Background: an optimization exercise with open tools, aiming at small area. Do not read the settings as production practice.
The RTL was checked by simulation tests, not by an equivalence proof against the original design.
The series may have gaps, and a smaller design here may also do less where the tests do not look.

==> flow/design.v, too long to show whole: its modules and the start of the top module <==
// module dct_row: 914 lines
// module dct_col: 1163 lines
// module dct_fa: 4 lines
// module dct_ha: 4 lines
// module xpose_in: 374 lines
// module xpose_out: 311 lines
// module dct_aoi222: 3 lines
// module dct2d_core: 28 lines
module dct2d_core(clk, reset, din, dout);
  // ...
==> flow/flow/run.sh <==
#!/bin/bash
set -euo pipefail
export BUFFER_PORTS_ARGS="-buffer_cell sky130_fd_sc_hd__buf_1"
bash standard.sh > standard_flow.log 2>&1
==> flow/standard.sh <==
#!/bin/bash
# synth_recipe.tcl (not shown) runs the flow's synth.tcl, then flattens the netlist and writes it again
# the make line also repeats each setting of config.mk as NAME=value (left out here)
make -C /OpenROAD-flow-scripts/flow DESIGN_CONFIG=/design/flow/config.mk WORK_HOME=/design/flow/orfs CLKGATE_MAP_FILE= SYNTH_SCRIPT=/design/flow/synth_recipe.tcl "${@:-finish}"
==> flow/config.mk <==
export PLATFORM = sky130hd
export DESIGN_NAME = dct2d_core
export DESIGN_NICKNAME = dct2d_core
export VERILOG_FILES = /design/flow/design.v
export SDC_FILE = /design/flow/constraint.sdc
export NUM_CORES = 4
export LEC_CHECK = 0
export CAP_MARGIN = 20
export CORE_MARGIN = 2
export CORE_UTILIZATION = 50
export CTS_BUF_LIST = sky130_fd_sc_hd__clkbuf_16
export CTS_CLUSTER_DIAMETER = 70
export CTS_CLUSTER_SIZE = 35
export GPL_ROUTABILITY_DRIVEN = 1
export PLACE_DENSITY = 0.6
export SLEW_MARGIN = 20
export SYNTH_HIERARCHICAL = 1
==> flow/constraint.sdc <==
create_clock -name core_clock -period 14.0 [get_ports {clk}]
set_input_delay 2.8000 -clock core_clock [delete_from_list [all_inputs] [get_ports {clk}]]
set_output_delay 2.8000 -clock core_clock [all_outputs]
set_load 0.01 [all_outputs]
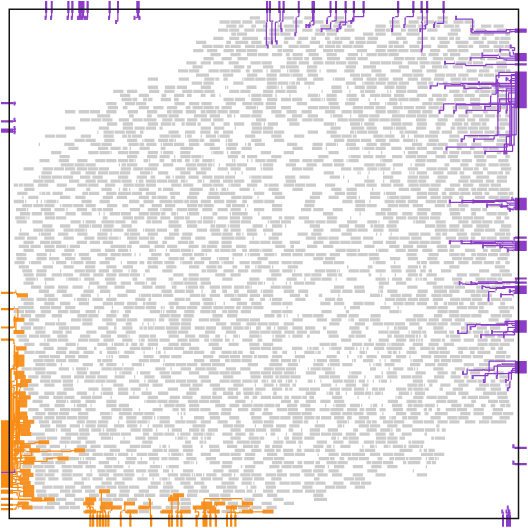
Run 1: nets reached from selected ports
Drawn at 1.5 px/µm.
Key: orange = din [bits 64, direction input, edge 41 left, 23 bottom, end cells 64, buffers 64, wire 1,330 µm]; purple = dout [bits 96, direction output, edge 57 right, 30 top, 5 left, 4 bottom, end cells 96, buffers 72, wire 2,150 µm]
Port-buffer cells: 137
Ports: 162

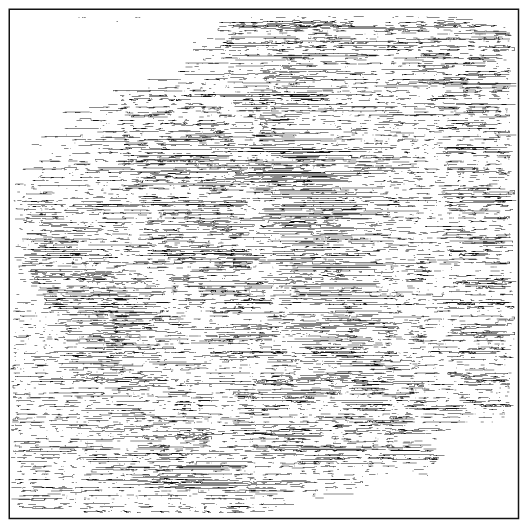
Run 1: the metal 1 layer
Drawn at 1.5 px/µm.
The longest straight run is 113 µm. The layer carries 46.6 mm of wire. 4,427 nets have wire on it.

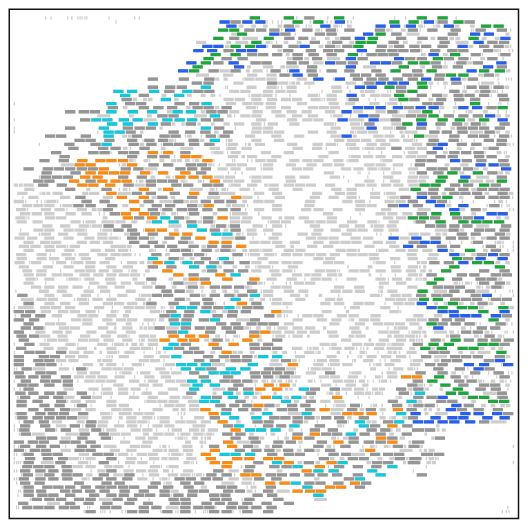
Run 1: sequential cells coloured by netlist name
Drawn at 1.5 px/µm. Other sequential cells in the stronger grey, the rest of the logic in the fainter grey.
Key: orange = u_xin.l0 [sequential cells 130]; cyan = u_xin.l4 [sequential cells 121]; blue = u_xout.y5 [sequential cells 132]; green = u_xout.y4 [sequential cells 120]
Reg area: 31,100 µm²

==> flow_metrics.env, run 1 <==
export IMPL_setup_viol=0
export IMPL_critPathRequiredTime_ns=14.63
export IMPL_worst_setup_path_end_kind="register"
export IMPL_fin_crit_sh_pct=93.4
export IMPL_cp_slowest_stage_delay_ns=0.82
export IMPL_cp_slowest_cell="dfxtp_2"
export IMPL_clock_sinks=1552
export IMPL_clock_fmax_mhz=76.5
export IMPL_layout_min_cycle_time_ns=13.07
export IMPL_ys_seq_area_share_pct=55.5
export IMPL_postCtsSetupBuffers=0
export IMPL_r2r_cells=32
export IMPL_synth_edff_count=0
export IMPL_clock_latency_ns=0.69
export IMPL_ys_ff_latch=1552
export IMPL_wirelength_um=109000
export IMPL_final_nets=4657
export IMPL_grt_usage_pct=19.7
export IMPL_start_util_pct=50.5
export IMPL_post_route_util_pct=54.2
export IMPL_cp_data_arrival_time_ns=13.70
export IMPL_relSlewSlack_pct=36.5
export IMPL_hpwlAfterDp_um=86500
export IMPL_ant_nets=0
export IMPL_drt_iter0_drc=2728
export IMPL_die_h_um=338
export IMPL_synth_cell_types=45
export IMPL_avgRoutedWirePerCell_um=20.9
export IMPL_r2r_slack_ns=0.93
export IMPL_yosys_warnings=9
export IMPL_cts_resized=0
export IMPL_routed_via_density=5.07
export IMPL_place_congestion=0.900
export IMPL_maxCapViolCount=0
export IMPL_min_path_type="register to register"
export IMPL_drc=0
export IMPL_postSynthAreaPerCell_um2=15.8
export IMPL_die_width_um=338
export IMPL_skew_ns=0.0474
export IMPL_tns_ns=0
export IMPL_outcome="no timing/DRC/antenna violations"
export IMPL_synth_top_area_share_pct=55.5
export IMPL_synth_area_leader_cell="dfxtp_1"
export IMPL_first_pass_iters=8
export IMPL_start_kind="register"
export IMPL_hold_depth=0
export IMPL_hold_viol_final=0
export IMPL_ctsLongestPathBuffers=3
export IMPL_die_area_um2=115000
export IMPL_synthMostInstantiatedCell="dfxtp_1"
export IMPL_core_area_um2=111000
export IMPL_max_slew_worst_pin_slew_ns=0.952
export IMPL_netlist_top_cells_count="dfxtp_1, fa_1, inv_1"
export IMPL_antenna_found_initial=6
export IMPL_vias=26400
export IMPL_slew_viol_final=0
export IMPL_cts_buffers=67
export IMPL_grt_max_degree=73
export IMPL_synth_cells=3545
export IMPL_ys_top_cells_by_area="dfxtp_1, fa_1, a222oi_1"
export IMPL_critical_path_class="register to register"
export IMPL_cts_clk_slew_worst_paths_ns=0.12
export IMPL_rsz0062_at_grt="false"
export IMPL_cts_tree="yes"
export IMPL_grt_pass1_wl_um=170000
export IMPL_path_common_cell="fa_1"
export IMPL_grt_overflow=0
export IMPL_synth_area_um2=55900
export IMPL_htree_levels=3
export IMPL_grt_pass1_vias=28800
export IMPL_area_growth_pct=7.44
export IMPL_async_reset_ff_share_pct=0
run 1: layout make-up:
class / count / area, µm² / share of cell area, %
inverter: 343 / 1290 / 2.14
sequential: 1552 / 31100 / 51.7
clock buffer: 68 / 1700 / 2.83
antenna: 2 / 5.00 / 0.00833
timing repair buffer: 159 / 679 / 1.13
tap: 1488 / 1860 / 3.10
multi-input combinational: 1553 / 22800 / 37.9
clock inverter: 43 / 696 / 1.16
run 1: cell usage in the layout, fill, tap and decap left out, types with 2 or more instances in the layout:
cell type | netlist | routed
o211ai_1 | 2 | 2
o21ai_1 | 2 | 2
a21oi_1 | 6 | 6
clkinv_16 | 0 | 7
maj3_2 | 3 | 3
a21boi_0 | 2 | 2
o21ai_0 | 10 | 10
a22oi_1 | 7 | 7
buf_4 | 117 | 22
a32o_1 | 2 | 2
inv_1 | 343 | 345
and2_2 | 0 | 4
inv_8 | 0 | 6
ha_1 | 51 | 51
o2bb2ai_1 | 2 | 2
nand2b_1 | 5 | 5
fa_1 | 864 | 864
inv_6 | 0 | 6
and2_4 | 0 | 2
clkbuf_16 | 0 | 68
a22oi_2 | 2 | 2
xnor2_1 | 20 | 20
clkinv_8 | 0 | 7
nor2b_1 | 10 | 10
nand2_1 | 171 | 171
dfxtp_4 | 0 | 5
maj3_1 | 12 | 12
and2_1 | 13 | 7
inv_16 | 0 | 4
nor2_1 | 7 | 7
inv_12 | 0 | 7
buf_1 | 0 | 137
dfxtp_1 | 1552 | 1546
o21a_1 | 5 | 5
nor3_1 | 3 | 3
o32ai_1 | 2 | 2
conb_1 | 1 | 24
a222oi_1 | 312 | 312
diode_2 | 0 | 2
run 1: metal layers:
| layer | track usage, % | share of wire (%) |
|---|---|---|
| met1 | 25.8 | 43 |
| met2 | 33.5 | 50 |
| met4 | 5.94 | 3.0 |
| met5 | 0 | 0.050 |
| met3 | 3.46 | 4.6 |
run 1: metrics by stage:
stage | instance area [µm²] | hold WS, ns | worst slack (ns) | cells
2_1_floorplan | 56000 | 0.310 | 0.348 | 3568
3_3_place_gp | 57700 | 0.310 | 0.933 | 5095
3_5_place_dp | 57700 | 0.312 | 0.850 | 5095
4_1_cts | 60100 | 0.292 | 0.851 | 5206
5_1_grt | 60100 | 0.291 | 0.418 | 5206
6_report | 60100 | 0.290 | 0.928 | 5208
run 1: worst max-delay path, delay by kind of cell, from the launching register on:
| kind | cells | cell delay [ns] |
|---|---|---|
| AOI/OAI and AO/OA | 1 | 0.23 |
| adders and majority gates | 26 | 11.38 |
| buffers and inverters | 2 | 0.10 |
| and+or+nand+nor | 1 | 0.16 |
| xor gates and xnor gates | 2 | 0.31 |
| DFF | 1 | 0.82 |
run 1: cells by family (layout without fill, tap and decap cells):
kind of cell / after synthesis / after routing / share of synthesized area (%)
flip-flops: 1552 / 1552 / 55.5
adder cells (fa/ha/maj): 930 / 930 / 32.3
buffers and inverters: 463 / 613 / 3.91
AO/OA/AOI/OAI: 363 / 363 / 6.25
AND/OR/NAND/NOR: 214 / 214 / 1.61
XOR/XNOR: 21 / 21 / 0.329
other: 1 / 26 / 0.00670
multiplexers: 1 / 1 / 0.0179
Run 1, the worst timing path:
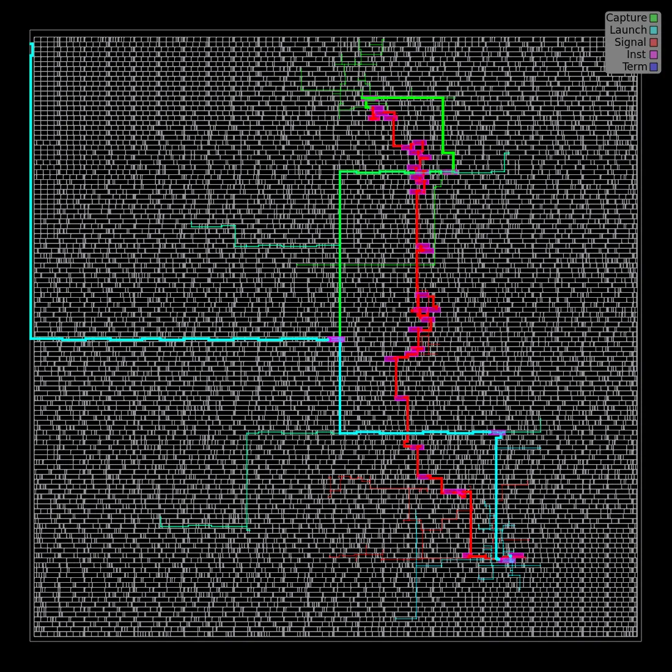

==> run 2, diff against run 1 <==
--- a/flow/config.mk
+++ b/flow/config.mk
@@ -10,5 +10,5 @@
 export CORE_UTILIZATION = 50
-export CTS_BUF_LIST = sky130_fd_sc_hd__clkbuf_16
-export CTS_CLUSTER_DIAMETER = 70
-export CTS_CLUSTER_SIZE = 35
+export CTS_BUF_LIST = sky130_fd_sc_hd__clkbuf_4
+export CTS_CLUSTER_DIAMETER = 40
+export CTS_CLUSTER_SIZE = 10
 export GPL_ROUTABILITY_DRIVEN = 1
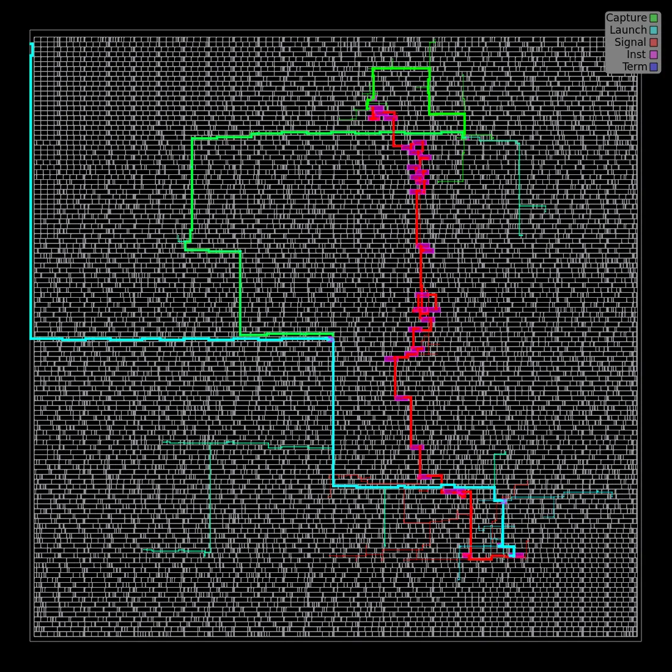
Run 2: the worst timing path
Setup WS post-layout: 0.960 ns
Final min period: 13.04 ns

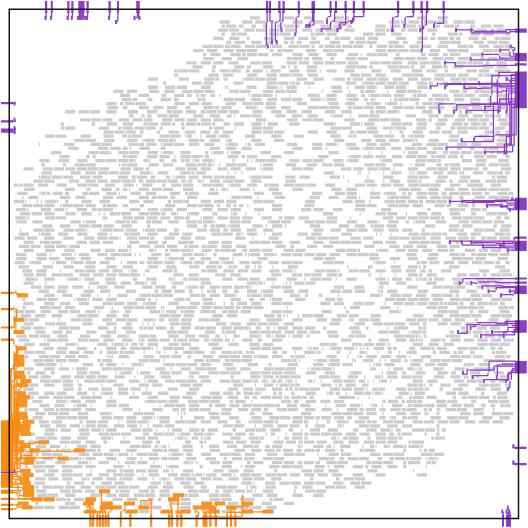
Run 2: nets reached from selected ports
Drawn at 1.5 px/µm.
Key: purple = dout [bits 96, direction output, edge 57 right, 30 top, 5 left, 4 bottom, end cells 96, buffers 72, wire 2,130 µm]; orange = din [bits 64, direction input, edge 41 left, 23 bottom, end cells 64, buffers 64, wire 1,310 µm]

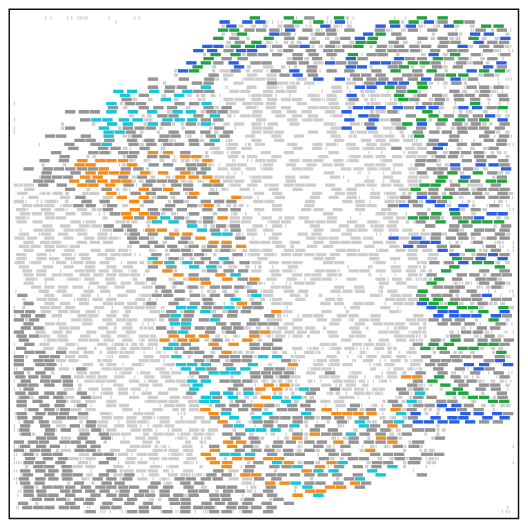
Run 2: sequential cells coloured by netlist name
Drawn at 1.5 px/µm. Other sequential cells in the stronger grey, the rest of the logic in the fainter grey.
Key: orange = u_xin.l0 [sequential cells 130]; blue = u_xout.y5 [sequential cells 132]; cyan = u_xin.l4 [sequential cells 121]; green = u_xout.y4 [sequential cells 120]
Final Core Density: 53.7%
sequential share of cell area: 52.2%

==> flow_metrics.env, run 2 <==
export IMPL_grt_util_met3_pct=3.43
export IMPL_r2r_cells=32
export IMPL_cts_tree="yes"
export IMPL_hold_buffers=0
export IMPL_first_pass_iters=9
export IMPL_die_width_um=338
export IMPL_crit_path_max_fanout=34
export IMPL_hpwlAfterDp_um=86500
export IMPL_postSynthAreaPerCell_um2=15.8
export IMPL_clock_latency_ns=1.12
export IMPL_register_area_um2=31100
export IMPL_ys_ff_latch=1552
export IMPL_cts_clk_slew_worst_paths_ns=0.11
export IMPL_die_area_um2=115000
export IMPL_cts_buffers=184
export IMPL_muxShareOfSynthArea_pct=0.0179
export IMPL_core_area_um2=111000
export IMPL_multi_input_area_um2=22800
export IMPL_synthMostInstantiatedCell="dfxtp_1"
export IMPL_ioPinCount=162
export IMPL_area_growth_pct=6.43
export IMPL_synth_compound_area_share_pct=6.25
export IMPL_start_util_pct=50.5
export IMPL_cp_slowest_stage_delay_ns=0.83
export IMPL_synth_cell_types=45
export IMPL_rsz0062_at_grt="false"
export IMPL_synth_simple_area_share_pct=1.61
export IMPL_drc=0
export IMPL_hold_viol_final=0
export IMPL_final_nets=4774
export IMPL_clock_sinks=1552
export IMPL_path_common_cell="fa_1"
export IMPL_synth_top_family_by_area="adder cells"
export IMPL_fp_row_count=122
export IMPL_grt_usage_pct=20.1
export IMPL_synth_top_area_share_pct=55.5
export IMPL_synth_area_leader_cell="dfxtp_1"
export IMPL_use_met2_pct=34.5
export IMPL_max_slew_worst_pin_slew_ns=0.952
export IMPL_maxCapViolCount=0
export IMPL_grt_overflow=0
export IMPL_die_h_um=338
export IMPL_synth_xor_area_share_pct=0.329
export IMPL_relSlewSlack_pct=36.5
export IMPL_outcome="no timing/DRC/antenna violations"
export IMPL_skew_ns=0.0795
export IMPL_holdWs_ns=0.296
export IMPL_use_met1_pct=26.3
export IMPL_grt_pass1_wl_um=174000
export IMPL_ctsLongestPathBuffers=3
export IMPL_drive_gt1_share_pct=7.03
export IMPL_start_kind="register"
export IMPL_wirelength_um=110000
export IMPL_postCtsSetupBuffers=0
export IMPL_cp_slowest_cell="fa_1"
export IMPL_port_buffers=137
export IMPL_routed_via_density=5.08
export IMPL_critical_path_class="register to register"
export IMPL_synth_edff_count=0
export IMPL_synth_area_um2=55900
export IMPL_min_path_type="register to register"
export IMPL_place_congestion=0.900
export IMPL_clock_fmax_mhz=76.7
export IMPL_critPathRequiredTime_ns=15.04
export IMPL_r2r_slack_ns=0.96
export IMPL_cts_root_buf="clkbuf_4"
export IMPL_grt_pass1_vias=30100
export IMPL_synthAdderAreaFrac_pct=32.3
export IMPL_setup_viol=0
export IMPL_ys_seq_area_share_pct=55.5
export IMPL_drt_iter0_drc=2605
export IMPL_htree_levels=4
export IMPL_cts_resized=0
export IMPL_fillCellCount=9269
export IMPL_yosys_warnings=9
export IMPL_synth_main_ff_cell="dfxtp_1"
export IMPL_netlist_top_cells_count="dfxtp_1, fa_1, inv_1"
export IMPL_avgRoutedWirePerCell_um=20.6
export IMPL_final_cell_mix="dfxtp_1, fa_1, inv_1"
export IMPL_final_common_cell="dfxtp_1"
export IMPL_worst_setup_path_end_kind="register"
export IMPL_slew_viol_final=0
export IMPL_grt_max_degree=73
export IMPL_ys_top_cells_by_area="dfxtp_1, fa_1, a222oi_1"
export IMPL_cp_data_arrival_time_ns=14.08
export IMPL_tns_ns=0
export IMPL_hold_depth=0
export IMPL_fin_crit_sh_pct=93.1
export IMPL_antenna_found_initial=3
export IMPL_grt_busiest_layer="met2"
export IMPL_synth_cells=3545
export IMPL_vias=27100
export IMPL_ant_nets=0
export IMPL_async_reset_ff_share_pct=0
## run 2: metal layers
metal,vias up,part of all wire [%]
li1,12300,-
met1,14000,43
met2,673,51
met3,128,4.3
met4,0,1.9
met5,-,0
## run 2: cell families after synthesis
family / count (synthesis)
XOR/XNOR: 21
multiplexers: 1
adder cells (fa/ha/maj): 930
AND/OR/NAND/NOR: 214
buffers and inverters: 463
flip-flops: 1552
other: 1
AO/OA/AOI/OAI: 363
## run 2: critical path, delay by kind of cell, from the launching register on
| kind | cells | cell delay (ns) |
|---|---|---|
| AND/OR/NAND/NOR | 1 | 0.16 |
| XOR/XNOR | 2 | 0.31 |
| flip-flops | 1 | 0.80 |
| buffers and inverters | 2 | 0.10 |
| AO/OA/AOI/OAI | 1 | 0.23 |
| adder cells (fa/ha/maj) | 26 | 11.40 |
## run 2: per-stage QoR
stage / setup slack, ns / instance area, µm² / std cells
3_5_place_dp: 0.850 / 57700 / 5095
6_report: 0.960 / 59500 / 5334
3_3_place_gp: 0.933 / 57700 / 5095
2_1_floorplan: 0.348 / 56000 / 3568
5_1_grt: 0.415 / 59500 / 5332
4_1_cts: 0.857 / 59500 / 5327
## run 2: area by class of cell
| type | count | share of cell area, % |
|---|---|---|
| Tap cell | 1488 | 3.13 |
| Sequential cell | 1552 | 52.2 |
| Clock inverter | 39 | 0.626 |
| Clock buffer | 193 | 2.43 |
| Timing Repair Buffer | 159 | 1.14 |
| Multi-Input combinational cell | 1553 | 38.3 |
| Antenna cell | 7 | 0.0294 |
| Inverter | 343 | 2.16 |
Run 2, the metal 1 layer:
Drawn at 1.5 px/µm.
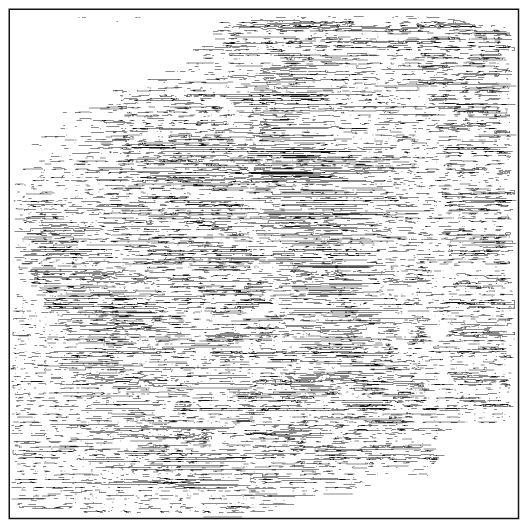

==> run 3, diff against run 2 <==
==> flow/flow/run.sh (replaced) <==
#!/bin/bash
set -euo pipefail
export BUFFER_PORTS_ARGS="-buffer_cell sky130_fd_sc_hd__buf_1"
export CTS_ARGS="-sink_clustering_enable -repair_clock_nets -dont_use_dummy_load -buf_list sky130_fd_sc_hd__clkbuf_4 -sink_clustering_size 10 -sink_clustering_max_diameter 40"
bash standard.sh > standard_flow.log 2>&1
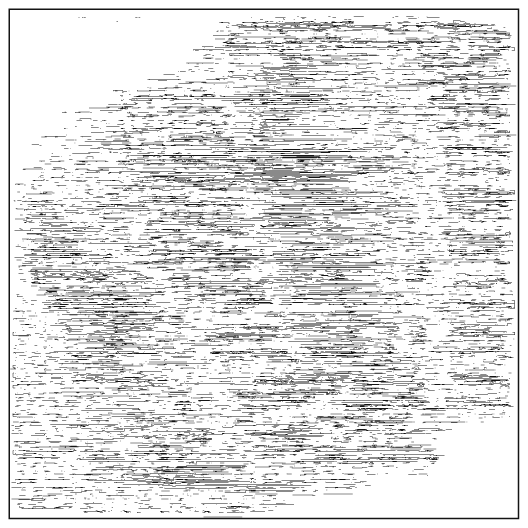
Run 3: the metal 1 layer
Drawn at 1.5 px/µm.
The layer carries 46.5 mm of wire. The longest straight run is 114 µm. The layer holds 42% of the routed length. 4,546 nets have wire on it.

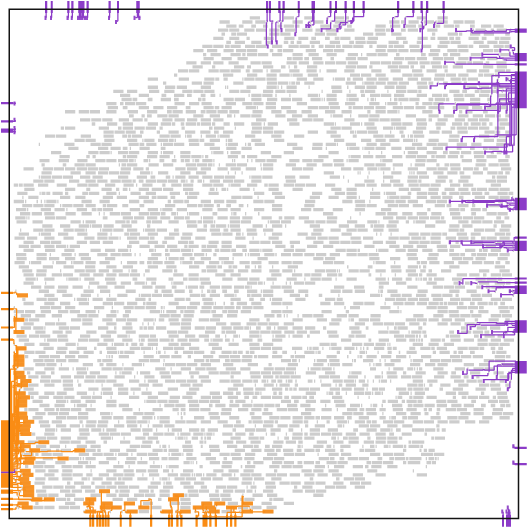
Run 3: nets reached from selected ports
Drawn at 1.5 px/µm.
Key: purple = dout [bits 96, direction output, edge 57 right, 30 top, 5 left, 4 bottom, end cells 96, buffers 72, wire 2,130 µm]; orange = din [bits 64, direction input, edge 41 left, 23 bottom, end cells 64, buffers 64, wire 1,320 µm]

==> flow_metrics.env, run 3 <==
export IMPL_setup_viol=0
export IMPL_ys_ff_latch=1552
export IMPL_cts_buffers=184
export IMPL_worst_setup_path_end_kind="register"
export IMPL_crit_path_max_fanout=34
export IMPL_synth_top_area_share_pct=55.5
export IMPL_fin_crit_sh_pct=93.3
export IMPL_cts_tree="yes"
export IMPL_synthMostInstantiatedCell="dfxtp_1"
export IMPL_cts_clk_slew_worst_paths_ns=0.10
export IMPL_clock_fmax_mhz=76.6
export IMPL_ys_seq_area_share_pct=55.5
export IMPL_min_path_type="register to register"
export IMPL_final_nets=4774
export IMPL_hold_viol_final=0
export IMPL_hold_depth=0
export IMPL_grt_pass1_wl_um=173000
export IMPL_synth_cell_types=45
export IMPL_hpwlAfterDp_um=86500
export IMPL_synth_edff_count=0
export IMPL_grt_overflow=0
export IMPL_max_slew_worst_pin_slew_ns=0.969
export IMPL_ant_nets=0
export IMPL_critPathRequiredTime_ns=14.98
export IMPL_ioPinCount=162
export IMPL_use_met2_pct=33.8
export IMPL_ys_top_cells_by_area="dfxtp_1, fa_1, a222oi_1"
export IMPL_place_congestion=0.900
export IMPL_grt_busiest_layer="met2"
export IMPL_holdWs_ns=0.251
export IMPL_relSlewSlack_pct=35.4
export IMPL_r2r_cells=32
export IMPL_slew_viol_final=0
export IMPL_wirelength_um=110000
export IMPL_clock_sinks=1552
export IMPL_skew_ns=0.171
export IMPL_path_common_cell="fa_1"
export IMPL_antenna_found_initial=8
export IMPL_fillCellCount=9300
export IMPL_fp_row_count=122
export IMPL_postCtsSetupBuffers=0
export IMPL_clock_latency_ns=1.11
export IMPL_start_util_pct=50.5
export IMPL_area_growth_pct=5.64
export IMPL_critical_path_class="register to register"
export IMPL_use_met1_pct=25.6
export IMPL_outcome="no timing/DRC/antenna violations"
export IMPL_routed_via_density=5.10
export IMPL_drive_gt1_share_pct=6.01
export IMPL_grt_max_degree=73
export IMPL_crit_family="adder cells"
export IMPL_final_cell_mix="dfxtp_1, fa_1, inv_1"
export IMPL_grt_pass1_vias=29800
export IMPL_die_area_um2=115000
export IMPL_hold_buffers=0
export IMPL_first_pass_iters=8
export IMPL_start_kind="register"
export IMPL_path_buf_inv=2
export IMPL_cp_slowest_stage_delay_ns=0.82
export IMPL_synth_main_ff_cell="dfxtp_1"
export IMPL_r2r_slack_ns=0.94
export IMPL_postSynthAreaPerCell_um2=15.8
export IMPL_multi_input_area_um2=22800
export IMPL_htree_levels=4
export IMPL_drt_iter0_drc=2547
export IMPL_port_buffers=137
export IMPL_register_area_um2=31100
export IMPL_cts_resized=0
export IMPL_cp_data_arrival_time_ns=14.04
export IMPL_rsz0062_at_grt="false"
export IMPL_synth_area_leader_cell="dfxtp_1"
export IMPL_die_h_um=338
export IMPL_netlist_top_cells_count="dfxtp_1, fa_1, inv_1"
export IMPL_path_depth=32
export IMPL_synth_cells=3545
export IMPL_synth_area_um2=55900
export IMPL_core_area_um2=111000
export IMPL_avgRoutedWirePerCell_um=20.8
export IMPL_grt_util_met3_pct=4.41
export IMPL_yosys_warnings=9
export IMPL_ctsLongestPathBuffers=3
export IMPL_die_width_um=338
export IMPL_vias=27000
export IMPL_cts_root_buf="clkbuf_4"
export IMPL_async_reset_ff_share_pct=0
export IMPL_maxCapViolCount=0
export IMPL_cp_slowest_cell="fa_1"
export IMPL_final_common_cell="dfxtp_1"
export IMPL_drc=0
export IMPL_grt_usage_pct=20.0
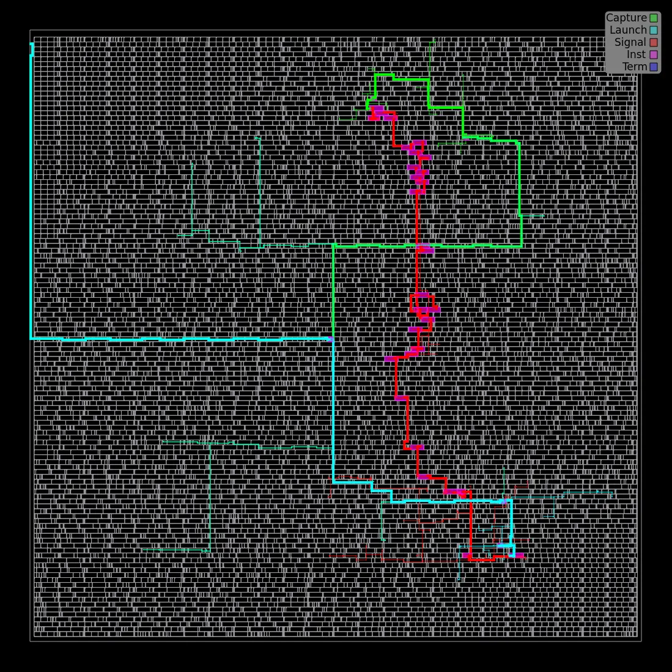
Run 3: the worst timing path
Final Core Density: 53.3%
Post-Route Setup TNS: 0 ns
Setup WS post-layout: 0.942 ns
Final min period: 13.06 ns
Layout Cells excl Fill: 5,285

-- run 3: changes by cell type in the layout (fill, tap and decap cells not counted), sizes merged --
cell and delta:
inv -12, diode -1, bufinv -3, clkinv -19, clkbuf -9, clkinvlp -5
-- run 3: cell families (layout without fill, tap and decap cells) --
kind of cell,after synthesis,count (layout),synth area share [%]
xor gates and xnor gates,21,21,0.329
buffers and inverters,463,686,3.91
DFF,1552,1552,55.5
other,1,30,0.00670
AOI/OAI and AO/OA,363,363,6.25
and+or+nand+nor,214,214,1.61
muxes,1,1,0.0179
adders and majority gates,930,930,32.3
-- run 3: per-stage QoR --
step | setup slack [ns] | instance area (µm²) | util (%) | std cells
final | 0.942 | 59100 | 53.3 | 5285
after global placement | 0.933 | 57700 | 52.1 | 5095
after detailed placement | 0.850 | 57700 | 52.1 | 5095
after CTS | 0.858 | 59100 | 53.3 | 5279
after floorplan | 0.348 | 56000 | - | 3568
after global routing | 0.418 | 59100 | 53.3 | 5284
-- run 3: worst reg2reg max path: cells and delay by family, from the launching register on --
family / cells / cell delay (ns)
and+or+nand+nor: 1 / 0.16
DFF: 1 / 0.81
adders and majority gates: 26 / 11.39
AOI/OAI and AO/OA: 1 / 0.24
xor gates and xnor gates: 2 / 0.31
buffers and inverters: 2 / 0.10
-- run 3: final cells by class --
class	instances	share of cell area, %
Antenna cell	6	0.0254
Sequential cell	1552	52.6
Tap cell	1488	3.15
Clock buffer	184	2.34
Inverter	343	2.18
Multi-Input combinational cell	1553	38.5
Timing Repair Buffer	159	1.15
-- run 3: per-layer routing --
metal  up-vias  share of wire [%]
li1      12200                  -
met1     13900                 42
met2       704                 49
met3       178                5.4
met4         8                3.0
met5         -              0.048
Run 3, sequential cells coloured by netlist name:
Drawn at 1.5 px/µm. Other sequential cells in the stronger grey, the rest of the logic in the fainter grey.
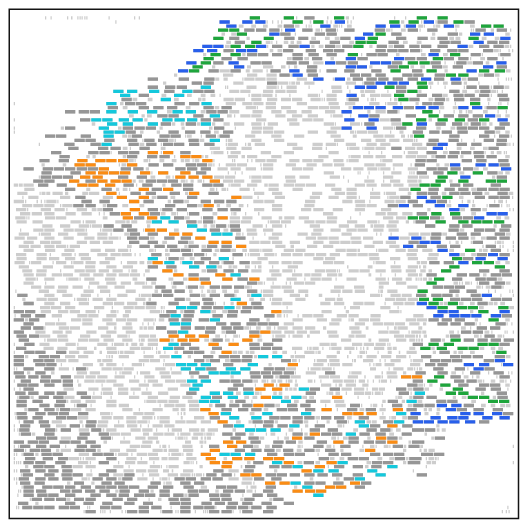

==> run 4, diff against run 3 <==
==> flow/flow/run.sh (replaced) <==
#!/bin/bash
set -euo pipefail
export BUFFER_PORTS_ARGS="-buffer_cell sky130_fd_sc_hd__buf_1"
export CTS_ARGS="-sink_clustering_enable -repair_clock_nets -dont_use_dummy_load -buf_list sky130_fd_sc_hd__clkbuf_4 -sink_clustering_size 12 -sink_clustering_max_diameter 40"
bash standard.sh > standard_flow.log 2>&1
--- a/flow/config.mk
+++ b/flow/config.mk
@@ -9,3 +9,3 @@
 export CORE_MARGIN = 2
-export CORE_UTILIZATION = 50
+export CORE_UTILIZATION = 44
 export CTS_BUF_LIST = sky130_fd_sc_hd__clkbuf_4
@@ -14,3 +14,3 @@
 export GPL_ROUTABILITY_DRIVEN = 1
-export PLACE_DENSITY = 0.6
+export PLACE_DENSITY = 0.55
 export SLEW_MARGIN = 20
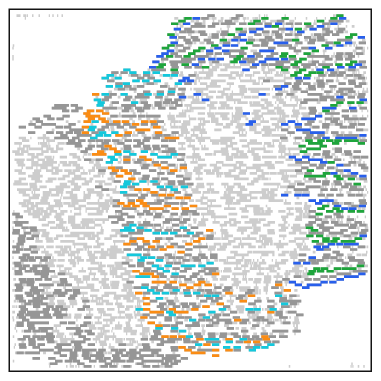
Run 4: sequential cells coloured by netlist name
Drawn at 1 px/µm. Other sequential cells in the stronger grey, the rest of the logic in the fainter grey.
Key: blue = u_xout.y5 [sequential cells 132]; cyan = u_xin.l4 [sequential cells 121]; orange = u_xin.l0 [sequential cells 130]; green = u_xout.y4 [sequential cells 120]
Another 1,049 sequential cells are not coloured.

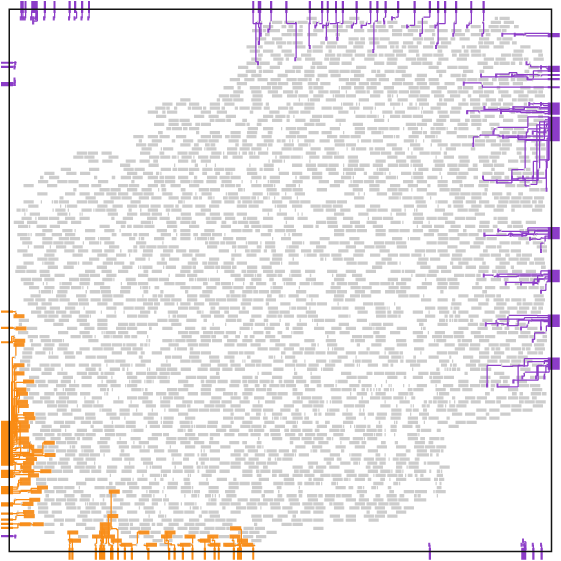
Run 4: nets reached from selected ports
Drawn at 1.5 px/µm.
Key: orange = din [bits 64, direction input, edge 39 left, 25 bottom, end cells 64, buffers 64, wire 1,120 µm]; purple = dout [bits 96, direction output, edge 50 right, 35 top, 6 bottom, 5 left, end cells 96, buffers 72, wire 2,190 µm]

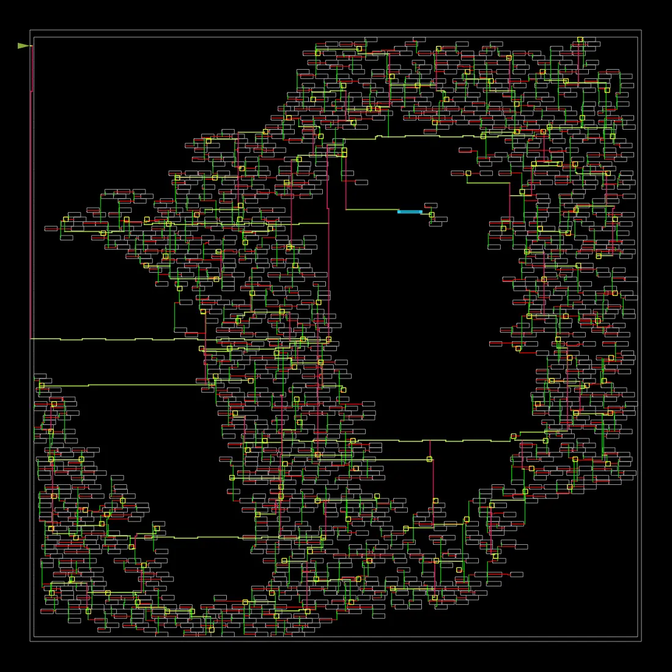
Run 4: clock wiring as the flow saved it
CLK BUF: 166
Clock Skew: 0.148 ns
num sequential: 1,552
Num Clock Sinks: 1,552

==> flow_metrics.env, run 4 <==
export IMPL_grt_max_degree=73
export IMPL_ys_seq_area_share_pct=55.5
export IMPL_r2r_cells=32
export IMPL_postSynthAreaPerCell_um2=15.8
export IMPL_synth_area_leader_cell="dfxtp_1"
export IMPL_worst_setup_path_end_kind="register"
export IMPL_rsz0062_at_grt="false"
export IMPL_port_buffers=137
export IMPL_cts_resized=0
export IMPL_drc=0
export IMPL_ioPinCount=162
export IMPL_register_area_um2=31100
export IMPL_fin_crit_sh_pct=92.9
export IMPL_ctsLongestPathBuffers=3
export IMPL_instances_no_fill=5429
export IMPL_netlist_top_cells_count="dfxtp_1, fa_1, inv_1"
export IMPL_hold_buffers=0
export IMPL_setup_ws_ns=0.994
export IMPL_final_common_cell="dfxtp_1"
export IMPL_synth_area_um2=55900
export IMPL_cts_buffers=166
export IMPL_slew_viol_final=0
export IMPL_ys_top_cells_by_area="dfxtp_1, fa_1, a222oi_1"
export IMPL_hold_depth=0
export IMPL_yosys_warnings=9
export IMPL_cts_root_buf="clkbuf_4"
export IMPL_cp_slowest_cell="dfxtp_2"
export IMPL_cp_data_arrival_time_ns=14.03
export IMPL_cts_tree="yes"
export IMPL_critical_path_class="register to register"
export IMPL_relSlewSlack_pct=28.9
export IMPL_avgRoutedWirePerCell_um=20.7
export IMPL_antenna_found_initial=10
export IMPL_fp_row_count=130
export IMPL_grt_usage_pct=17.9
export IMPL_drive_gt1_share_pct=5.44
export IMPL_maxCapViolCount=0
export IMPL_dp_cells=5252
export IMPL_min_path_type="register to register"
export IMPL_outcome="no timing/DRC/antenna violations"
export IMPL_area_growth_pct=5.72
export IMPL_final_cell_mix="dfxtp_1, fa_1, inv_1"
export IMPL_r2r_slack_ns=0.99
export IMPL_grt_pass1_wl_um=175000
export IMPL_routed_via_density=4.96
export IMPL_clock_fmax_mhz=76.9
export IMPL_critPathRequiredTime_ns=15.03
export IMPL_first_pass_iters=7
export IMPL_path_common_cell="fa_1"
export IMPL_fillCellCount=11200
export IMPL_crit_path_max_fanout=33
export IMPL_max_slew_worst_pin_slew_ns=1.07
export IMPL_async_reset_ff_share_pct=0
export IMPL_core_area_um2=126000
export IMPL_multi_input_area_um2=22800
export IMPL_final_nets=4751
export IMPL_start_util_pct=44.4
export IMPL_tns_ns=0
export IMPL_postCtsSetupBuffers=0
export IMPL_synthMostInstantiatedCell="dfxtp_1"
export IMPL_start_kind="register"
export IMPL_synth_cell_types=45
export IMPL_synth_edff_count=0
export IMPL_wirelength_um=112000
export IMPL_die_width_um=361
export IMPL_htree_levels=4
export IMPL_clock_latency_ns=1.13
export IMPL_ys_ff_latch=1552
export IMPL_holdWs_ns=0.246
export IMPL_pre_cts_ws_ns=0.849
export IMPL_setup_viol=0
export IMPL_cp_slowest_stage_delay_ns=0.81
export IMPL_synth_main_ff_cell="dfxtp_1"
export IMPL_grt_overflow=0
export IMPL_hold_viol_final=0
export IMPL_hpwlAfterDp_um=87100
export IMPL_synth_top_area_share_pct=55.5
export IMPL_grt_pass1_vias=30000
export IMPL_place_congestion=0.915
export IMPL_layout_min_cycle_time_ns=13.01
export IMPL_vias=27000
export IMPL_die_area_um2=130000
export IMPL_die_h_um=361
export IMPL_drt_iter0_drc=2603
export IMPL_cts_clk_slew_worst_paths_ns=0.11
export IMPL_ant_nets=0
export IMPL_synth_cells=3545
run 4: critical path, delay by kind of cell, from the launching register on:
| kind | cells | cell delay, ns |
|---|---|---|
| AND/OR/NAND/NOR | 1 | 0.16 |
| flip-flops | 1 | 0.81 |
| XOR/XNOR | 2 | 0.32 |
| buffers and inverters | 2 | 0.10 |
| adder cells (fa/ha/maj) | 26 | 11.40 |
| AO/OA/AOI/OAI | 1 | 0.24 |
run 4: layout make-up:
cell class                 instances  area share [%]
sequential                      1552            52.6
multi-input combinational       1553            38.5
tap                             1650            3.49
inverter                         343            2.18
clock buffer                     166            2.11
timing repair buffer             154            1.09
antenna                           11          0.0465
run 4: logic make-up after synthesis:
kind of cell | count (synthesis) | synth area share [%]
simple gates | 214 | 1.61
mux | 1 | 0.0179
fa+ha+maj | 930 | 32.3
flops | 1552 | 55.5
xor+xnor | 21 | 0.329
other cells | 1 | 0.00670
buf+inv | 463 | 3.91
compound gates | 363 | 6.25
run 4: layer usage:
layer / track usage, % / share of wire (%)
met5: 0 / 0.035
met4: 6.01 / 2.8
met3: 4.46 / 5.8
met2: 30.8 / 50
met1: 21.9 / 41
run 4: through the flow:
step	util (%)	area, µm²
6_report	47.0	59100
5_1_grt	47.0	59100
4_1_cts	46.9	59100
3_5_place_dp	46.0	57900
3_3_place_gp	46.0	57900
2_1_floorplan	-	56000
Run 4, the metal 1 layer:
Drawn at 1.5 px/µm.
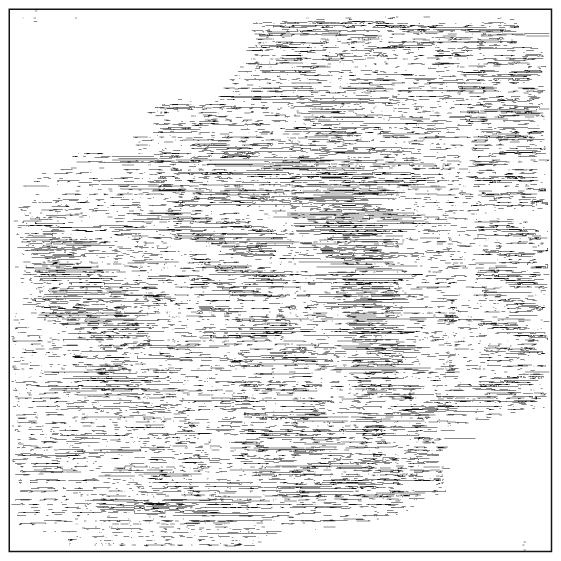

==> run 5, diff against run 4 <==
--- a/flow/config.mk
+++ b/flow/config.mk
@@ -9,3 +9,3 @@
 export CORE_MARGIN = 2
-export CORE_UTILIZATION = 44
+export CORE_UTILIZATION = 56
 export CTS_BUF_LIST = sky130_fd_sc_hd__clkbuf_4
@@ -14,3 +14,3 @@
 export GPL_ROUTABILITY_DRIVEN = 1
-export PLACE_DENSITY = 0.55
+export PLACE_DENSITY = 0.66
 export SLEW_MARGIN = 20
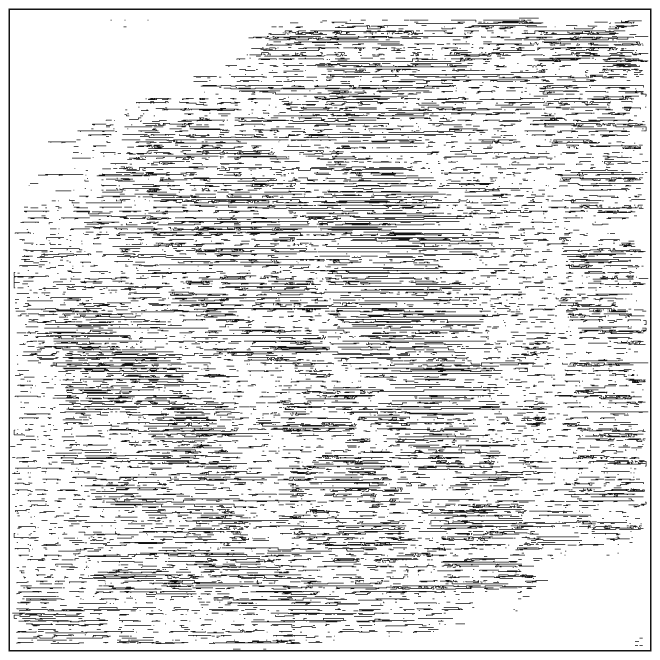
Run 5: the metal 1 layer
Drawn at 2 px/µm.
The longest straight run is 84.6 µm. The wires run mostly horizontal. The layer holds 41% of the routed length.

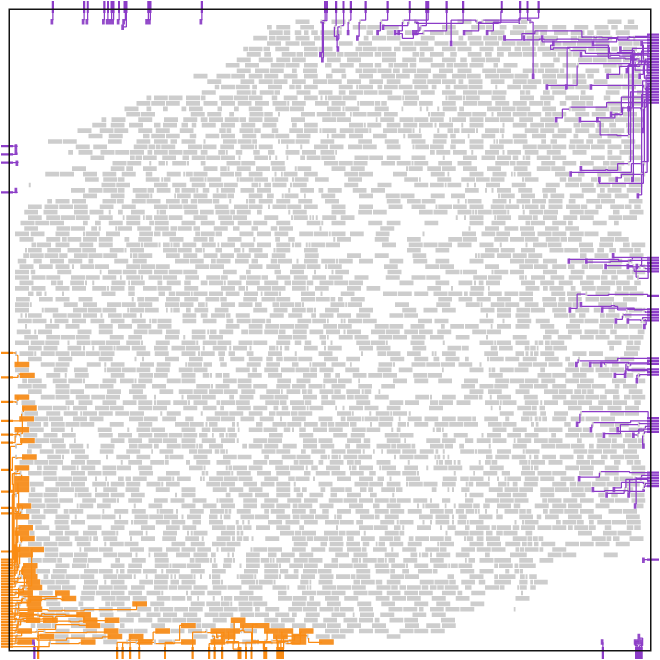
Run 5: nets reached from selected ports
Drawn at 2 px/µm.
Key: orange = din [bits 64, direction input, edge 44 left, 20 bottom, end cells 64, buffers 64, wire 1,390 µm]; purple = dout [bits 96, direction output, edge 57 right, 29 top, 6 bottom, 4 left, end cells 96, buffers 72, wire 2,510 µm]

==> flow_metrics.env, run 5 <==
export IMPL_clock_fmax_mhz=76.5
export IMPL_path_common_cell="fa_1"
export IMPL_critPathRequiredTime_ns=14.98
export IMPL_r2r_cells=32
export IMPL_synth_top_area_share_pct=55.5
export IMPL_grt_pass1_vias=29400
export IMPL_clock_latency_ns=1.08
export IMPL_synth_area_um2=55900
export IMPL_hold_viol_final=0
export IMPL_drt_iter0_drc=3078
export IMPL_grt_max_degree=73
export IMPL_final_cell_mix="dfxtp_1, fa_1, inv_1"
export IMPL_die_area_um2=102000
export IMPL_drc=0
export IMPL_routed_via_density=5.33
export IMPL_synth_edff_count=0
export IMPL_outcome="no timing/DRC/antenna violations"
export IMPL_setup_ws_ns=0.926
export IMPL_ctsLongestPathBuffers=3
export IMPL_avgRoutedWirePerCell_um=21.4
export IMPL_slew_viol_final=0
export IMPL_cp_data_arrival_time_ns=14.06
export IMPL_cp_slowest_cell="fa_1"
export IMPL_setup_viol=0
export IMPL_die_width_um=320
export IMPL_r2r_slack_ns=0.93
export IMPL_area_growth_pct=4.84
export IMPL_place_area_um2=57400
export IMPL_fin_crit_sh_pct=93.4
export IMPL_die_h_um=320
export IMPL_synth_main_ff_cell="dfxtp_1"
export IMPL_ys_seq_area_share_pct=55.5
export IMPL_postCtsSetupBuffers=0
export IMPL_cts_root_buf="clkbuf_4"
export IMPL_start_kind="register"
export IMPL_instances_no_fill=5057
export IMPL_crit_path_max_fanout=35
export IMPL_pre_cts_ws_ns=0.837
export IMPL_wirelength_um=108000
export IMPL_final_common_cell="dfxtp_1"
export IMPL_relSlewSlack_pct=38.7
export IMPL_max_slew_worst_pin_slew_ns=0.919
export IMPL_antenna_found_initial=8
export IMPL_grt_pass1_wl_um=168000
export IMPL_drive_gt1_share_pct=5.39
export IMPL_first_pass_iters=8
export IMPL_tns_ns=0
export IMPL_synth_cells=3545
export IMPL_ys_ff_latch=1552
export IMPL_final_nets=4749
export IMPL_core_area_um2=98700
export IMPL_layout_min_cycle_time_ns=13.07
export IMPL_fp_row_count=115
export IMPL_critical_path_class="register to register"
export IMPL_synth_area_leader_cell="dfxtp_1"
export IMPL_cts_tree="yes"
export IMPL_hold_depth=0
export IMPL_async_reset_ff_share_pct=0
export IMPL_fillCellCount=7666
export IMPL_ys_top_cells_by_area="dfxtp_1, fa_1, a222oi_1"
export IMPL_synthMostInstantiatedCell="dfxtp_1"
export IMPL_start_util_pct=56.7
export IMPL_ant_nets=0
export IMPL_vias=27000
export IMPL_synth_cell_types=45
export IMPL_grt_usage_pct=22.1
export IMPL_netlist_top_cells_count="dfxtp_1, fa_1, inv_1"
export IMPL_cts_clk_slew_worst_paths_ns=0.11
export IMPL_ioPinCount=162
export IMPL_grt_overflow=0
export IMPL_cp_slowest_stage_delay_ns=0.84
export IMPL_htree_levels=4
export IMPL_maxCapViolCount=0
export IMPL_hold_buffers=0
export IMPL_cts_resized=0
export IMPL_worst_setup_path_end_kind="register"
export IMPL_min_path_type="register to register"
export IMPL_postLayoutCellArea_um2=58600
export IMPL_rsz0062_at_grt="false"
export IMPL_holdWs_ns=0.257
export IMPL_clock_sinks=1552
export IMPL_port_buffers=137
export IMPL_place_congestion=0.923
export IMPL_yosys_warnings=9
export IMPL_dp_cells=4890
export IMPL_hpwlAfterDp_um=85800
export IMPL_postSynthAreaPerCell_um2=15.8
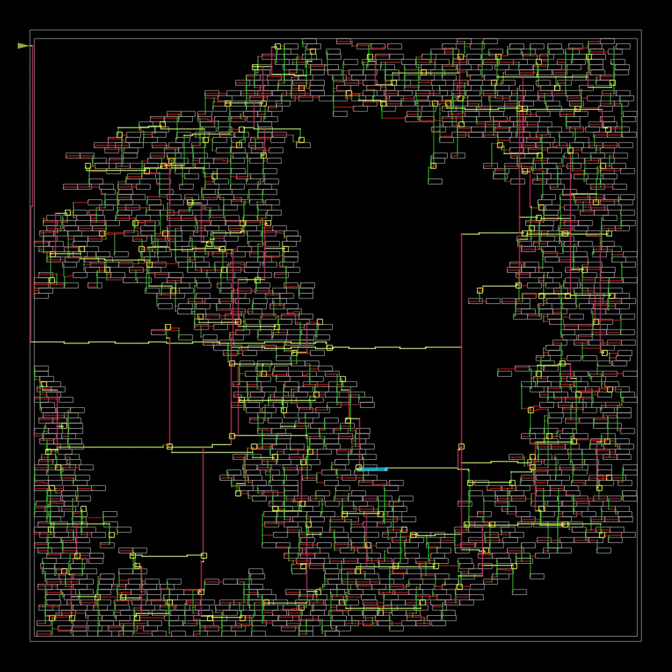
Run 5: clock wiring as the flow saved it
CTS Buf Count: 163
CLK BUF: 163
Clock Skew: 0.112 ns

run 5: kinds of logic after synthesis:
kind of cell             Yosys count  share of synthesized area, %
flip-flops                      1552                          55.5
adder cells (fa/ha/maj)          930                          32.3
buffers and inverters            463                          3.91
AO/OA/AOI/OAI                    363                          6.25
AND/OR/NAND/NOR                  214                          1.61
XOR/XNOR                          21                         0.329
other                              1                       0.00670
multiplexers                       1                        0.0179
run 5: critical path: cells and delay by family (launching register included):
kind | cells | cell delay, ns
adders and majority gates | 26 | 11.46
DFF | 1 | 0.81
xor gates and xnor gates | 2 | 0.30
AOI/OAI and AO/OA | 1 | 0.23
and+or+nand+nor | 1 | 0.15
buffers and inverters | 2 | 0.10
run 5: cell type report:
class	instances	area [µm²]	share of cell area, %
Sequential cell	1552	31100	53.0
Tap cell	1287	1610	2.75
Antenna cell	4	10.0	0.0171
Clock buffer	163	1220	2.09
Multi-Input combinational cell	1553	22800	38.8
Timing Repair Buffer	155	649	1.11
Inverter	343	1290	2.20
run 5: per-layer routing:
layer,track usage (%),wire length (µm),up-vias
met5,0,60,-
met4,8.52,3490,8
met3,5.23,6580,192
met2,36.8,53500,790
met1,28.2,44800,13800
li1,-,-,12200
run 5: metrics by stage:
step	utilization [%]
global route	59.4
finish	59.4
floorplan	-
global placement	58.2
detailed placement	58.2
CTS	59.4
Run 5, the worst timing path:
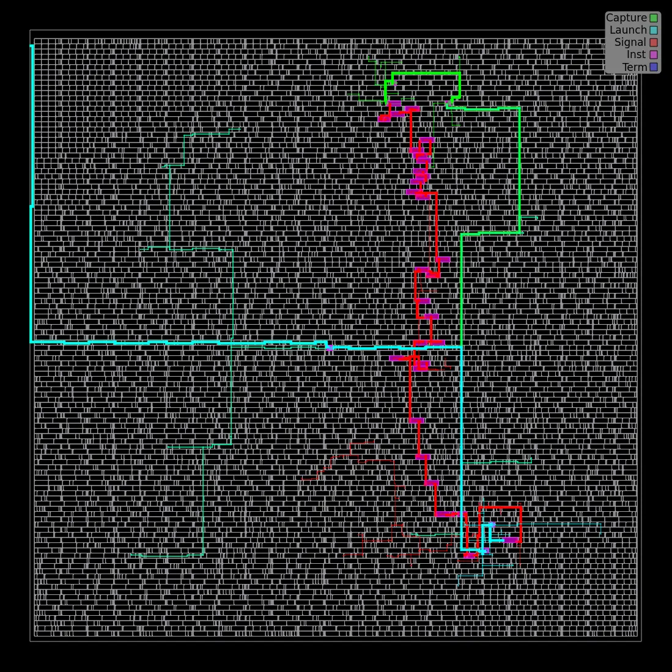

==> run 6, diff against run 5 <==
--- a/flow/config.mk
+++ b/flow/config.mk
@@ -9,3 +9,3 @@
 export CORE_MARGIN = 2
-export CORE_UTILIZATION = 56
+export CORE_UTILIZATION = 50
 export CTS_BUF_LIST = sky130_fd_sc_hd__clkbuf_4
@@ -14,3 +14,3 @@
 export GPL_ROUTABILITY_DRIVEN = 1
-export PLACE_DENSITY = 0.66
+export PLACE_DENSITY = 0.6
 export SLEW_MARGIN = 20
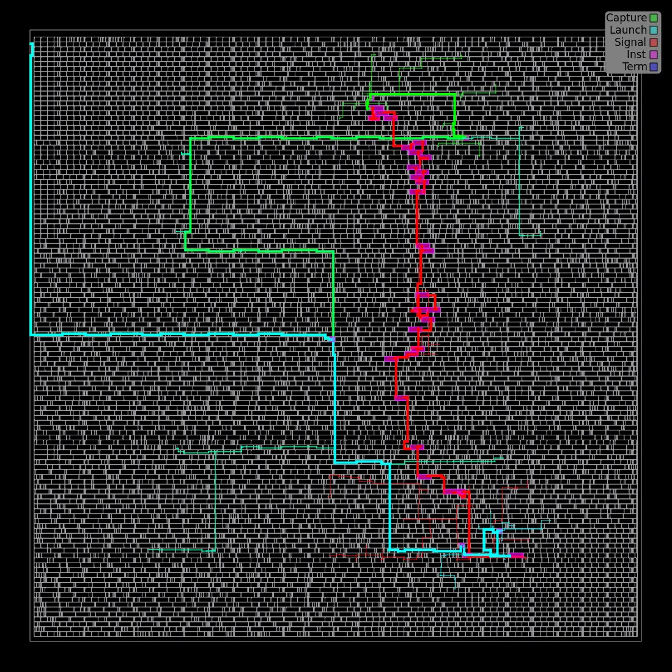
Run 6: the worst timing path
Layout Cells excl Fill: 5,264
Final Core Density: 53.2%
Setup WS post-layout: 0.995 ns

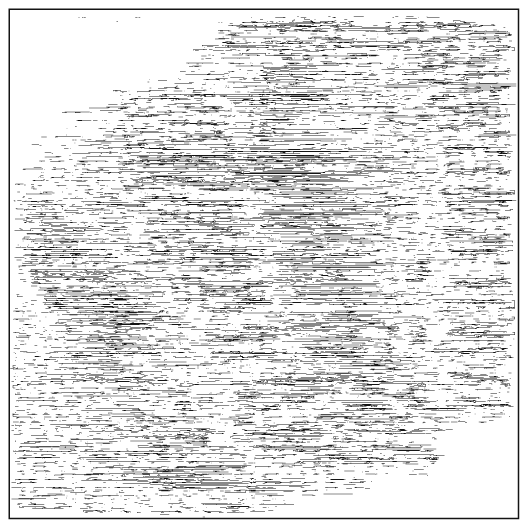
Run 6: the metal 1 layer
Drawn at 1.5 px/µm.
The longest straight run is 113 µm. The wires run mostly horizontal. 4,525 nets have wire on it.

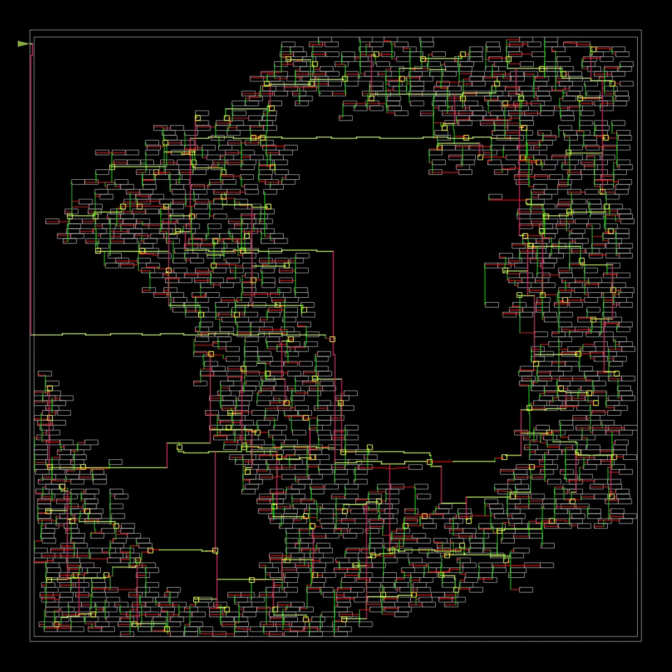
Run 6: clock wiring as the flow saved it
Clk Latency, worst-skew pair: 1.10 ns
CLK BUF: 161
CTS Buf Count: 161
Clock Skew: 0.184 ns

==> flow_metrics.env, run 6 <==
export IMPL_htree_levels=4
export IMPL_die_h_um=338
export IMPL_synth_edff_count=0
export IMPL_synth_compound_area_share_pct=6.25
export IMPL_ys_ff_latch=1552
export IMPL_ioPinCount=162
export IMPL_path_common_cell="fa_1"
export IMPL_synth_xor_area_share_pct=0.329
export IMPL_worst_setup_path_end_kind="register"
export IMPL_drive_gt1_share_pct=5.44
export IMPL_synth_area_um2=55900
export IMPL_die_width_um=338
export IMPL_grt_pass1_vias=29600
export IMPL_final_nets=4751
export IMPL_outcome="no timing/DRC/antenna violations"
export IMPL_tns_ns=0
export IMPL_hold_viol_final=0
export IMPL_first_pass_iters=8
export IMPL_synth_area_leader_cell="dfxtp_1"
export IMPL_start_util_pct=50.5
export IMPL_avgRoutedWirePerCell_um=20.9
export IMPL_critPathRequiredTime_ns=15.00
export IMPL_ys_seq_area_share_pct=55.5
export IMPL_vias=26800
export IMPL_r2r_slack_ns=0.99
export IMPL_cts_resized=0
export IMPL_max_slew_worst_pin_slew_ns=0.943
export IMPL_ys_top_cells_by_area="dfxtp_1, fa_1, a222oi_1"
export IMPL_grt_max_degree=73
export IMPL_grt_busiest_layer="met2"
export IMPL_place_congestion=0.900
export IMPL_use_met1_pct=25.7
export IMPL_grt_pass1_wl_um=172000
export IMPL_hold_depth=0
export IMPL_start_kind="register"
export IMPL_setup_viol=0
export IMPL_cp_data_arrival_time_ns=14.01
export IMPL_fp_row_count=122
export IMPL_drt_iter0_drc=2526
export IMPL_fillCellCount=9328
export IMPL_cts_clk_slew_worst_paths_ns=0.11
export IMPL_async_reset_ff_share_pct=0
export IMPL_maxCapViolCount=0
export IMPL_relSlewSlack_pct=37.1
export IMPL_final_cell_mix="dfxtp_1, fa_1, inv_1"
export IMPL_die_area_um2=115000
export IMPL_r2r_cells=32
export IMPL_core_area_um2=111000
export IMPL_critical_path_class="register to register"
export IMPL_routed_via_density=5.10
export IMPL_min_path_type="register to register"
export IMPL_area_growth_pct=5.34
export IMPL_slew_viol_final=0
export IMPL_clock_sinks=1552
export IMPL_fin_crit_sh_pct=92.9
export IMPL_rsz0062_at_grt="false"
export IMPL_muxShareOfSynthArea_pct=0.0179
export IMPL_grt_util_met3_pct=4.35
export IMPL_postCtsSetupBuffers=0
export IMPL_synthMostInstantiatedCell="dfxtp_1"
export IMPL_clock_fmax_mhz=76.9
export IMPL_yosys_warnings=9
export IMPL_drc=0
export IMPL_cp_slowest_cell="fa_1"
export IMPL_synth_top_family_by_area="adder cells"
export IMPL_crit_path_max_fanout=34
export IMPL_grt_overflow=0
export IMPL_ant_nets=0
export IMPL_synth_cell_types=45
export IMPL_synth_main_ff_cell="dfxtp_1"
export IMPL_synth_cells=3545
export IMPL_holdWs_ns=0.237
export IMPL_antenna_found_initial=9
export IMPL_netlist_top_cells_count="dfxtp_1, fa_1, inv_1"
export IMPL_cts_root_buf="clkbuf_4"
export IMPL_cp_slowest_stage_delay_ns=0.82
export IMPL_wirelength_um=110000
export IMPL_layout_min_cycle_time_ns=13.01
export IMPL_final_common_cell="dfxtp_1"
export IMPL_grt_usage_pct=20.0
export IMPL_port_buffers=137
export IMPL_postSynthAreaPerCell_um2=15.8
export IMPL_use_met2_pct=33.6
export IMPL_synth_top_area_share_pct=55.5
export IMPL_synth_simple_area_share_pct=1.61
export IMPL_hold_buffers=0
export IMPL_hpwlAfterDp_um=86500
export IMPL_cts_tree="yes"
export IMPL_synthAdderAreaFrac_pct=32.3
export IMPL_ctsLongestPathBuffers=3
-- run 6: per-layer routing --
layer / part of all wire, % / wire, µm
met3: 5.3 / 5810
met4: 3.2 / 3470
met5: 0.048 / 53
met1: 42 / 46600
met2: 49 / 54000
-- run 6: through the flow --
stage	util, %	setup WS [ns]	std cells	cell area [µm²]
2_1_floorplan	-	0.348	3568	56000
3_3_place_gp	52.1	0.933	5095	57700
3_5_place_dp	52.1	0.850	5095	57700
4_1_cts	53.2	0.901	5256	58900
5_1_grt	53.2	0.500	5263	58900
6_report	53.2	0.995	5264	58900
-- run 6: cell families after synthesis --
logic type,Yosys count
fa+ha+maj,930
compound gates,363
flops,1552
xor+xnor,21
buf+inv,463
other cells,1
simple gates,214
mux,1
-- run 6: area by class of cell --
| type | instances | area [µm²] | share of cell area [%] |
|---|---|---|---|
| flip-flops and latches | 1552 | 31100 | 52.8 |
| inverters | 343 | 1290 | 2.19 |
| repair buffers | 159 | 679 | 1.15 |
| well taps | 1488 | 1860 | 3.16 |
| clock buffers | 161 | 1210 | 2.05 |
| diodes | 8 | 20.0 | 0.0340 |
| multi-input cells | 1553 | 22800 | 38.7 |
-- run 6: critical path, delay by kind of cell, from the launching register on --
kind / cells / cell delay (ns)
xor+xnor: 2 / 0.31
compound gates: 1 / 0.23
fa+ha+maj: 26 / 11.41
flops: 1 / 0.81
buf+inv: 2 / 0.10
simple gates: 1 / 0.16
==> run 7, diff against run 6 <==
==> flow/config.mk (replaced) <==
export PLATFORM = sky130hd
export DESIGN_NAME = dct2d_core
export DESIGN_NICKNAME = dct2d_core
export VERILOG_FILES = /design/flow/design.v
export SDC_FILE = /design/flow/constraint.sdc
export NUM_CORES = 4
export LEC_CHECK = 0
export CAP_MARGIN = 0
export CORE_MARGIN = 2
export CORE_UTILIZATION = 50
export GPL_ROUTABILITY_DRIVEN = 1
export PLACE_DENSITY = 0.6
export SLEW_MARGIN = 0
export SYNTH_HIERARCHICAL = 1
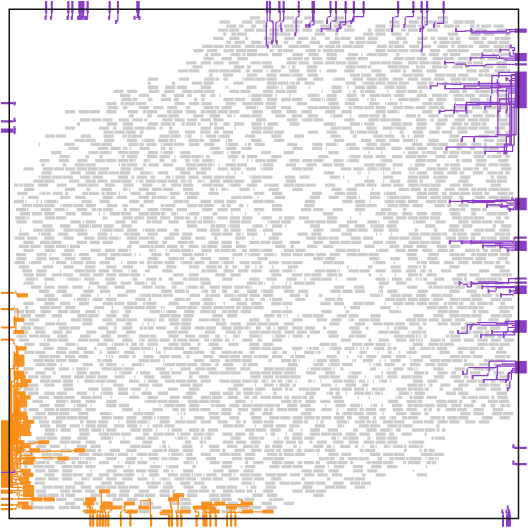
Run 7: nets reached from selected ports
Drawn at 1.5 px/µm.
Key: orange = din [bits 64, direction input, edge 41 left, 23 bottom, end cells 64, buffers 64, wire 1,320 µm]; purple = dout [bits 96, direction output, edge 57 right, 30 top, 5 left, 4 bottom, end cells 96, buffers 72, wire 2,130 µm]

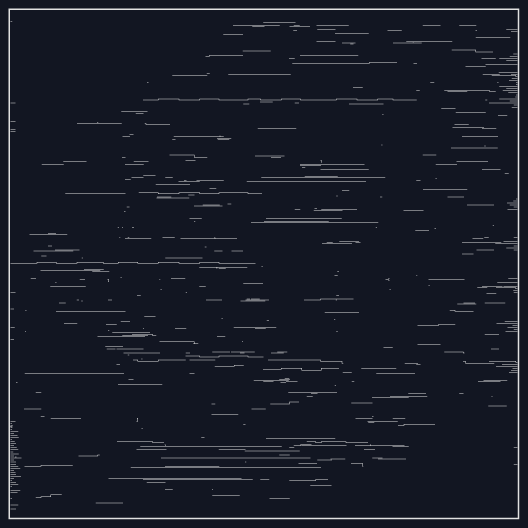
Run 7: metal 3
Drawn at 1.5 px/µm.
The longest straight run is 127 µm. The layer carries 5,810 µm of wire. The wires run mostly horizontal. 250 nets have wire on it. The layer holds 5.3% of the routed length.

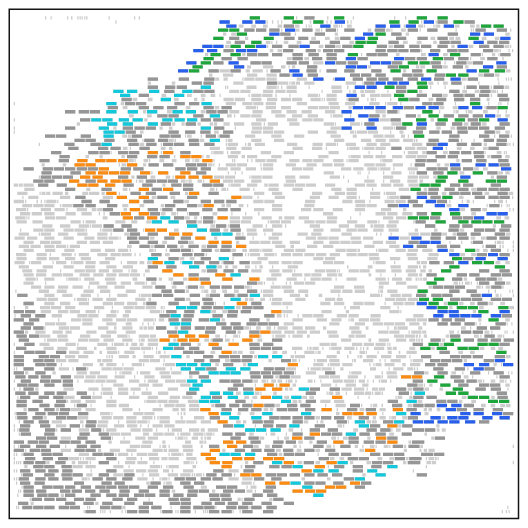
Run 7: sequential cells coloured by netlist name
Drawn at 1.5 px/µm. Other sequential cells in the stronger grey, the rest of the logic in the fainter grey.
Key: green = u_xout.y4 [sequential cells 120]; orange = u_xin.l0 [sequential cells 130]; cyan = u_xin.l4 [sequential cells 121]; blue = u_xout.y5 [sequential cells 132]
Another 1,049 sequential cells are not coloured.

==> flow_metrics.env, run 7 <==
export IMPL_synth_top_family_by_area="adder cells"
export IMPL_setup_viol=0
export IMPL_ant_nets=0
export IMPL_ys_seq_area_share_pct=55.5
export IMPL_clock_sinks=1552
export IMPL_register_area_um2=31100
export IMPL_grt_pass1_vias=29600
export IMPL_htree_levels=4
export IMPL_netlist_top_cells_count="dfxtp_1, fa_1, inv_1"
export IMPL_r2r_slack_ns=0.99
export IMPL_core_area_um2=111000
export IMPL_cts_resized=0
export IMPL_layout_min_cycle_time_ns=13.01
export IMPL_synth_xor_area_share_pct=0.329
export IMPL_hpwlAfterDp_um=86500
export IMPL_fin_crit_sh_pct=92.9
export IMPL_use_met2_pct=33.6
export IMPL_routed_via_density=5.10
export IMPL_drive_gt1_share_pct=5.44
export IMPL_path_buf_inv=2
export IMPL_final_nets=4751
export IMPL_clock_latency_ns=1.10
export IMPL_r2r_cells=32
export IMPL_crit_path_max_fanout=34
export IMPL_critPathRequiredTime_ns=15.00
export IMPL_rsz0062_at_grt="false"
export IMPL_final_cell_mix="dfxtp_1, fa_1, inv_1"
export IMPL_hold_viol_final=0
export IMPL_yosys_warnings=9
export IMPL_slew_viol_final=0
export IMPL_die_width_um=338
export IMPL_drt_iter0_drc=2526
export IMPL_grt_pass1_wl_um=172000
export IMPL_synth_cells=3545
export IMPL_ys_ff_latch=1552
export IMPL_synth_area_leader_cell="dfxtp_1"
export IMPL_synth_top_area_share_pct=55.5
export IMPL_max_slew_worst_pin_slew_ns=0.943
export IMPL_synth_main_ff_cell="dfxtp_1"
export IMPL_cts_root_buf="clkbuf_4"
export IMPL_cts_buffers=161
export IMPL_drc=0
export IMPL_worst_setup_path_end_kind="register"
export IMPL_synth_edff_count=0
export IMPL_relSlewSlack_pct=37.1
export IMPL_hold_buffers=0
export IMPL_vias=26800
export IMPL_synth_compound_area_share_pct=6.25
export IMPL_crit_family="adder cells"
export IMPL_cts_tree="yes"
export IMPL_cp_slowest_stage_delay_ns=0.82
export IMPL_grt_usage_pct=20.0
export IMPL_skew_ns=0.184
export IMPL_outcome="no timing/DRC/antenna violations"
export IMPL_ctsLongestPathBuffers=3
export IMPL_path_depth=32
export IMPL_first_pass_iters=8
[run 7: cell counts after synthesis]
Identical to the previous run, type by type.
[run 7: logic make-up (layout without fill, tap and decap cells)]
kind of cell | after synthesis | in the layout
mux | 1 | 1
xor+xnor | 21 | 21
fa+ha+maj | 930 | 930
compound gates | 363 | 363
flops | 1552 | 1552
buf+inv | 463 | 663
other cells | 1 | 32
simple gates | 214 | 214
[run 7: worst reg2reg max path: cells and delay by family, from the launching register on]
family / cells / cell delay [ns]
fa+ha+maj: 26 / 11.41
xor+xnor: 2 / 0.31
simple gates: 1 / 0.16
compound gates: 1 / 0.24
flops: 1 / 0.81
buf+inv: 2 / 0.10
[run 7: final cells by class]
cell class / count / area share (%)
multi-input cells: 1553 / 38.7
flip-flops and latches: 1552 / 52.8
repair buffers: 159 / 1.15
clock buffers: 161 / 2.05
inverters: 343 / 2.19
diodes: 8 / 0.0340
well taps: 1488 / 3.16
[run 7: stage by stage]
stage	instance area, µm²	std cells	utilization, %	setup WS, ns	hold slack (ns)
floorplan	56000	3568	-	0.348	0.310
global placement	57700	5095	52.1	0.933	0.310
detailed placement	57700	5095	52.1	0.850	0.312
CTS	58900	5256	53.2	0.901	0.220
global route	58900	5263	53.2	0.500	0.225
finish	58900	5264	53.2	0.995	0.237
[run 7: routing by layer]
metal  vias to the layer above  wire length (µm)
met2                       712             54000
met5                         -                53
met4                         8              3470
li1                      12200                 -
met1                     13800             46600
met3                       189              5810
==> run 8, diff against run 7 <==
==> flow/run.sh (new file) <==
#!/bin/bash
# synth_recipe.tcl (not shown) runs the flow's synth.tcl, then flattens the netlist and writes it again
# the make line also repeats each setting of config.mk as NAME=value (left out here)
make -C /OpenROAD-flow-scripts/flow DESIGN_CONFIG=/design/flow/config.mk WORK_HOME=/design/flow/orfs CLKGATE_MAP_FILE= SYNTH_SCRIPT=/design/flow/synth_recipe.tcl finish
--- a/flow/config.mk
+++ b/flow/config.mk
@@ -7,8 +7,11 @@
 export LEC_CHECK = 0
-export CAP_MARGIN = 0
+export CAP_MARGIN = 20
 export CORE_MARGIN = 2
 export CORE_UTILIZATION = 50
+export CTS_BUF_LIST = sky130_fd_sc_hd__clkbuf_4
+export CTS_CLUSTER_DIAMETER = 40
+export CTS_CLUSTER_SIZE = 10
 export GPL_ROUTABILITY_DRIVEN = 1
 export PLACE_DENSITY = 0.6
-export SLEW_MARGIN = 0
+export SLEW_MARGIN = 20
 export SYNTH_HIERARCHICAL = 1
removed: flow/flow/run.sh
removed: flow/standard.sh
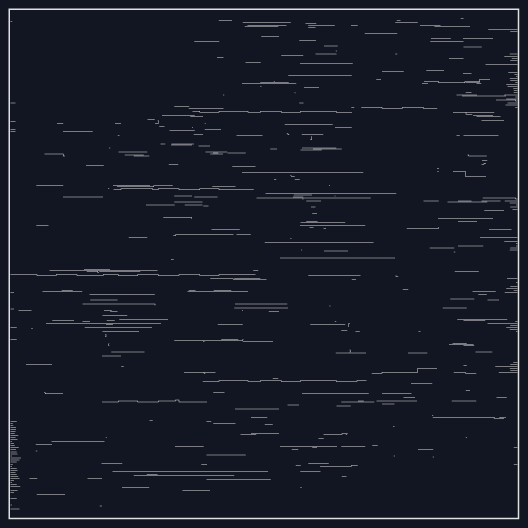
Run 8: metal 3
Drawn at 1.5 px/µm.
The longest straight run is 103 µm. The layer carries 5,510 µm of wire.
total wire length: 112,000 µm
met3 usage: 3.84%
via count: 27,100

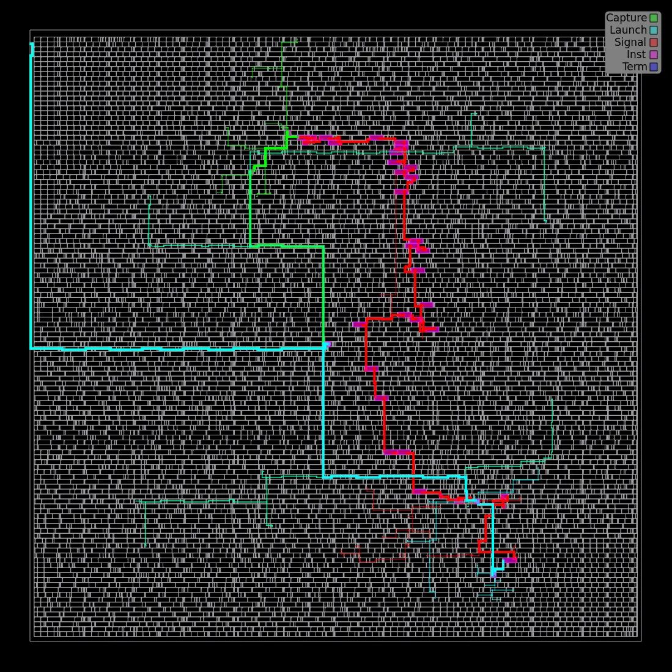
Run 8: the worst timing path
Final Core Density: 54.6%
Final min period: 13.08 ns
Layout Cells excl Fill: 5,335
Setup WS post-layout: 0.920 ns

==> flow_metrics.env, run 8 <==
export IMPL_outcome="no timing/DRC/antenna violations"
export IMPL_routed_top_layer="met4"
export IMPL_hold_buffers=0
export IMPL_place_congestion=0.908
export IMPL_grt_usage_pct=20.3
export IMPL_core_area_um2=111000
export IMPL_port_buffers=137
export IMPL_cts_root_buf="clkbuf_4"
export IMPL_cts_tree="yes"
export IMPL_die_area_um2=115000
export IMPL_synth_top_family_by_area="adder cells"
export IMPL_synth_simple_area_share_pct=1.61
export IMPL_critical_path_class="register to register"
export IMPL_cts_resized=0
export IMPL_netlist_top_cells_count="dfxtp_1, fa_1, inv_1"
export IMPL_grt_overflow=0
export IMPL_postSynthAreaPerCell_um2=15.8
export IMPL_clock_sinks=1552
export IMPL_routed_wl_met3_um=5510
export IMPL_path_common_cell="fa_1"
export IMPL_cp_data_arrival_time_ns=14.07
export IMPL_grt_max_degree=73
export IMPL_cts_buffers=184
export IMPL_r2r_slack_ns=0.92
export IMPL_synth_cell_types=45
export IMPL_clock_latency_ns=1.10
export IMPL_ant_nets=0
export IMPL_crit_family="adder cells"
export IMPL_skew_ns=0.0867
export IMPL_setup_viol=0
export IMPL_synth_area_leader_cell="dfxtp_1"
export IMPL_crit_path_max_fanout=27
export IMPL_cp_slowest_stage_delay_ns=0.83
export IMPL_ys_seq_area_share_pct=55.5
export IMPL_tns_ns=0
export IMPL_async_reset_ff_share_pct=0
export IMPL_critPathRequiredTime_ns=14.99
export IMPL_antenna_found_initial=4
export IMPL_drt_iter0_drc=2548
export IMPL_final_cell_mix="dfxtp_1, fa_1, inv_1"
export IMPL_ctsLongestPathBuffers=3
export IMPL_area_growth_pct=8.09
export IMPL_pre_cts_ws_ns=0.887
export IMPL_relSlewSlack_pct=33.4
export IMPL_synth_xor_area_share_pct=0.329
export IMPL_r2r_cells=33
export IMPL_wl_met1_um=46700
export IMPL_synth_main_ff_cell="dfxtp_1"
export IMPL_max_slew_worst_pin_slew_ns=0.999
export IMPL_grt_pass1_wl_um=176000
export IMPL_holdWs_ns=0.278
export IMPL_routed_via_density=5.09
export IMPL_avgRoutedWirePerCell_um=21.0
export IMPL_die_h_um=338
export IMPL_maxCapViolCount=0
export IMPL_path_depth=33
export IMPL_final_nets=4774
export IMPL_yosys_warnings=9
export IMPL_grt_pass1_vias=30300
export IMPL_synth_area_um2=55900
export IMPL_slew_viol_final=0
export IMPL_synth_top_area_share_pct=55.5
export IMPL_synth_edff_count=0
export IMPL_first_pass_iters=9
export IMPL_ys_top_cells_by_area="dfxtp_1, fa_1, a222oi_1"
export IMPL_synth_cells=3545
export IMPL_cp_slowest_cell="fa_1"
export IMPL_drive_gt1_share_pct=7.14
export IMPL_fp_row_count=122
export IMPL_start_kind="register"
export IMPL_clock_fmax_mhz=76.5
export IMPL_postCtsSetupBuffers=0
export IMPL_final_common_cell="dfxtp_1"
export IMPL_start_util_pct=50.5
export IMPL_fin_crit_sh_pct=93.4
export IMPL_hold_viol_final=0
export IMPL_dp_cells=5095
export IMPL_min_path_type="register to register"
export IMPL_path_buf_inv=3
export IMPL_hold_depth=0
export IMPL_die_width_um=338
export IMPL_hpwlAfterDp_um=88500
export IMPL_drc=0
export IMPL_synthAdderAreaFrac_pct=32.3
export IMPL_htree_levels=4
export IMPL_ys_ff_latch=1552
export IMPL_worst_setup_path_end_kind="register"
export IMPL_wl_met2_um=58100
export IMPL_synth_compound_area_share_pct=6.25
export IMPL_muxShareOfSynthArea_pct=0.0179
export IMPL_synthMostInstantiatedCell="dfxtp_1"
export IMPL_ioPinCount=162
export IMPL_rsz0062_at_grt="false"
export IMPL_cts_clk_slew_worst_paths_ns=0.10
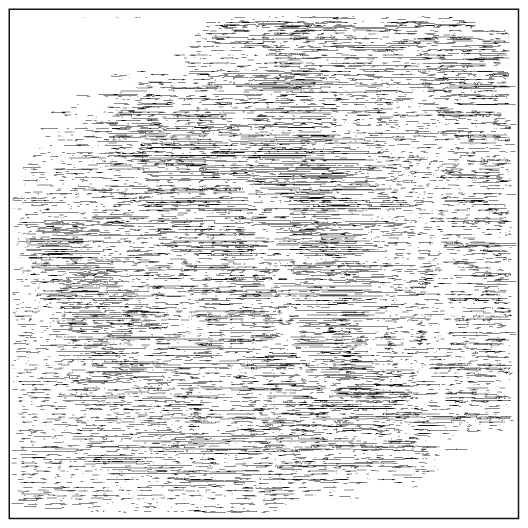
Run 8: the metal 1 layer
Drawn at 1.5 px/µm.
The longest straight run is 116 µm. 4,558 nets have wire on it. The wires run mostly horizontal.
GRT met1 Usage: 25.9%

==> run 8: cell counts after synthesis <==
No cell type changed its count.
==> run 8: layout make-up <==
| type | instances | area [µm²] |
|---|---|---|
| Fill cell | 9320 | 50400 |
| Sequential cell | 1552 | 31100 |
| Multi-Input combinational cell | 1553 | 22800 |
| Tap cell | 1488 | 1860 |
| Timing Repair Buffer | 159 | 1540 |
| Clock buffer | 198 | 1490 |
| Inverter | 343 | 1290 |
| Clock inverter | 35 | 408 |
| Antenna cell | 7 | 17.5 |
==> run 8: stage by stage <==
step,instance area (µm²),utilization [%]
final,60500,54.6
after detailed placement,58500,52.8
after CTS,60400,54.5
after global routing,60500,54.6
after floorplan,56000,-
after global placement,58500,52.8
==> run 8: logic make-up after synthesis <==
kind of cell / Yosys count
xor+xnor: 21
flops: 1552
compound gates: 363
other cells: 1
buf+inv: 463
mux: 1
simple gates: 214
fa+ha+maj: 930
==> run 8: worst reg2reg max path, delay by kind of cell (launching register included) <==
kind                       cells  cell delay (ns)
adders and majority gates     26            11.44
buffers and inverters          3             0.20
DFF                            1             0.52
AOI/OAI and AO/OA              1             0.42
and+or+nand+nor                1             0.15
xor gates and xnor gates       2             0.32
==> run 8: metal layers <==
metal / global-route usage (%) / vias up
met4: 5.11 / 0
met2: 35.7 / 698
met1: 25.9 / 14000
met3: 3.84 / 130
li1: - / 12300
met5: 0 / -
Run 8, sequential cells coloured by netlist name:
Drawn at 1.5 px/µm. Other sequential cells in the stronger grey, the rest of the logic in the fainter grey.
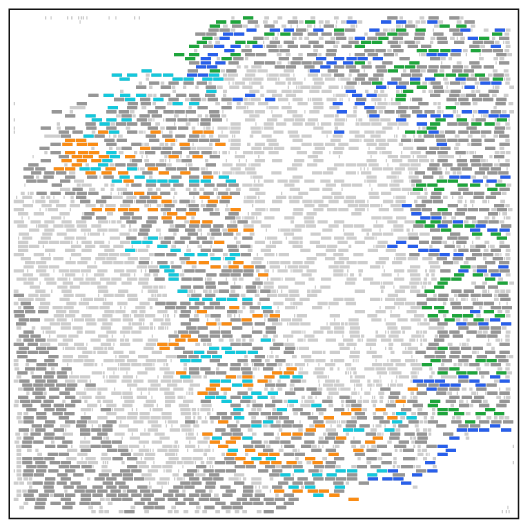

## Run 9: large edit since run 8, in outline
flow/design.v: 2801 -> 2265 lines; modules unchanged: 4
  dct_row: edited, 914 -> 940 lines
  dct_col: edited, 1163 -> 1206 lines
  xpose_in: edited, 374 -> 41 lines
  xpose_out: edited, 311 -> 39 lines
==> module xpose_out as of run 9 <==
module xpose_out(input clk, input [7:0] oh, input valid, input [70:0] colc, output [95:0] dout);
    reg [6*11-1:0]  y0;
    reg [7*12-1:0]  y1;
    reg [8*12-1:0]  y2;
    reg [9*12-1:0]  y3;
    reg [10*12-1:0] y4;
    reg [11*12-1:0] y5;
    always @(posedge clk) begin
        y0 <= {y0[5*11-1:0],  colc[70:60]};
        y1 <= {y1[6*12-1:0],  colc[59:48]};
        y2 <= {y2[7*12-1:0],  colc[47:36]};
        y3 <= {y3[8*12-1:0],  colc[35:24]};
        y4 <= {y4[9*12-1:0],  colc[23:12]};
        y5 <= {y5[10*12-1:0], colc[11:0]};
    end
    wire o0 = valid & oh[3];
    wire o1 = valid & oh[4];
    wire o2 = valid & oh[5];
    wire o3 = valid & oh[6];
    wire o4 = valid & oh[7];
    wire o5 = valid & oh[0];
    genvar k, b;
    generate for (k = 0; k < 6; k = k + 1) begin : g_out
        wire [10:0] a0 = y0[(5-k)*11 +: 11];
        wire [11:0] v0 = {a0[10], a0};
        wire [11:0] v1 = y1[(6-k)*12 +: 12];
        wire [11:0] v2 = y2[(7-k)*12 +: 12];
        wire [11:0] v3 = y3[(8-k)*12 +: 12];
        wire [11:0] v4 = y4[(9-k)*12 +: 12];
        wire [11:0] v5 = y5[(10-k)*12 +: 12];
        for (b = 0; b < 12; b = b + 1) begin : g_bit
            wire na, nb;
            dct_aoi222 ma (.a0(o0), .b0(v0[b]), .a1(o1), .b1(v1[b]), .a2(o2), .b2(v2[b]), .y(na));
            dct_aoi222 mb (.a0(o3), .b0(v3[b]), .a1(o4), .b1(v4[b]), .a2(o5), .b2(v5[b]), .y(nb));
            assign dout[(7-k)*12 + b] = ~(na & nb);
        end
    end endgenerate
    assign dout[23:0] = 24'd0;
endmodule
==> module xpose_in as of run 9 <==
module xpose_in(input clk, input [7:0] oh, input [64:0] rowc, output [87:0] colin);
    reg [8*10-1:0]  l0;
    reg [9*11-1:0]  l1;
    reg [10*11-1:0] l2;
    reg [11*11-1:0] l3;
    reg [12*11-1:0] l4;
    reg [13*11-1:0] l5;
    always @(posedge clk) begin
        l0 <= {l0[7*10-1:0],  rowc[64:55]};
        l1 <= {l1[8*11-1:0],  rowc[54:44]};
        l2 <= {l2[9*11-1:0],  rowc[43:33]};
        l3 <= {l3[10*11-1:0], rowc[32:22]};
        l4 <= {l4[11*11-1:0], rowc[21:11]};
        l5 <= {l5[12*11-1:0], rowc[10:0]};
    end
    wire s0 = oh[5];
    wire s1 = oh[6];
    wire s2 = oh[7];
    wire s3 = oh[0];
    wire s4 = oh[1];
    wire s5 = oh[2];
    genvar j, b;
    generate for (j = 0; j < 8; j = j + 1) begin : g_col
        wire [10:0] v0 = {1'b0, l0[(7-j)*10 +: 10]};
        wire [10:0] v1 = l1[(8-j)*11 +: 11];
        wire [10:0] v2 = l2[(9-j)*11 +: 11];
        wire [10:0] v3 = l3[(10-j)*11 +: 11];
        wire [10:0] v4 = l4[(11-j)*11 +: 11];
        wire [10:0] v5 = l5[(12-j)*11 +: 11];
        for (b = 0; b < 10; b = b + 1) begin : g_bit
            wire na, nb;
            dct_aoi222 ma (.a0(s0), .b0(v0[b]), .a1(s1), .b1(v1[b]), .a2(s2), .b2(v2[b]), .y(na));
            dct_aoi222 mb (.a0(s3), .b0(v3[b]), .a1(s4), .b1(v4[b]), .a2(s5), .b2(v5[b]), .y(nb));
            assign colin[(7-j)*11 + b] = ~(na & nb);
        end
        wire ta, tb;
        dct_aoi222 ta_m (.a0(s1), .b0(v1[10]), .a1(s2), .b1(v2[10]), .a2(s3), .b2(v3[10]), .y(ta));
        assign tb = ~((s4 & v4[10]) | (s5 & v5[10]));
        assign colin[(7-j)*11 + 10] = ~(ta & tb);
    end endgenerate
endmodule
==> flow/flow/run.sh (new file) <==
#!/bin/bash
set -euo pipefail
export BUFFER_PORTS_ARGS="-buffer_cell sky130_fd_sc_hd__buf_1"
bash standard.sh > standard_flow.log 2>&1
==> flow/standard.sh (new file) <==
#!/bin/bash
# synth_recipe.tcl (not shown) runs the flow's synth.tcl, then flattens the netlist and writes it again
# the make line also repeats each setting of config.mk as NAME=value (left out here)
make -C /OpenROAD-flow-scripts/flow DESIGN_CONFIG=/design/flow/config.mk WORK_HOME=/design/flow/orfs CLKGATE_MAP_FILE= SYNTH_SCRIPT=/design/flow/synth_recipe.tcl "${@:-finish}"
removed: flow/run.sh
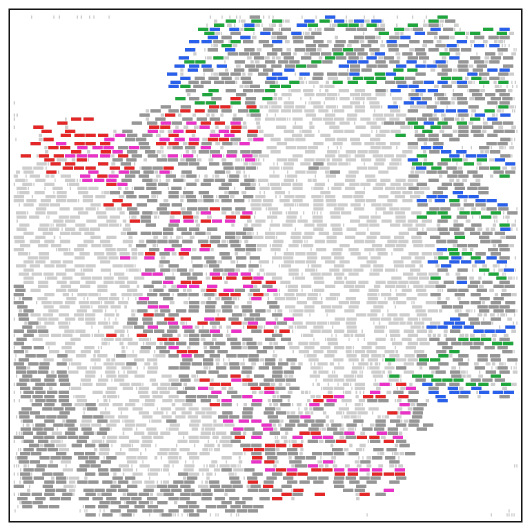
Run 9: sequential cells coloured by netlist name
Drawn at 1.5 px/µm. Other sequential cells in the stronger grey, the rest of the logic in the fainter grey.
Key: blue = u_xout.y5 [sequential cells 132]; magenta = u_xin.l3 [sequential cells 121]; green = u_xout.y4 [sequential cells 120]; red = u_xin.l5 [sequential cells 143]
Final Core Density: 53.5%
sequential share of cell area: 51.8%

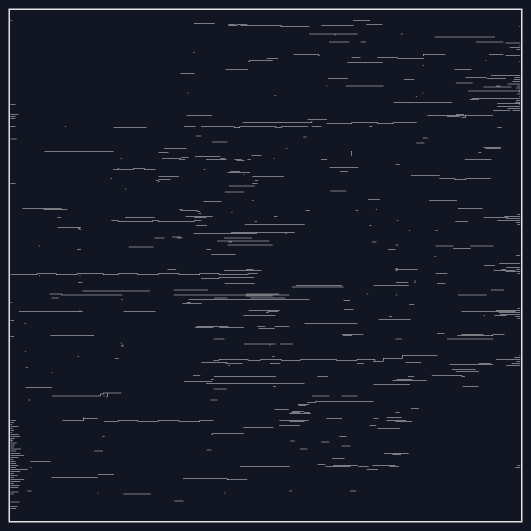
Run 9: metal 3
Drawn at 1.5 px/µm.
223 nets have wire on it. The wires run mostly horizontal.

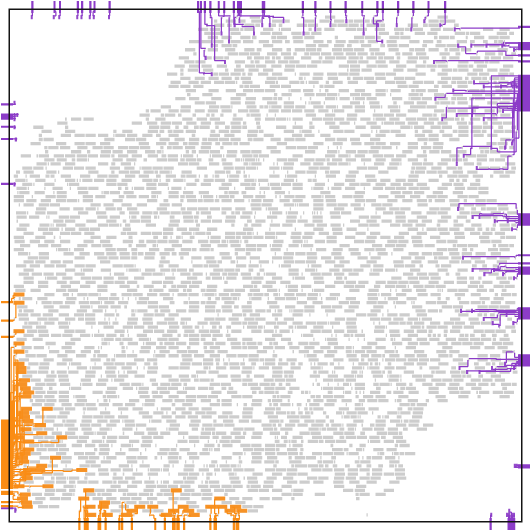
Run 9: nets reached from selected ports
Drawn at 1.5 px/µm.
Key: purple = dout [bits 96, direction output, edge 51 right, 31 top, 8 left, 6 bottom, end cells 96, buffers 72, wire 2,120 µm]; orange = din [bits 64, direction input, edge 41 left, 23 bottom, end cells 64, buffers 64, wire 1,340 µm]

==> flow_metrics.env, run 9 <==
export IMPL_hold_depth=0
export IMPL_grt_pass1_vias=30600
export IMPL_start_kind="register"
export IMPL_netlist_top_cells_count="dfxtp_1, fa_1, inv_1"
export IMPL_first_pass_iters=9
export IMPL_synth_edff_count=0
export IMPL_cts_root_buf="clkbuf_4"
export IMPL_area_growth_pct=6.27
export IMPL_avgRoutedWirePerCell_um=20.4
export IMPL_cp_data_arrival_time_ns=13.08
export IMPL_grt_usage_pct=19.7
export IMPL_die_width_um=341
export IMPL_cp_slowest_cell="buf_4"
export IMPL_synth_main_ff_cell="dfxtp_1"
export IMPL_setup_viol=0
export IMPL_htree_levels=4
export IMPL_yosys_warnings=9
export IMPL_synthMostInstantiatedCell="dfxtp_1"
export IMPL_grt_pass1_wl_um=172000
export IMPL_ant_nets=0
export IMPL_worst_setup_path_end_kind="register"
export IMPL_final_nets=4821
export IMPL_drive_gt1_share_pct=6.97
export IMPL_routed_via_density=5.06
export IMPL_cts_resized=0
export IMPL_clock_sinks=1557
export IMPL_wirelength_um=109000
export IMPL_synth_cells=3547
export IMPL_drc=0
export IMPL_r2r_slack_ns=1.93
export IMPL_hpwlAfterDp_um=84000
export IMPL_fp_row_count=123
export IMPL_layout_min_cycle_time_ns=12.07
export IMPL_ys_top_cells_by_area="dfxtp_1, fa_1, a222oi_1"
export IMPL_start_util_pct=50.4
export IMPL_drt_iter0_drc=2650
export IMPL_max_slew_worst_pin_slew_ns=1.04
export IMPL_cp_slowest_stage_delay_ns=0.67
export IMPL_maxCapViolCount=0
export IMPL_synth_area_um2=56700
export IMPL_min_path_type="register to register"
export IMPL_clock_latency_ns=1.13
export IMPL_cts_clk_slew_worst_paths_ns=0.10
export IMPL_largest_reg_flops=143
export IMPL_holdWs_ns=0.304
export IMPL_ys_seq_area_share_pct=55.0
export IMPL_final_cell_mix="dfxtp_1, fa_1, inv_1"
export IMPL_critical_path_class="register to register"
export IMPL_postCtsSetupBuffers=0
export IMPL_grt_max_degree=74
export IMPL_slew_viol_final=0
export IMPL_core_area_um2=112000
export IMPL_postSynthAreaPerCell_um2=16.0
export IMPL_relSlewSlack_pct=30.8
export IMPL_outcome="no timing/DRC/antenna violations"
export IMPL_skew_ns=0.106
export IMPL_hold_buffers=0
export IMPL_ys_ff_latch=1557
export IMPL_rsz0062_at_grt="false"
export IMPL_die_area_um2=116000
export IMPL_crit_path_max_fanout=66
export IMPL_synth_area_leader_cell="dfxtp_1"
export IMPL_ctsLongestPathBuffers=3
export IMPL_path_common_cell="fa_1"
export IMPL_final_common_cell="dfxtp_1"
export IMPL_grt_overflow=0
export IMPL_fin_crit_sh_pct=86.2
export IMPL_r2r_cells=30
export IMPL_place_congestion=0.871
export IMPL_clock_fmax_mhz=82.9
export IMPL_ioPinCount=162
export IMPL_hold_viol_final=0
export IMPL_cts_buffers=185
export IMPL_async_reset_ff_share_pct=0
export IMPL_tns_ns=0
export IMPL_cts_tree="yes"
export IMPL_critPathRequiredTime_ns=15.01
export IMPL_port_buffers=137
export IMPL_synth_top_area_share_pct=55.0
export IMPL_synth_cell_types=29
export IMPL_die_h_um=341
export IMPL_antenna_found_initial=5
export IMPL_vias=27100
[run 9: metal layers]
layer / wire (µm) / track usage [%] / part of all wire, % / vias up
met1: 45900 / 24.9 / 42 / 14000
met5: 13 / 0 / 0.012 / -
met2: 55500 / 34.1 / 51 / 693
li1: - / - / - / 12200
met3: 4990 / 3.69 / 4.6 / 177
met4: 2740 / 6.34 / 2.5 / 2
[run 9: per-stage QoR]
stage                     instance area, µm²  util, %  setup slack, ns  cells
final                                  60200     53.5             1.93   5350
after floorplan                        56800        -             1.44   3570
after detailed placement               58400     51.9             1.94   5104
after CTS                              60200     53.5             1.85   5344
after global placement                 58400     51.9             2.00   5104
after global routing                   60200     53.5             1.32   5350
[run 9: cell type report]
cell class,instances,area [µm²]
well taps,1500,1880
repair buffers,149,604
diodes,6,15.0
clock buffers,198,1490
multi-input cells,1553,23400
flip-flops and latches,1557,31200
fillers,9365,52300
clock inverters,42,330
inverters,345,1290
[run 9: kinds of logic (layout without fill, tap and decap cells)]
logic type	count (synthesis)	in the layout	share of synthesized area, %
DFF	1557	1557	55.0
adders and majority gates	974	974	33.6
buffers and inverters	460	734	3.83
AOI/OAI and AO/OA	325	325	5.68
and+or+nand+nor	208	208	1.54
xor gates and xnor gates	21	21	0.325
other	1	30	0.00662
muxes	1	1	0.0177
[run 9: critical path, delay by kind of cell, from the launching register on]
family          cells  cell delay (ns)
xor+xnor            2             0.35
flops               1             0.56
compound gates      1             0.30
fa+ha+maj          21             9.53
buf+inv             5             0.97
simple gates        1             0.21

separate check: timing with driven ports:
In the flow no input, the clock included, has a driving cell. The finished layouts below were timed again as built, in two steps. Step 1 assumes that a clkbuf_16 drives the clock port and a buf_2 every other input. Step 2 times the ports against the registers' clock, not the clock port: input delays grow and output delays shrink by t, the midpoint of the rising clock arrivals with the driver on. Three values: ideal, step 1, step 2; two values: the first two.
| run | t, ns | setup WS [ns] | worst hold slack (ns) | worst slew at a driven data input, ns |
|---|---|---|---|---|
| run 1 | 0.740 | 0.928 / 0.928 / 0.928 | 0.290 / 0.290 / 0.290 | 0.07 |
| run 2 | 1.147 | 0.960 / 0.960 / 0.960 | 0.296 / 0.296 / 0.296 | 0.06 |
| run 3 | 1.087 | 0.942 / 0.942 / 0.942 | 0.251 / 0.251 / 0.251 | 0.07 |
| run 4 | 1.125 | 0.994 / 0.994 / 0.994 | 0.246 / 0.246 / 0.246 | 0.05 |
| run 5 | 1.086 | 0.926 / 0.926 / 0.926 | 0.257 / 0.257 / 0.257 | 0.06 |
| run 6 | 1.080 | 0.995 / 0.995 / 0.995 | 0.237 / 0.237 / 0.237 | 0.06 |
| run 7 | 1.080 | 0.995 / 0.995 / 0.995 | 0.237 / 0.237 / 0.237 | 0.06 |
| run 8 | 1.122 | 0.920 / 0.920 / 0.920 | 0.278 / 0.278 / 0.278 | 0.06 |
| run 9 | 1.148 | 1.933 / 1.933 / 1.933 | 0.304 / 0.304 / 0.304 | 0.06 |
After both steps setup and hold are still met in every run listed.
